Source: an optimization exercise on an open RTL-to-GDS flow (aim: small area and a short achievable clock period). Production flows keep margins and buffers that such runs may drop.
Where RTL was checked, it was by simulation tests only, not by an equivalence proof against the original.
Not every run is shown, and edits may drop behaviour that the tests do not exercise.
The RTL of runs 1, 2 and 8 was laid out without a check of its function.

run_1/sizes.png
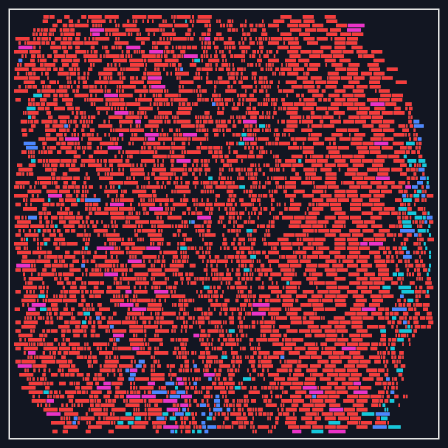
run_1/layer_met4.png
Supply wires on this layer in grey.
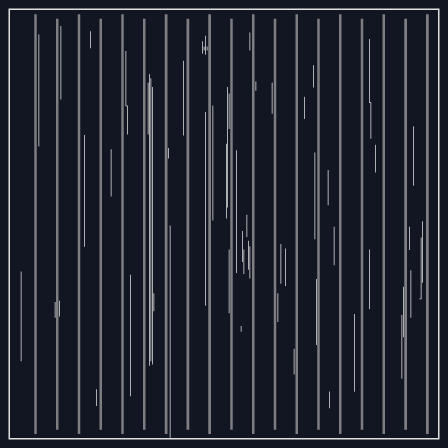
run_1/ir_drop.png
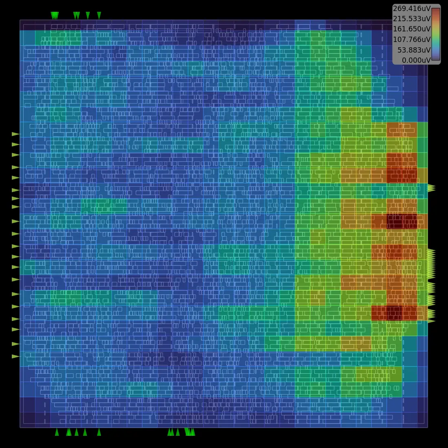
==> flow/design.v, too long to show whole: its modules and the start of the top module <==
// module DCT_FA: 4 lines
// module DCT_HA: 4 lines
// module DCT_Custom_Instruction: 1854 lines
module DCT_Custom_Instruction(clk,
                              reset,
                              dataa,
                              n,
                              clk_en,
                              start,
                              done,
                              result);
  // ...
==> flow/flow/run.sh <==
#!/bin/bash
set -o pipefail
export SETUP_SLACK_MARGIN=8
bash standard.sh finish > standard.log 2>&1
==> flow/standard.sh <==
#!/bin/bash
# synth_recipe.tcl (not shown) runs the flow's synth.tcl, then flattens the netlist and writes it again
# the make line also repeats each setting of config.mk as NAME=value (left out here)
make -C /OpenROAD-flow-scripts/flow DESIGN_CONFIG=/design/flow/config.mk WORK_HOME=/design/flow/orfs CLKGATE_MAP_FILE= SYNTH_SCRIPT=/design/flow/synth_recipe.tcl "${@:-finish}"
==> flow/config.mk <==
export PLATFORM = sky130hd
export DESIGN_NAME = DCT_Custom_Instruction
export DESIGN_NICKNAME = DCT_Custom_Instruction
export VERILOG_FILES = /design/flow/design.v
export SDC_FILE = /design/flow/constraint.sdc
export NUM_CORES = 4
export LEC_CHECK = 0
export CAP_MARGIN = 20
export CORE_MARGIN = 2
export CORE_UTILIZATION = 55
export PLACE_DENSITY = 0.65
export SLEW_MARGIN = 20
export SYNTH_HIERARCHICAL = 1
export SYNTH_MINIMUM_KEEP_SIZE = 0
==> flow/constraint.sdc <==
create_clock -name core_clock -period 16.0 [get_ports {clk}]
set_input_delay 3.2000 -clock core_clock [delete_from_list [all_inputs] [get_ports {clk}]]
set_output_delay 3.2000 -clock core_clock [all_outputs]
set_load 0.01 [all_outputs]
==> metrics.yaml, run 1 <==
status: "finished clean"
coreArea_mm2: 0.0685
yosysWarnings: 7
final_hold_viol_count: 0
dr.pass1.iters: 6
min_path_type: "flip-flop to flip-flop"
nMultiInputCombCells: 3114
reg2reg_depth: 23
dr_wl_met2_mm: 47.6
overflow: 0
fmax_ghz: 0.126
multi_input_area_share_pct: 67.2
setup_viol: 0
synth_seq_cells: 391
io_pins: 74
multi_input_area_mm2: 0.0277
dr_wl_met3_mm: 15.4
clock_skew_ns: 0.0370
gr-max-usage-layer: "met1"
stdcell_count: 4769
slew_headroom_pct: 27.4
grt_max_degree: 175
layout_worst_path_cycle_share_pct: 49.7
gr-usage-met1_pct: 55.0
critPathMaxFanout: 3
htree_levels: 2
hold_slack_ns: 0.480
tightestPinTransition_ns: 1.09
nWellTaps: 882
synth_commonest_cells: "nand2_1 (632), fa_1 (547), o21ai_0 (402)"
synthCells: 3906
path_class: "flip-flop to primary output"
yosysMostFrequentCell: "nand2_1"
routed.top_layer: "met5"
largestClassByArea: "multi-input gates"
post-cts-setup-buffers: 7
clk_latency_ns: 0.60
whs_path_depth: 2
final.clkbuf_count: 62
synth_top_area_cell: "fa_1"
ant_nets: 0
drtIter0Drc: 3898
layout-drive-gt1-share_pct: 6.30
nonClockBufferCount: 116
fin_tns_setup_ns: 0
syn2layout_area_growth_pct: 8.73
fill_cells: 5895
cts_root_buf: "clkbuf_16"
synth_area_per_cell_um2: 9.72
use_met3_pct: 10.2
rsz0062_at_grt: "true"
cts_buffer_depth: 3
path_delay_family: "compound AO/OA/AOI/OAI gates"
via_per_inst: 6.41
track_usage_pct: 34.4
crit_path_max_incr_delay_ns: 0.62
dp_hpwl_mm: 94.4
async_flop_share_pct: 66.8
final_nets: 4605
drc: 0
syn_area_mm2: 0.0380
cts_tree: "built"
num_antenna_cells: 0
ys_types: 84
netlist.area_leader.share_pct: 28.8
maxSlewViolCount: 0
arrival_ns: 4.76
slowest_stage: "fa_2"
floorplan.initialDensity_pct: 55.5
cts_hold_buf: 0
wl_per_cell_um: 25.3
ys.flop_type: "dfrtp_1"
sequential_cell_total: 391
path_depth: 14
fin_util_pct: 60.3
start_kind: "flip-flop"
path_buf_inv: 1
antenna_found_initial: 0
buffer_ports.inserted: 73
m1WireLength_mm: 55.3
ff_latch_area_mm2: 0.00914
num_rows: 96
die_h_um: 267
sh_seq_area_pct: 22.1
largest_reg_flops: 128
post-route-min-period_ns: 7.96
ctsResizeCount: 79
cts_buffers: 42
ys_seq_area_share_pct: 24.1
inverters: 190
worstPathCellList: "fa_1, fa_2, ha_4, a211oi_2, nor2_2, o31a_1, a311o_2, o2111ai_4, a21boi_2, o311a_1, o21ai_2, nand2_4, a221oi_1, buf_2"
synth_edf_count: 0
dp_cells: 4676
place_congestion: 0.987
path_clk_slew_ns: 0.06
die_area_mm2: 0.0712
regToRegSetupSlack_ns: 8.73
critical_path_required_ns: 12.80
grt_pass1_vias: 29700
clk_share_pct: 3.60
synthTopCellsByArea: "fa_1 (29%), dfrtp_1 (17%), dfxtp_1 (6.9%)"
bufAreaShareNonClock_pct: 2.68
end_kind: "primary output"
die_w_um: 267
cap_violations: 0
cts_sinks: 391
grt_use_met2_pct: 45.8
grt_pass1_wl_mm: 184
Notes on sizes.png above:
legend:
  cyan:
    size: _2 cells
    cells: 101
    share: 2.6%
    most_used: mux2_2
  magenta:
    size: _6 and larger
    cells: 76
    share: 2.0%
    most_used: clkbuf_16
  red:
    size: _0 and _1 cells
    cells: 3642
    share: 94%
    most_used: nand2_1
  blue:
    size: _3 and _4 cells
    cells: 68
    share: 1.7%
    most_used: buf_4

Notes on layer_met4.png above:
longest straight run: 182 um
main direction: vertical
wire length on this layer: 2440 um
Detailed Route WL: 121 mm
vias: 30600

Notes on ir_drop.png above:

run 1: logic make-up (layout without fill, tap and decap cells):
family / count (synthesis) / after routing / synth area share, %
xor gates and xnor gates: 204 / 204 / 4.71
adders and majority gates: 709 / 709 / 34.2
muxes: 61 / 61 / 1.78
and+or+nand+nor: 934 / 934 / 10.2
other: 1 / 1 / 0.00988
DFF: 391 / 391 / 24.1
AOI/OAI and AO/OA: 1205 / 1205 / 21.0
buffers and inverters: 401 / 382 / 4.00
run 1: stage by stage:
stage	worst slack (ns)	cell area (um2)
detailed placement	6.78	39300
CTS	7.80	41000
global route	7.89	41300
global placement	6.82	39300
finish	8.04	41300
floorplan	8.15	38000
run 1: cell usage in the layout (no fill, tap or decap), drive strengths merged, types with 130 or more instances in the layout:
cell     n
inv    191
nand2  632
o21ai  414
nor2   135
ha     162
a22oi  186
dfrtp  261
a21oi  145
dfxtp  130
fa     547
==> run 1 -> run 2 <==
--- a/flow/config.mk
+++ b/flow/config.mk
@@ -8,6 +8,5 @@
 export CAP_MARGIN = 20
 export CORE_MARGIN = 2
-export CORE_UTILIZATION = 55
-export PLACE_DENSITY = 0.65
+export CORE_UTILIZATION = 40
 export SLEW_MARGIN = 20
 export SYNTH_HIERARCHICAL = 1
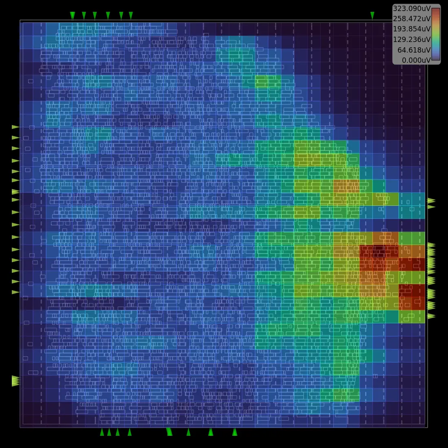
run_2/ir_drop.png

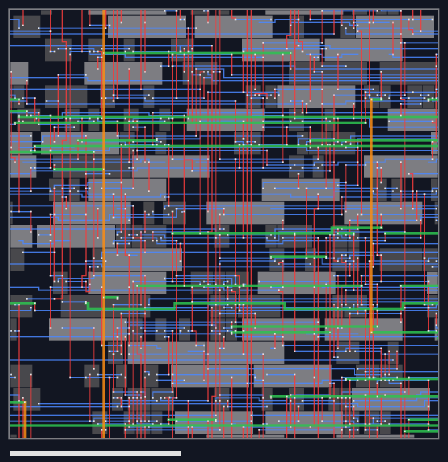
run_2/detail.png
Bar = 20 um. Window x 53 to 103, y 209 to 259 um. Cells in grey, sequential cells in the stronger grey; small squares are vias.
legend:
  green:
    layer: metal 3
  red:
    layer: metal 2
  orange:
    layer: metal 4
  blue:
    layer: metal 1
most frequent: nand2_1 (39), o21ai_0 (32), dfrtp_1 (31)
sequential cells in the window: 31
cells with their middle in the window: 134

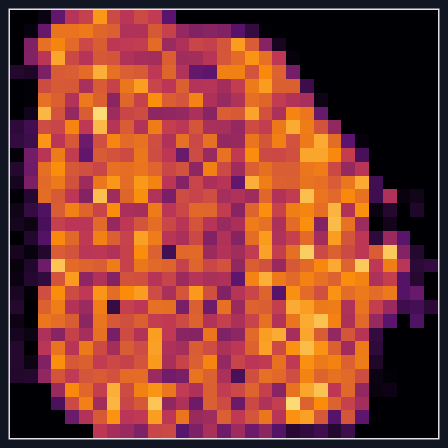
run_2/cell_density.png
The die is cut into 31 by 31 equal tiles; black is low, pale yellow is high, 0 to 100% covered.
nearly empty tiles: 21%
fullest tile: 92%
tiles over 75% full: 8.1%

==> metrics.yaml, run 2 <==
status: "finished clean"  # unchanged
place_congestion: 0.938  # was 0.987
synth_commonest_cells: "nand2_1 (632), fa_1 (547), o21ai_0 (402)"  # unchanged
path_depth: 15  # was 14
fin_tns_setup_ns: 0  # unchanged
path_buf_inv: 2  # was 1
synthCells: 3906  # unchanged
antenna_found_initial: 0  # unchanged
track_usage_pct: 25.0  # was 34.4%
async_flop_share_pct: 66.8  # unchanged
crit_path_max_incr_delay_ns: 0.65  # was 0.62 ns
dp_cells: 5062  # was 4676
routed_wl_mm: 123  # was 121 mm
ys_types: 84  # unchanged
ys_seq_area_share_pct: 24.1  # unchanged
clk_latency_ns: 0.62  # was 0.60 ns
drc: 0  # unchanged
synthTopCellsByArea: "fa_1 (29%), dfrtp_1 (17%), dfxtp_1 (6.9%)"  # unchanged
cts_root_buf: "clkbuf_16"  # unchanged
synth_edf_count: 0  # unchanged
cts_tree: "built"  # unchanged
path_class: "flip-flop to primary output"  # unchanged
cap_violations: 0  # unchanged
mostFrequentLayoutCell: "nand2_1"  # unchanged
floorplan.initialDensity_pct: 40.1  # was 55.5%
die_area_mm2: 0.0974  # was 0.0712 mm2
arrival_ns: 4.86  # was 4.76 ns
vias: 29900  # was 30600
start_kind: "flip-flop"  # unchanged
regToRegSetupSlack_ns: 8.72  # was 8.73 ns
htree_levels: 2  # unchanged
slew_headroom_pct: 27.6  # was 27.4%
overflow: 0  # unchanged
syn2layout_area_growth_pct: 10.8  # was 8.73%
dp_hpwl_mm: 95.9  # was 94.4 mm
worstPathCellList: "fa_1, fa_2, ha_4, a211oi_2, nor2_2, o31a_1, a311o_2, o2111ai_4, a21boi_2, o311a_1, o21ai_2, nand2_4, buf_6, o31ai_4, buf_2"  # was fa_1, fa_2, ha_4, a211oi_2, nor2_2, o31a_1, a311o_2, o2111ai_4, a21boi_2, o311a_1, o21ai_2, nand2_4, a221oi_1, buf_2
final_nets: 4620  # was 4605
grt_pass1_vias: 29700  # about the same
path_delay_family: "compound AO/OA/AOI/OAI gates"  # unchanged
maxSlewViolCount: 0  # unchanged
fmax_ghz: 0.124  # was 0.126 GHz
ant_nets: 0  # unchanged
tightestPinTransition_ns: 1.09  # about the same
die_h_um: 312  # was 267 um
synth_seq_cells: 391  # unchanged
layout_worst_path_cycle_share_pct: 50.4  # was 49.7%
yosysWarnings: 7  # unchanged
coreArea_mm2: 0.0946  # was 0.0685 mm2
critPathMaxFanout: 3  # unchanged
dr.pass1.iters: 6  # unchanged
slowest_stage: "fa_2"  # unchanged
fin_util_pct: 44.5  # was 60.3%
cts_sinks: 391  # unchanged
rsz0062_at_grt: "true"  # unchanged
synth_top_family_by_area: "adder cells"  # unchanged
synthAdderAreaFrac_pct: 34.2  # unchanged
drtIter0Drc: 3482  # was 3898
final_cell_mix: "nand2_1 (623), fa_1 (545), o21ai_0 (393), dfrtp_1 (261), a22oi_1 (186)"  # was nand2_1 (625), fa_1 (545), o21ai_0 (394), dfrtp_1 (261), a22oi_1 (186)
clock_skew_ns: 0.0350  # was 0.0370 ns
netlist.area_leader.share_pct: 28.8  # unchanged
cts_buffers: 43  # was 42
final_area_mm2: 0.0421  # was 0.0413 mm2
final_hold_viol_count: 0  # unchanged
wl_per_cell_um: 23.8  # was 25.3 um
grt_max_degree: 157  # was 175
placed_area_mm2: 0.0398  # was 0.0393 mm2
reg2reg_depth: 23  # unchanged
yosysMostFrequentCell: "nand2_1"  # unchanged
synthXorXnorAreaFrac_pct: 4.71  # unchanged
critical_path_required_ns: 12.80  # about the same
via_per_inst: 5.79  # was 6.41
whs_path_depth: 2  # unchanged
setup_viol: 0  # unchanged
worst_slack_ns: 7.94  # was 8.04 ns
buffer_ports.inserted: 73  # unchanged
die_w_um: 312  # was 267 um
cts_buffer_depth: 3  # unchanged
end_kind: "primary output"  # unchanged
synth_area_per_cell_um2: 9.72  # unchanged
min_path_type: "flip-flop to flip-flop"  # unchanged
synth_compound_area_share_pct: 21.0  # unchanged
num_rows: 113  # was 96
syn_area_mm2: 0.0380  # unchanged
synth_top_area_cell: "fa_1"  # unchanged
layout-drive-gt1-share_pct: 7.40  # was 6.30%
dp_slack_ns: 6.64  # was 6.78 ns
cts_hold_buf: 0  # unchanged
synthSimpleGateAreaFrac_pct: 10.2  # unchanged
num_antenna_cells: 0  # unchanged
grt_pass1_wl_mm: 187  # was 184 mm
stdcell_count: 5169  # was 4769
ys.flop_type: "dfrtp_1"  # unchanged
synthMuxAreaShare_pct: 1.78  # unchanged
largest_reg_flops: 128  # unchanged
hold_slack_ns: 0.479  # was 0.480 ns
io_pins: 74  # unchanged
path_clk_slew_ns: 0.07  # was 0.06 ns
post-route-min-period_ns: 8.06  # was 7.96 ns
==> run 2: cell counts after synthesis <==
Identical to the previous run, type by type.
==> run 2: timing repair <==
item | CTS | global route
setup endpoints to repair | 238 | 113
resized for setup | 145 | 68
hold endpoints to repair | 0 | 0
gates cloned | 0 | 2
pin swaps | 29 | 23
buffers inserted | 16 | 10
==> run 2: final cells by class <==
| cell class | instances | area (um2) |
|---|---|---|
| fillers | 9002 | 52500 |
| flip-flops and latches | 391 | 9140 |
| well taps | 1265 | 1580 |
| repair buffers | 130 | 1210 |
| inverters | 190 | 723 |
| clock inverters | 17 | 258 |
| clock buffers | 62 | 1290 |
| multi-input cells | 3114 | 27900 |
==> run 2: routing by layer <==
layer / track usage, % / vias to the layer above / part of all wire (%)
met5: 0 / - / 0
met4: 4.67 / 0 / 1.7
met3: 7.15 / 132 / 11
met2: 34.9 / 1373 / 41
met1: 38.5 / 14900 / 47
li1: - / 13500 / -
==> run 2 -> run 3 <==
--- a/flow/design.v
+++ b/flow/design.v
@@ -1837,9 +1837,13 @@
   assign rows = {c788, c784, c780, c776, c772, c768, c764, c760, c756, c752, c748, c744, c740, c736, c732, c728, c724, c720, c716, c712, c708, c704, c700, s699, c692, c688, s687, c680, c676, s675, c668, s667, c786, c782, c778, c774, c770, c766, c762, c758, c754, c750, c746, c742, c738, c734, c730, c726, c722, c718, c714, c710, c706, s707, s703, c696, s695, s691, c684, s683, s679, c672, s671, k_0_0, s791, s787, s783, s779, s775, s771, s767, s763, s759, s755, s751, s747, s743, s739, s735, s731, s727, s723, s719, s715, s711, s705, c698, c694, s693, c686, c682, s681, c674, c670, s669, r_D0_0, s789, s785, s781, s777, s773, s769, s765, s761, s757, s753, s749, s745, s741, s737, s733, s729, s725, s721, s717, s713, s709, c702, s701, s697, c690, s689, s685, c678, s677, s673, k_1_0, r_C0_0};
   reg [NR*32-1:0] pr;
-  reg col, even;
+  reg sh0, sh3, sh10, sh13;
+  wire col = n[4] & ~n[3];
+  wire even = t1 | t5;
   always @(posedge clk) begin
     pr <= rows;
-    col <= n[4] & ~n[3];
-    even <= t1 | t5;
+    sh0 <= even & ~col;
+    sh3 <= even & col;
+    sh10 <= ~even & ~col;
+    sh13 <= ~even & col;
   end
   wire [31:0] fa_, fb_;
@@ -1859,4 +1863,5 @@
   assign fb_ = {fc2[30:0], 1'b0};
   wire signed [31:0] s = fa_ + fb_;
-  assign result = even ? (col ? (s >>> 3) : s) : (col ? (s >>> 13) : (s >>> 10));
+  wire [31:0] q3 = s >>> 3, q10 = s >>> 10, q13 = s >>> 13;
+  assign result = ({32{sh0}} & s) | ({32{sh3}} & q3) | ({32{sh10}} & q10) | ({32{sh13}} & q13);
 endmodule
==> flow/flow/run.sh (replaced) <==
#!/bin/bash
set -o pipefail
export SETUP_SLACK_MARGIN=8
bash standard.sh REMOVE_ABC_BUFFERS=1 finish > standard.log 2>&1
--- a/flow/config.mk
+++ b/flow/config.mk
@@ -8,5 +8,6 @@
 export CAP_MARGIN = 20
 export CORE_MARGIN = 2
-export CORE_UTILIZATION = 40
+export CORE_UTILIZATION = 55
+export PLACE_DENSITY = 0.65
 export SLEW_MARGIN = 20
 export SYNTH_HIERARCHICAL = 1
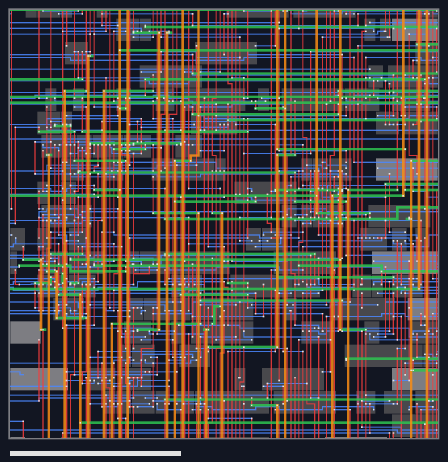
run_3/detail.png
Bar = 20 um. Window x 41 to 91, y 174 to 224 um. Cells in grey, sequential cells in the stronger grey; small squares are vias.
legend:
  blue:
    layer: metal 1
  orange:
    layer: metal 4
  green:
    layer: metal 3
  red:
    layer: metal 2
cells with their middle in the window: 116
sequential cells in the window: 5
most frequent: fa_1 (16), nand2_1 (15), o21ai_0 (14)

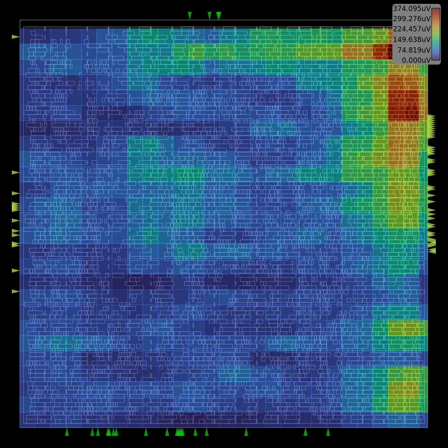
run_3/ir_drop.png

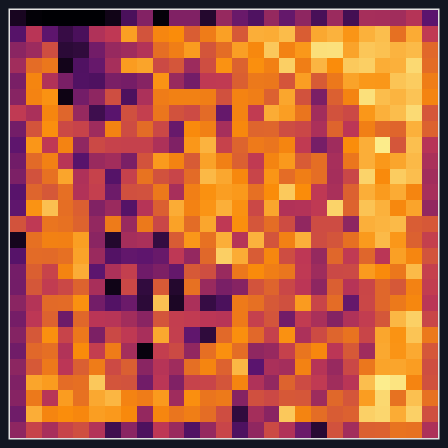
run_3/cell_density.png
The die is cut into 27 by 27 equal tiles; black is low, pale yellow is high, 0 to 100% covered.
tiles over 75% full: 22%
emptiest ninth of the die: upper left
nearly empty tiles: 0.80%
fullest tile: 96%
post-layout util: 61.9%
core area: 0.0675 mm2

==> metrics.yaml, run 3 <==
nonClockBufferCount: 146  # was 130
multi_input_area_share_pct: 66.6  # was 66.3%
largest_reg_flops: 128  # unchanged
fill_cells: 5553  # was 9002
clk_latency_ns: 0.62  # about the same
synth_commonest_cells: "nand2_1 (608), fa_1 (547), o21ai_0 (388)"  # was nand2_1 (632), fa_1 (547), o21ai_0 (402)
synth_top_area_cell: "fa_1"  # unchanged
path_delay_family: "compound AO/OA/AOI/OAI gates"  # unchanged
maxSlewViolCount: 0  # unchanged
synthCells: 3799  # was 3906
dr_wl_met2_mm: 64.4  # was 50.1 mm
routed.top_layer: "met4"  # unchanged
syn_area_mm2: 0.0376  # was 0.0380 mm2
overflow: 0  # unchanged
fin_tns_setup_ns: 0  # unchanged
htree_levels: 2  # unchanged
path_buf_inv: 2  # unchanged
num_rows: 95  # was 113
grt_pass1_vias: 33000  # was 29700
dr.pass1.iters: 7  # was 6
grt_pass1_wl_mm: 212  # was 187 mm
worstPathCellList: "fa_1, fa_1, ha_2, fa_2, a21o_1, a21oi_2, o21ai_2, a31oi_4, o21ai_4, a311o_1, a21oi_2, xnor2_2, buf_4, a22o_1, a221o_1, buf_2"  # was fa_1, fa_2, ha_4, a211oi_2, nor2_2, o31a_1, a311o_2, o2111ai_4, a21boi_2, o311a_1, o21ai_2, nand2_4, buf_6, o31ai_4, buf_2
cts_root_buf: "clkbuf_16"  # unchanged
synth_edf_count: 0  # unchanged
gr-max-usage-layer: "met2"  # was met1
ff_latch_area_mm2: 0.00918  # was 0.00914 mm2
critPathMaxFanout: 4  # was 3
dp_hpwl_mm: 109  # was 95.9 mm
routed_wl_mm: 144  # was 123 mm
layout_worst_path_cycle_share_pct: 50.5  # was 50.4%
floorplan.initialDensity_pct: 55.8  # was 40.1%
cts_hold_buf: 0  # unchanged
inverters: 184  # was 190
final_hold_viol_count: 0  # unchanged
ant_nets: 0  # unchanged
cap_violations: 0  # unchanged
die_h_um: 266  # was 312 um
via_per_inst: 6.78  # was 5.79
sequential_cell_total: 393  # was 391
clock_skew_ns: 0.0288  # was 0.0350 ns
yosysWarnings: 7  # unchanged
cts_tree: "built"  # unchanged
ys_seq_area_share_pct: 24.4  # was 24.1%
fmax_ghz: 0.124  # about the same
gr-usage-met1_pct: 52.2  # was 38.5%
path_clk_slew_ns: 0.06  # was 0.07 ns
multi_input_area_mm2: 0.0278  # was 0.0279 mm2
buffer_ports.inserted: 73  # unchanged
sh_seq_area_pct: 22.0  # was 21.7%
cts_sinks: 393  # was 391
antenna_found_initial: 0  # unchanged
drc: 0  # unchanged
start_kind: "flip-flop"  # unchanged
place_congestion: 0.998  # was 0.938
m1WireLength_mm: 54.1  # was 57.7 mm
nWellTaps: 873  # was 1265
vias: 31900  # was 29900
crit_path_max_incr_delay_ns: 0.59  # was 0.65 ns
synth_area_per_cell_um2: 9.91  # was 9.72 um2
end_kind: "primary output"  # unchanged
setup_viol: 0  # unchanged
io_pins: 74  # unchanged
grt_use_met2_pct: 64.5  # was 34.9%
dr_wl_met3_mm: 16.2  # was 13.2 mm
final.clkbuf_count: 67  # was 62
mostFrequentLayoutCell: "nand2_1"  # unchanged
yosysMostFrequentCell: "nand2_1"  # unchanged
nMultiInputCombCells: 3017  # was 3114
cts_buffer_depth: 3  # unchanged
num_antenna_cells: 0  # unchanged
status: "finished clean"  # unchanged
path_class: "flip-flop to primary output"  # unchanged
die_w_um: 266  # was 312 um
syn2layout_area_growth_pct: 10.9  # was 10.8%
critical_path_required_ns: 12.80  # about the same
die_area_mm2: 0.0706  # was 0.0974 mm2
netlist.area_leader.share_pct: 29.1  # was 28.8%
clk_share_pct: 3.77  # was 3.67%
arrival_ns: 4.88  # was 4.86 ns
synth_seq_cells: 393  # was 391
min_path_type: "flip-flop to flip-flop"  # unchanged
whs_path_depth: 2  # unchanged
drtIter0Drc: 4415  # was 3482
path_depth: 16  # was 15
grt_max_degree: 132  # was 157
track_usage_pct: 41.0  # was 25.0%
regToRegSetupSlack_ns: 8.04  # was 8.72 ns
post-route-min-period_ns: 8.08  # was 8.06 ns
use_met3_pct: 11.4  # was 7.15%
slowest_stage: "fa_1"  # was fa_2
layout-drive-gt1-share_pct: 8.25  # was 7.40%
final_cell_mix: "nand2_1 (598), fa_1 (546), o21ai_0 (379), dfrtp_1 (261), inv_1 (179)"  # was nand2_1 (623), fa_1 (545), o21ai_0 (393), dfrtp_1 (261), a22oi_1 (186)
async_flop_share_pct: 66.4  # was 66.8%
ys.flop_type: "dfrtp_1"  # unchanged
slew_headroom_pct: 17.6  # was 27.6%
rsz0062_at_grt: "true"  # unchanged
largestClassByArea: "multi-input gates"  # unchanged
cts_buffers: 48  # was 43
final_nets: 4540  # was 4620
tightestPinTransition_ns: 1.23  # was 1.09 ns
reg2reg_depth: 20  # was 23
synthTopCellsByArea: "fa_1 (29%), dfrtp_1 (17%), dfxtp_1 (7.0%)"  # was fa_1 (29%), dfrtp_1 (17%), dfxtp_1 (6.9%)
ys_types: 70  # was 84
bufAreaShareNonClock_pct: 3.34  # was 2.88%
wl_per_cell_um: 30.6  # was 23.8 um
-- run 3: through the flow --
step | instances | instance area, um2 | setup WS (ns) | hold WS [ns]
2_1_floorplan | 3593 | 36900 | 4.63 | 0.449
5_1_grt | 4701 | 41800 | 7.83 | 0.516
6_report | 4701 | 41800 | 7.92 | 0.488
4_1_cts | 4683 | 41300 | 7.82 | 0.485
3_5_place_dp | 4576 | 39100 | 6.06 | 0.472
3_3_place_gp | 4575 | 39100 | 6.07 | 0.470
-- run 3: logic make-up after synthesis --
group	count (synthesis)	synth area share [%]
AO/OA/AOI/OAI	1167	21.4
XOR/XNOR	213	4.97
adder cells (fa/ha/maj)	709	34.5
buffers and inverters	390	3.91
flip-flops	393	24.4
multiplexers	39	1.09
other	1	0.00996
AND/OR/NAND/NOR	887	9.81
-- run 3: timing repair --
| action | 4_1_cts | 5_1_grt |
|---|---|---|
| resized for setup | 125 | 111 |
| setup endpoints to repair | 345 | 244 |
| cloned | 1 | 2 |
| pin swaps | 33 | 57 |
| buffers inserted | 18 | 16 |
==> run 3 -> run 4 <==
==> flow/flow/run.sh (replaced) <==
#!/bin/bash
set -o pipefail
export SETUP_SLACK_MARGIN=8
bash standard.sh "BUFFER_PORTS_ARGS=-buffer_cell sky130_fd_sc_hd__buf_4" finish > standard.log 2>&1
--- a/flow/config.mk
+++ b/flow/config.mk
@@ -6,4 +6,5 @@
 export NUM_CORES = 4
 export LEC_CHECK = 0
+export ABC_AREA = 1
 export CAP_MARGIN = 20
 export CORE_MARGIN = 2
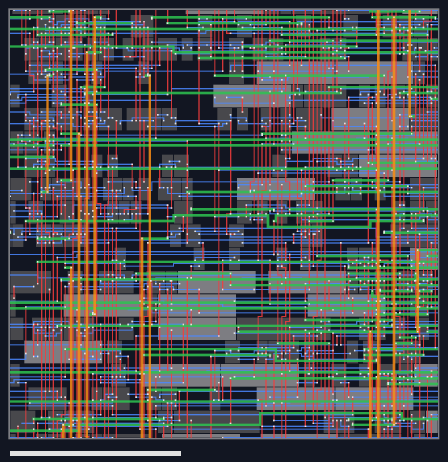
run_4/detail.png
Bar = 20 um. Window x 43 to 93, y 179 to 229 um. Cells in grey, sequential cells in the stronger grey; small squares are vias.

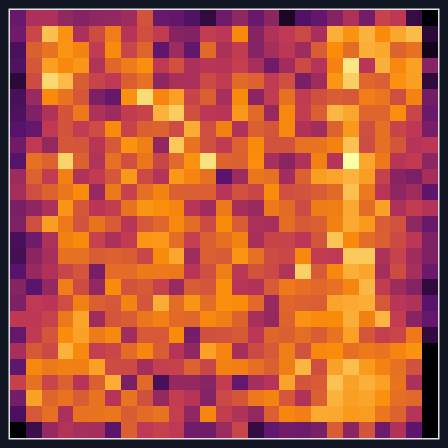
run_4/cell_density.png
The die is cut into 27 by 27 equal tiles; black is low, pale yellow is high, 0 to 100% covered.
nearly empty tiles: 1.1%
tiles over 75% full: 15%
fullest tile: 100%
mean over tiles: 57%
core area: 0.0714 mm2
post-layout util: 60.7%
starting density of the core: 55.5%

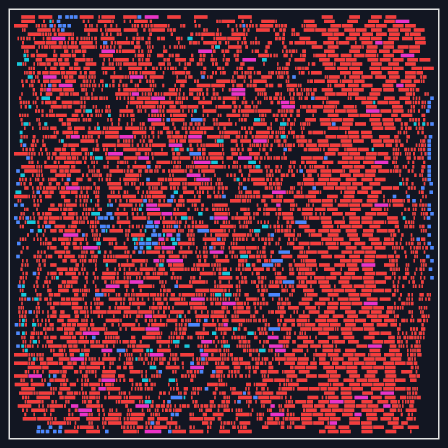
run_4/sizes.png
legend:
  magenta:
    size: _6 and larger
    cells: 87
    share: 1.9%
    most_used: clkbuf_16
  red:
    size: _0 and _1 cells
    cells: 4290
    share: 93%
    most_used: nand2_1
  cyan:
    size: _2 cells
    cells: 101
    share: 2.2%
    most_used: nor4_2
  blue:
    size: _3 and _4 cells
    cells: 157
    share: 3.4%
    most_used: buf_4
buffers outside the clock class: 134
setup ws final: 7.98 ns
synthesis-to-finish area growth: 9.37%
cell area after layout: 0.0433 mm2

==> metrics.yaml, run 4 <==
mostFrequentLayoutCell: "nand2_1"  # unchanged
use_met3_pct: 15.9  # was 11.4%
ant_nets: 0  # unchanged
grt_use_met2_pct: 57.3  # was 64.5%
place_congestion: 1.01  # was 0.998
clk_latency_ns: 0.63  # was 0.62 ns
num_antenna_cells: 0  # unchanged
routed_wl_mm: 153  # was 144 mm
reg2reg_depth: 24  # was 20
dp_cells: 5494  # was 4576
layout_worst_path_cycle_share_pct: 50.1  # was 50.5%
track_usage_pct: 41.2  # was 41.0%
overflow: 0  # unchanged
post-route-min-period_ns: 8.02  # was 8.08 ns
min_path_type: "flip-flop to flip-flop"  # unchanged
cts_sinks: 393  # unchanged
synth_area_per_cell_um2: 8.59  # was 9.91 um2
largest_reg_flops: 128  # unchanged
grt_pass1_wl_mm: 226  # was 212 mm
placed_area_mm2: 0.0411  # was 0.0391 mm2
via_per_inst: 6.38  # was 6.78
synthTopCellsByArea: "fa_1 (28%), dfrtp_1 (16%), dfxtp_1 (6.7%)"  # was fa_1 (29%), dfrtp_1 (17%), dfxtp_1 (7.0%)
status: "finished clean"  # unchanged
cap_violations: 0  # unchanged
synthAdderAreaFrac_pct: 32.7  # was 34.5%
regToRegSetupSlack_ns: 8.90  # was 8.04 ns
wl_per_cell_um: 27.4  # was 30.6 um
m1WireLength_mm: 62.7  # was 54.1 mm
dr.pass1.iters: 6  # was 7
netlist.area_leader.share_pct: 27.6  # was 29.1%
synth_commonest_cells: "nand2_1 (698), fa_1 (547), inv_1 (538)"  # was nand2_1 (608), fa_1 (547), o21ai_0 (388)
clock_skew_ns: 0.0421  # was 0.0288 ns
async_flop_share_pct: 66.4  # unchanged
cts_root_buf: "clkbuf_16"  # unchanged
ys.flop_type: "dfrtp_1"  # unchanged
die_w_um: 272  # was 266 um
buffer_ports.inserted: 73  # unchanged
critical_path_required_ns: 16.47  # was 12.80 ns
fin_tns_setup_ns: 0  # unchanged
layout-drive-gt1-share_pct: 7.44  # was 8.25%
synthMuxAreaShare_pct: 0.0284  # was 1.09%
hold_slack_ns: 0.484  # was 0.488 ns
synthXorXnorAreaFrac_pct: 4.11  # was 4.97%
slew_headroom_pct: 20.4  # was 17.6%
cts_tree: "built"  # unchanged
gr-usage-met1_pct: 59.8  # was 52.2%
start_kind: "input pin"  # was flip-flop
path_class: "input pin to flip-flop"  # was flip-flop to primary output
cts_buffer_depth: 3  # unchanged
yosysWarnings: 7  # unchanged
critPathMaxFanout: 57  # was 4
stdcell_count: 5585  # was 4701
final_cell_mix: "nand2_1 (697), fa_1 (547), inv_1 (531), nor2_1 (386), o21ai_0 (361)"  # was nand2_1 (598), fa_1 (546), o21ai_0 (379), dfrtp_1 (261), inv_1 (179)
setup_viol: 0  # unchanged
ys_seq_area_share_pct: 23.1  # was 24.4%
rsz0062_at_grt: "true"  # unchanged
maxSlewViolCount: 0  # unchanged
path_clk_slew_ns: 0.07  # was 0.06 ns
gr-max-usage-layer: "met1"  # was met2
dp_slack_ns: 6.06  # about the same
drtIter0Drc: 4955  # was 4415
yosysMostFrequentCell: "nand2_1"  # unchanged
vias: 35600  # was 31900
routed.top_layer: "met5"  # was met4
fmax_ghz: 0.125  # was 0.124 GHz
final_hold_viol_count: 0  # unchanged
arrival_ns: 8.49  # was 4.88 ns
syn_area_mm2: 0.0396  # was 0.0376 mm2
drc: 0  # unchanged
cts_buffers: 46  # was 48
whs_path_depth: 2  # unchanged
die_area_mm2: 0.0742  # was 0.0706 mm2
synth_top_area_cell: "fa_1"  # unchanged
grt_pass1_vias: 34500  # was 33000
fill_cells: 6435  # was 5553
synth_top_family_by_area: "adder cells"  # unchanged
num_rows: 98  # was 95
grt_max_degree: 95  # was 132
synthCells: 4612  # was 3799
synth_edf_count: 0  # unchanged
die_h_um: 272  # was 266 um
antenna_found_initial: 1  # was 0
htree_levels: 2  # unchanged
end_kind: "flip-flop"  # was primary output
final_nets: 5350  # was 4540
io_pins: 74  # unchanged
tightestPinTransition_ns: 1.18  # was 1.23 ns
synth_compound_area_share_pct: 16.4  # was 21.4%
synth_seq_cells: 393  # unchanged
dp_hpwl_mm: 118  # was 109 mm
dr_wl_met3_mm: 24.1  # was 16.2 mm
synthSimpleGateAreaFrac_pct: 16.3  # was 9.81%
dr_wl_met2_mm: 61.5  # was 64.4 mm
ys_types: 59  # was 70
==> run 4: cell count changes in the layout (fill, tap and decap cells not counted), moves of 82 or more <==
cell and change:
a21o_1 -99, nand2_1 +99, a21oi_1 +89, a221o_1 -109, inv_1 +352, o22ai_1 +204
nand3_1 +181, nor2_1 +273, a22o_1 -82
==> run 4: cell type report <==
type / instances / area, um2 / share of cell area [%]
Clock inverter: 22 / 244 / 0.563
Inverter: 551 / 2130 / 4.92
Tap cell: 950 / 1190 / 2.74
Clock buffer: 61 / 1350 / 3.11
Multi-Input combinational cell: 3474 / 28100 / 64.7
Timing Repair Buffer: 134 / 1200 / 2.77
Sequential cell: 393 / 9170 / 21.2
==> run 4: timing repair <==
item | CTS | global route
setup buffers | 0 | 4
pin swaps | 0 | 4
endpoints found under the hold margin | 0 | 0
resized for setup | 74 | 58
gates cloned | 0 | 4
setup endpoints to repair | 340 | 257
hold buffers | 0 | 0
==> run 4: critical path: stages <==
cell	delay [ns]
buf_4	0.10
nand2_1	0.34
clkinv_4	0.29
nor3_4	0.06
inv_4	0.44
buf_6	0.52
nor2_1	0.09
nor4_1	0.91
inv_1	0.38
fa_1	0.63
fa_1	0.46
fa_1	0.52
fa_1	0.49
==> run 4 -> run 5 <==
--- a/flow/config.mk
+++ b/flow/config.mk
@@ -6,5 +6,4 @@
 export NUM_CORES = 4
 export LEC_CHECK = 0
-export ABC_AREA = 1
 export CAP_MARGIN = 20
 export CORE_MARGIN = 2
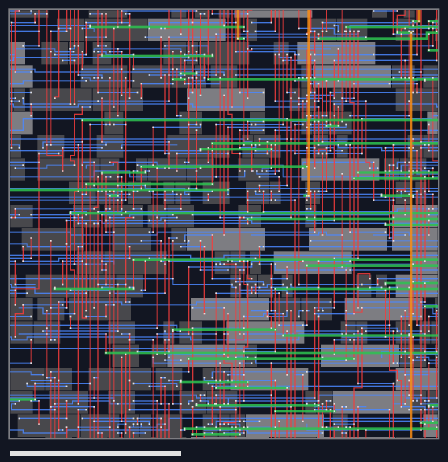
run_5/detail.png
Bar = 20 um. Window x 41 to 91, y 174 to 224 um. Cells in grey, sequential cells in the stronger grey; small squares are vias.

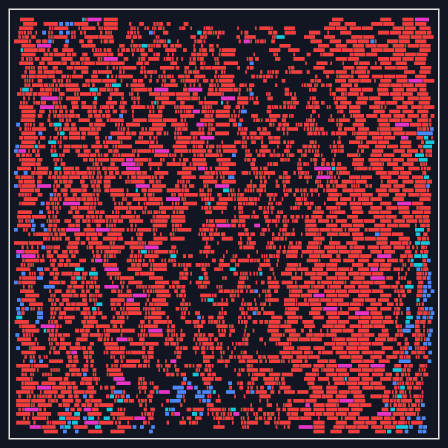
run_5/sizes.png
cell area after layout: 0.0408 mm2
synthesis-to-finish area growth: 8.42%

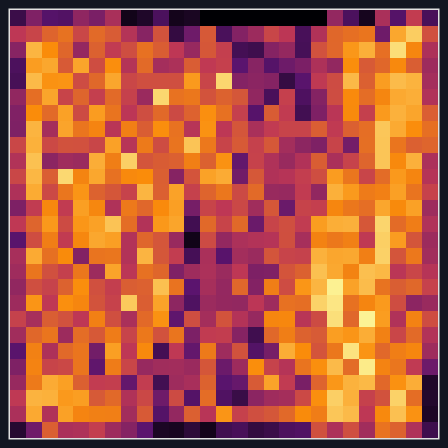
run_5/cell_density.png
The die is cut into 27 by 27 equal tiles; black is low, pale yellow is high, 0 to 100% covered.
tiles over 75% full: 20%
fullest tile: 98%
nearly empty tiles: 1.1%

==> metrics.yaml, run 5 <==
status: "finished clean"  # unchanged
rsz0062_at_grt: "true"  # unchanged
synthTopCellsByArea: "fa_1 (29%), dfrtp_1 (17%), dfxtp_1 (7.0%)"  # was fa_1 (28%), dfrtp_1 (16%), dfxtp_1 (6.7%)
cts_buffers: 42  # was 46
clock_skew_ns: 0.0412  # was 0.0421 ns
post-cts-setup-buffers: 7  # was 0
ant_nets: 0  # unchanged
cts_root_buf: "clkbuf_16"  # unchanged
crit_path_max_incr_delay_ns: 0.60  # was 0.91 ns
final_nets: 4513  # was 5350
synth_top_area_cell: "fa_1"  # unchanged
place_congestion: 0.987  # was 1.01
start_kind: "flip-flop"  # was input pin
dp_slack_ns: 6.51  # was 6.06 ns
setup_viol: 0  # unchanged
grt_pass1_vias: 31000  # was 34500
path_delay_family: "compound AO/OA/AOI/OAI gates"  # was adder cells
synth_edf_count: 0  # unchanged
min_path_type: "flip-flop to flip-flop"  # unchanged
synth_area_per_cell_um2: 9.91  # was 8.59 um2
layout-drive-gt1-share_pct: 7.54  # was 7.44%
floorplan.initialDensity_pct: 55.8  # was 55.5%
drtIter0Drc: 4022  # was 4955
grt_max_degree: 179  # was 95
track_usage_pct: 38.1  # was 41.2%
syn_area_mm2: 0.0376  # was 0.0396 mm2
cts_sinks: 393  # unchanged
layout_worst_path_cycle_share_pct: 49.5  # was 50.1%
cts_buffer_depth: 3  # unchanged
synth_commonest_cells: "nand2_1 (608), fa_1 (547), o21ai_0 (388)"  # was nand2_1 (698), fa_1 (547), inv_1 (538)
routed_wl_mm: 133  # was 153 mm
fin_tns_setup_ns: 0  # unchanged
wl_per_cell_um: 28.5  # was 27.4 um
final_cell_mix: "nand2_1 (601), fa_1 (546), o21ai_0 (381), dfrtp_1 (261), inv_1 (179)"  # was nand2_1 (697), fa_1 (547), inv_1 (531), nor2_1 (386), o21ai_0 (361)
grt_pass1_wl_mm: 199  # was 226 mm
coreArea_mm2: 0.0675  # was 0.0714 mm2
maxSlewViolCount: 0  # unchanged
netlist.area_leader.share_pct: 29.1  # was 27.6%
die_area_mm2: 0.0706  # was 0.0742 mm2
clk_latency_ns: 0.61  # was 0.63 ns
post-route-min-period_ns: 7.92  # was 8.02 ns
critical_path_required_ns: 12.80  # was 16.47 ns
htree_levels: 2  # unchanged
end_kind: "primary output"  # was flip-flop
path_buf_inv: 1  # was 5
synthCells: 3799  # was 4612
regToRegSetupSlack_ns: 8.45  # was 8.90 ns
die_h_um: 266  # was 272 um
synth_seq_cells: 393  # unchanged
slowest_stage: "fa_1"  # was nor4_1
whs_path_depth: 2  # unchanged
io_pins: 74  # unchanged
async_flop_share_pct: 66.4  # unchanged
antenna_found_initial: 3  # was 1
ys_seq_area_share_pct: 24.4  # was 23.1%
worst_slack_ns: 8.08  # was 7.98 ns
yosysMostFrequentCell: "nand2_1"  # unchanged
fmax_ghz: 0.126  # was 0.125 GHz
num_antenna_cells: 0  # unchanged
buffer_ports.inserted: 73  # unchanged
path_depth: 15  # was 13
ys_types: 70  # was 59
drc: 0  # unchanged
cts_tree: "built"  # unchanged
reg2reg_depth: 23  # was 24
path_class: "flip-flop to primary output"  # was input pin to flip-flop
overflow: 0  # unchanged
worstPathCellList: "fa_1, fa_1, ha_1, fa_2, a21o_1, a21oi_2, o21ai_2, a31oi_4, o21ai_4, a311o_1, a21oi_2, xnor2_2, a22o_1, a221o_1, buf_4"  # was buf_4, nand2_1, clkinv_4, nor3_4, inv_4, buf_6, nor2_1, nor4_1, inv_1, fa_1, fa_1, fa_1, fa_1
final_hold_viol_count: 0  # unchanged
arrival_ns: 4.72  # was 8.49 ns
largest_reg_flops: 128  # unchanged
ctsResizeCount: 38  # was 74
yosysWarnings: 7  # unchanged
cap_violations: 0  # unchanged
dr.pass1.iters: 8  # was 6
cts_hold_buf: 0  # unchanged
critPathMaxFanout: 3  # was 57
dp_hpwl_mm: 105  # was 118 mm
tightestPinTransition_ns: 1.19  # was 1.18 ns
mostFrequentLayoutCell: "nand2_1"  # unchanged
ys.flop_type: "dfrtp_1"  # unchanged
die_w_um: 266  # was 272 um
vias: 31400  # was 35600
num_rows: 95  # was 98
slew_headroom_pct: 20.4  # about the same
path_clk_slew_ns: 0.06  # was 0.07 ns
via_per_inst: 6.72  # was 6.38
[run 5: kinds of logic after synthesis]
family | share of synthesized area, %
adders and majority gates | 34.5
AOI/OAI and AO/OA | 21.4
xor gates and xnor gates | 4.97
other | 0.00996
DFF | 24.4
and+or+nand+nor | 9.81
muxes | 1.09
buffers and inverters | 3.91
[run 5: per-stage QoR]
stage,cell area [um2],util [%],hold slack [ns],instances
5_1_grt,40800,60.5,0.525,4668
2_1_floorplan,37700,-,0.449,3799
3_5_place_dp,38900,57.7,0.470,4574
6_report,40800,60.5,0.478,4668
4_1_cts,40600,60.1,0.483,4658
3_3_place_gp,38900,57.7,0.462,4573
[run 5: cell type report]
cell class	instances	area, um2
Clock buffer	61	1250
Clock inverter	15	175
Fill cell	5609	26700
Inverter	184	702
Multi-Input combinational cell	3017	27400
Sequential cell	393	9170
Tap cell	873	1090
Timing Repair Buffer	125	1030
[run 5: per-layer routing]
metal,GRT usage (%),wire [um],up-vias
met3,12.9,18800,213
met2,51.7,52800,2038
li1,-,-,13300
met4,8.31,2730,6
met5,0,41,-
met1,58.7,58700,15800
==> run 5 -> run 6 <==
==> flow/flow/run.sh (replaced) <==
#!/bin/bash
set -o pipefail
export SETUP_SLACK_MARGIN=8.5
bash standard.sh "BUFFER_PORTS_ARGS=-buffer_cell sky130_fd_sc_hd__buf_4" finish > standard.log 2>&1
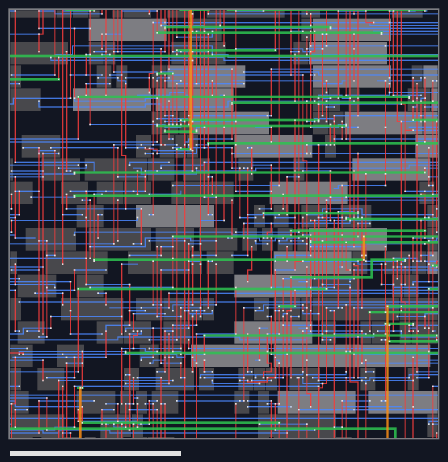
run_6/detail.png
Bar = 20 um. Window x 41 to 91, y 174 to 224 um. Cells in grey, sequential cells in the stronger grey; small squares are vias.
legend:
  orange:
    layer: metal 4
  red:
    layer: metal 2
  blue:
    layer: metal 1
  green:
    layer: metal 3
cells with their middle in the window: 133
most frequent: o21ai_0 (28), nand2_1 (24), dfrtp_1 (22)
sequential cells in the window: 22

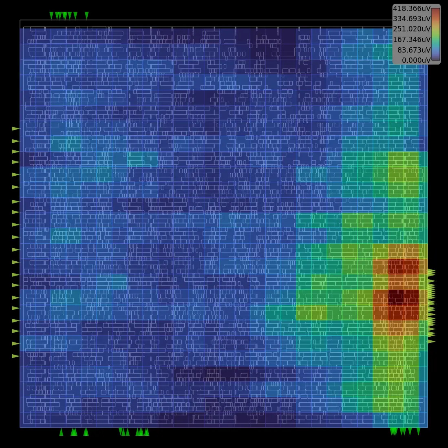
run_6/ir_drop.png

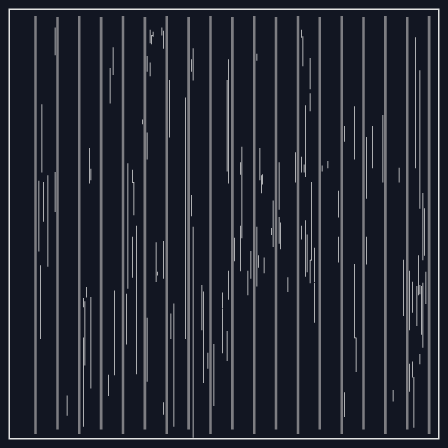
run_6/layer_met4.png
Supply wires on this layer in grey.
main direction: vertical
wire length on this layer: 3250 um
nets with wire on the layer: 94
vias: 32000
Detailed Route WL: 138 mm

==> metrics.yaml, run 6 <==
ys_seq_area_share_pct: 24.4  # unchanged
worst_slack_ns: 8.21  # was 8.08 ns
synthCells: 3799  # unchanged
routed.top_layer: "met5"  # unchanged
layout-drive-gt1-share_pct: 11.5  # was 7.54%
track_usage_pct: 38.2  # was 38.1%
dp_cells: 4573  # was 4574
path_clk_slew_ns: 0.06  # about the same
fin_tns_setup_ns: 0  # unchanged
wl_per_cell_um: 29.2  # was 28.5 um
syn_area_mm2: 0.0376  # unchanged
async_flop_share_pct: 66.4  # unchanged
dr.pass1.iters: 8  # unchanged
netlist.area_leader.share_pct: 29.1  # unchanged
grt_use_met2_pct: 52.1  # was 51.7%
grt_pass1_wl_mm: 200  # was 199 mm
end_kind: "primary output"  # unchanged
reg2reg_depth: 21  # was 23
final_cell_mix: "nand2_1 (594), fa_1 (544), o21ai_0 (374), dfrtp_1 (259), inv_1 (178)"  # was nand2_1 (601), fa_1 (546), o21ai_0 (381), dfrtp_1 (261), inv_1 (179)
grt_pass1_vias: 31300  # was 31000
hold_slack_ns: 0.485  # was 0.478 ns
m1WireLength_mm: 59.1  # was 58.7 mm
path_buf_inv: 1  # unchanged
ys_types: 70  # unchanged
yosysMostFrequentCell: "nand2_1"  # unchanged
cts_tree: "built"  # unchanged
die_w_um: 266  # unchanged
synth_seq_cells: 393  # unchanged
placed_area_mm2: 0.0389  # unchanged
dp_hpwl_mm: 104  # was 105 mm
final_area_mm2: 0.0423  # was 0.0408 mm2
stdcell_count: 4720  # was 4668
layout_worst_path_cycle_share_pct: 48.7  # was 49.5%
final_hold_viol_count: 0  # unchanged
cap_violations: 0  # unchanged
synth_commonest_cells: "nand2_1 (608), fa_1 (547), o21ai_0 (388)"  # unchanged
die_h_um: 266  # unchanged
buffer_ports.inserted: 73  # unchanged
clk_latency_ns: 0.63  # was 0.61 ns
yosysWarnings: 7  # unchanged
setup_viol: 0  # unchanged
mostFrequentLayoutCell: "nand2_1"  # unchanged
fin_util_pct: 62.6  # was 60.5%
gr-max-usage-layer: "met1"  # unchanged
synth_area_per_cell_um2: 9.91  # unchanged
coreArea_mm2: 0.0675  # unchanged
via_per_inst: 6.77  # was 6.72
cts_root_buf: "clkbuf_16"  # unchanged
tightestPinTransition_ns: 1.16  # was 1.19 ns
arrival_ns: 4.59  # was 4.72 ns
gr-usage-met1_pct: 58.6  # was 58.7%
path_class: "flip-flop to primary output"  # unchanged
ant_nets: 0  # unchanged
critical_path_required_ns: 12.80  # about the same
dr_wl_met3_mm: 20.4  # was 18.8 mm
place_congestion: 1.01  # was 0.987
drc: 0  # unchanged
fill_cells: 5508  # was 5609
clock_skew_ns: 0.0662  # was 0.0412 ns
slowest_stage: "fa_1"  # unchanged
dp_slack_ns: 6.48  # was 6.51 ns
overflow: 0  # unchanged
cts_sinks: 393  # unchanged
htree_levels: 2  # unchanged
cts_buffer_depth: 3  # unchanged
regToRegSetupSlack_ns: 8.70  # was 8.45 ns
whs_path_depth: 2  # unchanged
cts_buffers: 44  # was 42
maxSlewViolCount: 0  # unchanged
syn2layout_area_growth_pct: 12.3  # was 8.42%
synth_edf_count: 0  # unchanged
critPathMaxFanout: 3  # unchanged
use_met3_pct: 13.1  # was 12.9%
synth_top_area_cell: "fa_1"  # unchanged
crit_path_max_incr_delay_ns: 0.58  # was 0.60 ns
io_pins: 74  # unchanged
path_delay_family: "compound AO/OA/AOI/OAI gates"  # unchanged
grt_max_degree: 178  # was 179
start_kind: "flip-flop"  # unchanged
synthTopCellsByArea: "fa_1 (29%), dfrtp_1 (17%), dfxtp_1 (7.0%)"  # unchanged
ys.flop_type: "dfrtp_1"  # unchanged
drtIter0Drc: 4040  # was 4022
final_nets: 4564  # was 4513
rsz0062_at_grt: "true"  # unchanged
antenna_found_initial: 4  # was 3
floorplan.initialDensity_pct: 55.8  # unchanged
path_depth: 15  # unchanged
die_area_mm2: 0.0706  # unchanged
post-route-min-period_ns: 7.79  # was 7.92 ns
status: "finished clean"  # unchanged
min_path_type: "flip-flop to flip-flop"  # unchanged
num_rows: 95  # unchanged
num_antenna_cells: 0  # unchanged
slew_headroom_pct: 22.9  # was 20.4%
fmax_ghz: 0.128  # was 0.126 GHz
worstPathCellList: "fa_1, fa_1, ha_2, fa_2, a21o_1, a21oi_2, o21ai_2, a31oi_4, o21ai_4, a311o_1, a21oi_2, xnor2_2, a22o_1, a221o_1, buf_6"  # was fa_1, fa_1, ha_1, fa_2, a21o_1, a21oi_2, o21ai_2, a31oi_4, o21ai_4, a311o_1, a21oi_2, xnor2_2, a22o_1, a221o_1, buf_4
dr_wl_met2_mm: 55.1  # was 52.8 mm
largest_reg_flops: 128  # unchanged
==> run 6: cell counts after synthesis <==
Identical to the previous run, type by type.
==> run 6: cell families after synthesis <==
logic type	count (synthesis)	share of synthesized area, %
AOI/OAI and AO/OA	1167	21.4
xor gates and xnor gates	213	4.97
muxes	39	1.09
DFF	393	24.4
buffers and inverters	390	3.91
and+or+nand+nor	887	9.81
other	1	0.00996
adders and majority gates	709	34.5
==> run 6: final cells by class <==
type	count	area [um2]	area share, %
Multi-Input combinational cell	3016	28100	66.5
Sequential cell	393	9180	21.7
Timing Repair Buffer	175	1720	4.08
Clock buffer	55	1190	2.82
Tap cell	873	1090	2.58
Inverter	184	706	1.67
Clock inverter	24	270	0.639
==> run 6: what timing repair did <==
action,4_1_cts,5_1_grt
cloned,3,8
endpoints found under the setup margin,349,242
gates resized for setup,131,119
buffers inserted,31,26
endpoints found under the hold margin,0,0
hold buffers,0,0
pin swaps,61,43
==> run 6: worst register-to-register path: cells and delay by family (launching register included) <==
kind	cells	cell delay (ns)
compound gates	7	2.02
fa+ha+maj	7	3.05
buf+inv	2	0.32
flops	1	0.53
mux	1	0.27
simple gates	4	0.93
==> run 6 -> run 7 <==
==> flow/flow/run.sh (replaced) <==
#!/bin/bash
set -o pipefail
export SETUP_SLACK_MARGIN=8
bash standard.sh "BUFFER_PORTS_ARGS=-buffer_cell sky130_fd_sc_hd__buf_4" finish > standard.log 2>&1
--- a/flow/config.mk
+++ b/flow/config.mk
@@ -8,6 +8,6 @@
 export CAP_MARGIN = 20
 export CORE_MARGIN = 2
-export CORE_UTILIZATION = 55
-export PLACE_DENSITY = 0.65
+export CORE_UTILIZATION = 65
+export PLACE_DENSITY = 0.75
 export SLEW_MARGIN = 20
 export SYNTH_HIERARCHICAL = 1
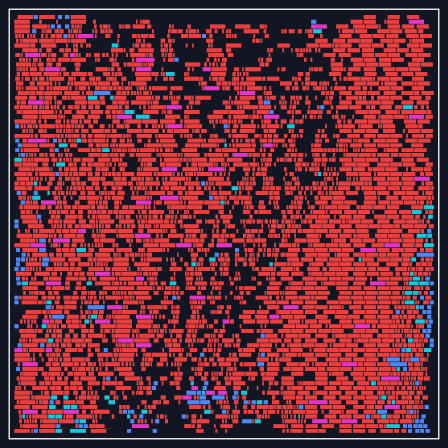
run_7/sizes.png
synthesis-to-finish area growth: 8.13%
setup ws final: 7.90 ns
cell area after layout: 0.0407 mm2

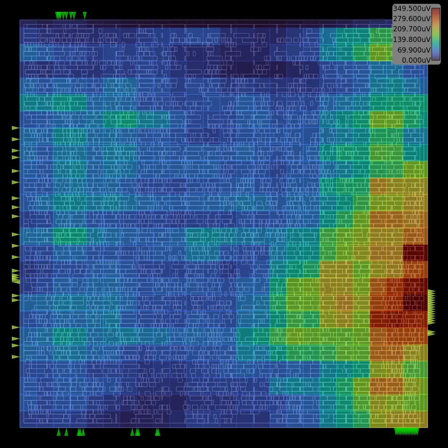
run_7/ir_drop.png

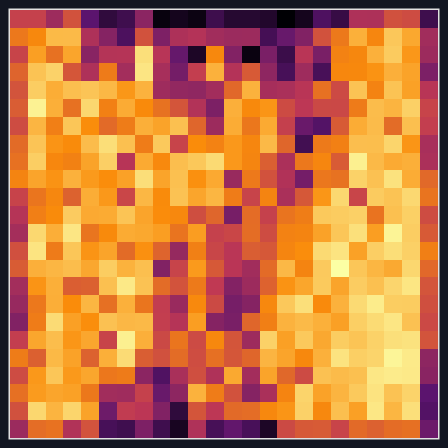
run_7/cell_density.png
The die is cut into 24 by 24 equal tiles; black is low, pale yellow is high, 0 to 100% covered.
nearly empty tiles: 0.20%
emptiest ninth of the die: top centre
mean over tiles: 66%
fullest tile: 100%
tiles over 75% full: 43%

==> metrics.yaml, run 7 <==
final_nets: 4508  # was 4564
ys_types: 70  # unchanged
clock_skew_ns: 0.0415  # was 0.0662 ns
path_clk_slew_ns: 0.07  # was 0.06 ns
dp_hpwl_mm: 104  # about the same
floorplan.initialDensity_pct: 65.5  # was 55.8%
fmax_ghz: 0.123  # was 0.128 GHz
cts_buffers: 42  # was 44
largest_reg_flops: 128  # unchanged
critical_path_required_ns: 12.80  # about the same
cap_violations: 0  # unchanged
ant_nets: 0  # unchanged
cts_buffer_depth: 3  # unchanged
wl_per_cell_um: 30.3  # was 29.2 um
start_kind: "flip-flop"  # unchanged
track_usage_pct: 46.2  # was 38.2%
buffer_ports.inserted: 73  # unchanged
io_pins: 74  # unchanged
async_flop_share_pct: 66.4  # unchanged
die_h_um: 245  # was 266 um
cts_hold_buf: 0  # unchanged
arrival_ns: 4.90  # was 4.59 ns
whs_path_depth: 2  # unchanged
synthTopCellsByArea: "fa_1 (29%), dfrtp_1 (17%), dfxtp_1 (7.0%)"  # unchanged
coreArea_mm2: 0.0575  # was 0.0675 mm2
grt_max_degree: 110  # was 178
slew_headroom_pct: 15.9  # was 22.9%
synth_edf_count: 0  # unchanged
layout_worst_path_cycle_share_pct: 50.6  # was 48.7%
place_congestion: 1.03  # was 1.01
mostFrequentLayoutCell: "nand2_1"  # unchanged
yosysWarnings: 7  # unchanged
cts_root_buf: "clkbuf_16"  # unchanged
grt_pass1_wl_mm: 205  # was 200 mm
regToRegSetupSlack_ns: 8.16  # was 8.70 ns
synth_top_area_cell: "fa_1"  # unchanged
placed_area_mm2: 0.0388  # was 0.0389 mm2
path_class: "flip-flop to primary output"  # unchanged
cts_tree: "built"  # unchanged
die_area_mm2: 0.0599  # was 0.0706 mm2
netlist.area_leader.share_pct: 29.1  # unchanged
dp_cells: 4465  # was 4573
final_hold_viol_count: 0  # unchanged
syn_area_mm2: 0.0376  # unchanged
routed_wl_mm: 138  # about the same
end_kind: "primary output"  # unchanged
htree_levels: 2  # unchanged
setup_viol: 0  # unchanged
drc: 0  # unchanged
reg2reg_depth: 23  # was 21
via_per_inst: 7.19  # was 6.77
fin_tns_setup_ns: 0  # unchanged
rsz0062_at_grt: "true"  # unchanged
stdcell_count: 4554  # was 4720
dr.pass1.iters: 13  # was 8
status: "finished clean"  # unchanged
synthCells: 3799  # unchanged
antenna_found_initial: 2  # was 4
clk_latency_ns: 0.61  # was 0.63 ns
worstPathCellList: "fa_1, fa_1, ha_1, a21o_1, a21oi_2, o21ai_1, a41oi_4, a211oi_2, and3b_2, o21bai_1, a21oi_2, xnor2_2, a221o_1, buf_4"  # was fa_1, fa_1, ha_2, fa_2, a21o_1, a21oi_2, o21ai_2, a31oi_4, o21ai_4, a311o_1, a21oi_2, xnor2_2, a22o_1, a221o_1, buf_6
layout-drive-gt1-share_pct: 7.50  # was 11.5%
post-route-min-period_ns: 8.10  # was 7.79 ns
crit_path_max_incr_delay_ns: 0.58  # about the same
vias: 32700  # was 32000
==> run 7: cell counts after synthesis <==
Identical to the previous run, type by type.
==> run 7: layout make-up <==
type / count / area, um2
Inverter: 184 / 702
Antenna cell: 2 / 5.00
Timing Repair Buffer: 121 / 1000
Clock buffer: 56 / 1160
Fill cell: 4041 / 16800
Multi-Input combinational cell: 3016 / 27500
Clock inverter: 17 / 244
Tap cell: 765 / 957
Sequential cell: 393 / 9180
==> run 7: metal layers <==
metal	global-route usage (%)	share of wire, %
met1	65.6	38
met2	64.0	40
met3	20.0	17
met4	14.5	4.1
met5	0	0.031
==> run 7: kinds of logic after synthesis <==
kind of cell / after synthesis / share of synthesized area [%]
compound gates: 1167 / 21.4
xor+xnor: 213 / 4.97
fa+ha+maj: 709 / 34.5
buf+inv: 390 / 3.91
flops: 393 / 24.4
mux: 39 / 1.09
other cells: 1 / 0.00996
simple gates: 887 / 9.81
==> run 7: what timing repair did <==
action                                  4_1_cts  5_1_grt
endpoints found under the setup margin      193      155
endpoints found under the hold margin         0        0
pin swaps                                     6        7
cloned                                        0        1
setup buffers                                 5        7
resized for setup                            30       51
==> run 8: too many edits to list; what changed since run 7 <==
flow/design.v: 1867 -> 1768 lines; modules unchanged: 0
  DCT_Tree: new, 1695 lines
  DCT_Custom_Instruction: edited, 1859 -> 73 lines
  removed: DCT_FA, DCT_HA
==> module DCT_Custom_Instruction as of run 8 <==
module DCT_Custom_Instruction(clk,
                              reset,
                              dataa,
                              n,
                              clk_en,
                              start,
                              done,
                              result);
  input clk;
  input reset;
  input signed [31:0] dataa;
  input [4:0] n;
  input clk_en;
  input start;
  output done;
  output signed [31:0] result;
  reg [31:0] d1, d2, d3, d4, d5, d6, d7, d8;
  reg done_delay;
  wire read = n[4] | n[3];
  assign done = read ? done_delay : start;
  always @(posedge clk or posedge reset) begin
    if (reset)
      done_delay <= 1'b0;
    else
      done_delay <= start & read;
  end
  wire we = start & clk_en & ~read;
  always @(posedge clk or posedge reset) begin
    if (reset) begin
      d1 <= 32'd0; d2 <= 32'd0; d3 <= 32'd0; d4 <= 32'd0;
      d5 <= 32'd0; d6 <= 32'd0; d7 <= 32'd0; d8 <= 32'd0;
    end else if (we) begin
      case (n[2:0])
        3'd0: d1 <= dataa;
        3'd1: d2 <= dataa;
        3'd2: d3 <= dataa;
        3'd3: d4 <= dataa;
        3'd4: d5 <= dataa;
        3'd5: d6 <= dataa;
        3'd6: d7 <= dataa;
        default: d8 <= dataa;
      endcase
    end
  end
  wire [31:0] x8 = d1 + d8, x0 = d1 - d8;
  wire [31:0] x7 = d2 + d7, x1 = d2 - d7;
  wire [31:0] x6 = d3 + d6, x2 = d3 - d6;
  wire [31:0] x5 = d4 + d5, x3 = d4 - d5;
  wire [31:0] e8 = x8 - x5, e7 = x7 - x6;
  wire hi = n[4] & n[3];
  wire t1 = hi | (n[2:0] == 3'd0);
  wire t2 = ~hi & (n[2:0] == 3'd1);
  wire t3 = ~hi & (n[2:0] == 3'd2);
  wire t4 = ~hi & (n[2:0] == 3'd3);
  wire t5 = ~hi & (n[2:0] == 3'd4);
  wire t6 = ~hi & (n[2:0] == 3'd5);
  wire t7 = ~hi & (n[2:0] == 3'd6);
  wire t8 = ~hi & (n[2:0] == 3'd7);
  wire [31:0] sa, sb;
  DCT_Tree tree(.x0(x0), .x1(x1), .x2(x2), .x3(x3), .x8(x8), .x7(x7), .x6(x6), .x5(x5),
                .e8(e8), .e7(e7), .t1(t1), .t2(t2), .t3(t3), .t4(t4), .t5(t5), .t6(t6),
                .t7(t7), .t8(t8), .sa(sa), .sb(sb));
  reg [31:0] pa, pb;
  reg col, even;
  always @(posedge clk) begin
    pa <= sa;
    pb <= sb;
    col <= n[4] & ~n[3];
    even <= t1 | t5;
  end
  wire signed [31:0] s = pa + pb;
  assign result = even ? (col ? (s >>> 3) : s) : (col ? (s >>> 13) : (s >>> 10));
endmodule
==> flow/run.sh (new file) <==
#!/bin/bash
# synth_recipe.tcl (not shown) runs the flow's synth.tcl, then flattens the netlist and writes it again
# the make line also repeats each setting of config.mk as NAME=value (left out here)
make -C /OpenROAD-flow-scripts/flow DESIGN_CONFIG=/design/flow/config.mk WORK_HOME=/design/flow/orfs CLKGATE_MAP_FILE= SYNTH_SCRIPT=/design/flow/synth_recipe.tcl finish
--- a/flow/config.mk
+++ b/flow/config.mk
@@ -8,7 +8,4 @@
 export CAP_MARGIN = 20
 export CORE_MARGIN = 2
-export CORE_UTILIZATION = 65
-export PLACE_DENSITY = 0.75
+export CORE_UTILIZATION = 40
 export SLEW_MARGIN = 20
-export SYNTH_HIERARCHICAL = 1
-export SYNTH_MINIMUM_KEEP_SIZE = 0
removed: flow/flow/run.sh
removed: flow/standard.sh
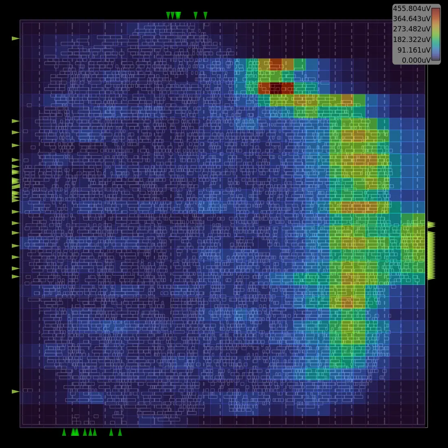
run_8/ir_drop.png

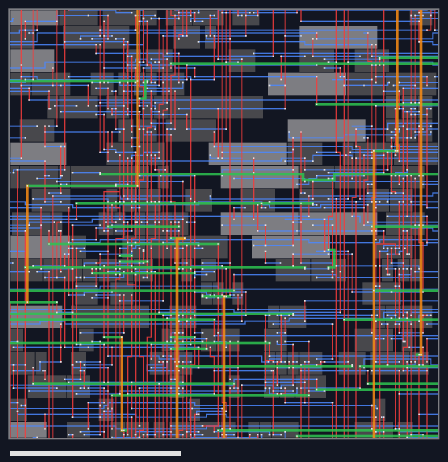
run_8/detail.png
Bar = 20 um. Window x 61 to 111, y 232 to 282 um. Cells in grey, sequential cells in the stronger grey; small squares are vias.
legend:
  blue:
    layer: metal 1
  red:
    layer: metal 2
  green:
    layer: metal 3
  orange:
    layer: metal 4
cells with their middle in the window: 161
most frequent: ha_1 (20), a21oi_1 (16)
sequential cells in the window: 13

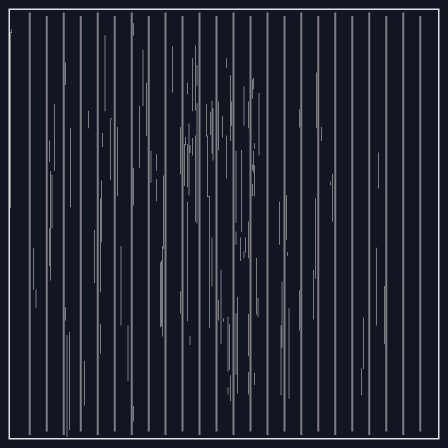
run_8/layer_met4.png
Supply wires on this layer in grey.
main direction: vertical
wire length on this layer: 4300 um
longest straight run: 140 um
vias: 39200
Detailed Route WL: 166 mm

==> metrics.yaml, run 8 <==
place_congestion: 1.05  # was 1.03
die_h_um: 342  # was 245 um
num_rows: 124  # was 88
post-cts-setup-buffers: 0  # was 5
synth_top_area_cell: "fa_1"  # unchanged
dp_slack_ns: 4.37  # was 6.51 ns
cpMostUsedCell: "xnor2_1"
htree_levels: 2  # unchanged
via_per_inst: 5.92  # was 7.19
final_hold_viol_count: 0  # unchanged
synth_area_per_cell_um2: 8.93  # was 9.91 um2
final_cell_mix: "inv_1 (619), fa_1 (468), nor2_1 (415), a21oi_1 (396), ha_1 (369)"  # was nand2_1 (600), fa_1 (545), o21ai_0 (380), dfrtp_1 (260), inv_1 (179)
synth_top_family_by_area: "adder cells"  # unchanged
fin_tns_setup_ns: 0  # unchanged
layout_worst_path_cycle_share_pct: 71.1  # was 50.6%
final_nets: 5953  # was 4508
mostFrequentLayoutCell: "inv_1"  # was nand2_1
async_flop_share_pct: 79.6  # was 66.4%
critPathMaxFanout: 6  # was 5
reg2reg_depth: 44  # was 23
synth_seq_cells: 323  # was 393
rsz0062_at_grt: "false"  # was true
netlist.area_leader.share_pct: 20.5  # was 29.1%
synth_commonest_cells: "inv_1 (622), fa_1 (468), nor2_1 (419)"  # was nand2_1 (608), fa_1 (547), o21ai_0 (388)
fill_cells: 11300  # was 4041
cap_violations: 0  # unchanged
coreArea_mm2: 0.114  # was 0.0575 mm2
arrival_ns: 11.91  # was 4.90 ns
drc: 0  # unchanged
ant_nets: 0  # unchanged
yosysMostFrequentCell: "inv_1"  # was nand2_1
synth_edf_count: 0  # unchanged
dr.pass1.iters: 8  # was 13
wl_per_cell_um: 25.0  # was 30.3 um
cts_buffer_depth: 3  # unchanged
regToRegSetupSlack_ns: 4.63  # was 8.16 ns
path_buf_inv: 4  # was 1
path_class: "flip-flop to flip-flop"  # was flip-flop to primary output
floorplan.initialDensity_pct: 40.2  # was 65.5%
ys_types: 114  # was 70
cts_tree: "built"  # unchanged
path_depth: 44  # was 14
cts_sinks: 323  # was 393
path_clk_slew_ns: 0.09  # was 0.07 ns
worst_slack_ns: 4.63  # was 7.90 ns
end_kind: "flip-flop"  # was primary output
track_usage_pct: 27.8  # was 46.2%
yosysWarnings: 1  # was 7
syn2layout_area_growth_pct: 8.20  # was 8.13%
die_area_mm2: 0.117  # was 0.0599 mm2
hold_slack_ns: 0.531  # was 0.493 ns
ys.flop_type: "dfrtp_1"  # unchanged
synthTopCellsByArea: "fa_1 (20%), dfrtp_1 (14%), ha_1 (10%)"  # was fa_1 (29%), dfrtp_1 (17%), dfxtp_1 (7.0%)
fmax_ghz: 0.0880  # was 0.123 GHz
synthAdderAreaFrac_pct: 30.6  # was 34.5%
buffer_ports.inserted: 73  # unchanged
cts_root_buf: "clkbuf_16"  # unchanged
antenna_found_initial: 2  # unchanged
ctsResizeCount: 0  # was 30
fin_util_pct: 43.5  # was 70.8%
ys_seq_area_share_pct: 16.9  # was 24.4%
drtIter0Drc: 4835  # was 4644
slew_headroom_pct: 12.2  # was 15.9%
status: "finished clean"  # unchanged
synth_compound_area_share_pct: 20.4  # was 21.4%
==> run 8: changes by cell type in the layout (fill, tap and decap cells not counted), moves of 72 or more <==
cell | before | now
inv_1 | 179 | 619
nor2_1 | 116 | 415
nand2_1 | 600 | 306
a21oi_1 | 111 | 396
mux2_2 | 15 | 253
ha_1 | 162 | 369
o21ai_0 | 380 | 198
xnor2_1 | 114 | 274
a221o_1 | 119 | 20
fa_1 | 545 | 468
clkdlybuf4s50_1 | 0 | 72
==> run 8: layout make-up <==
type	instances	area [um2]	share of cell area (%)
Clock inverter	13	216	0.437
Antenna cell	3	7.51	0.0152
Tap cell	1512	1890	3.82
Inverter	630	2370	4.79
Sequential cell	323	7750	15.7
Clock buffer	58	1210	2.44
Timing Repair Buffer	144	1280	2.58
Multi-Input combinational cell	3937	34800	70.3
==> run 8: layer usage <==
layer,share of wire [%],track usage (%),vias up
li1,-,-,17600
met1,44,40.6,19300
met2,41,40.9,2074
met3,12,7.22,260
met4,2.6,6.60,2
met5,0.0072,0,-
==> run 8: stage by stage <==
step / cell area (um2) / instances
after floorplan: 45800 / 5126
after global routing: 49500 / 6618
after CTS: 49500 / 6615
after global placement: 48000 / 6543
after detailed placement: 48100 / 6544
final: 49500 / 6620

separate check: timing with driven ports:
The flow's constraints put no driver on any port. The routed layouts listed below were extracted and timed again, unchanged, in two steps.
Step 1 (the two cells are an assumption about what drives the block):
set clk [get_ports {clk}]
set_driving_cell -lib_cell sky130_fd_sc_hd__clkbuf_16 $clk
set_driving_cell -lib_cell sky130_fd_sc_hd__buf_2 [delete_from_list [all_inputs] $clk]
Step 2 times the ports against the registers' clock, not the clock port: input delays grow and output delays shrink by t, the midpoint of the rising clock arrivals with the driver on.
Slacks: ideal / step 1 / step 2; pairs: ideal / step 1.
run | shift t [ns] | setup WS [ns] | worst setup path at the end | cell pins on the clock port's net
run 1 | 0.642 | 8.044 / 7.985 / 7.492 | input to register | 1
run 2 | 0.672 | 7.943 / 7.874 / 7.545 | input to register | 1
run 3 | 0.673 | 7.925 / 7.861 / 7.315 | input to register | 1
run 4 | 0.669 | 7.980 / 7.993 / 7.324 | input to register | 1
run 5 | 0.649 | 8.079 / 8.022 / 7.538 | input to register | 1
run 6 | 0.658 | 8.211 / 8.152 / 7.652 | input to register | 1
run 7 | 0.645 | 7.897 / 7.837 / 7.420 | input to register | 1
run 8 | 0.692 | 4.631 / 4.631 / 4.250 | input to register | 1
After both steps setup and hold are still met in every run listed. For run 4, which loses most, drivers alone change the setup slack by +0.013 ns; drivers and shift together by -0.656 ns.
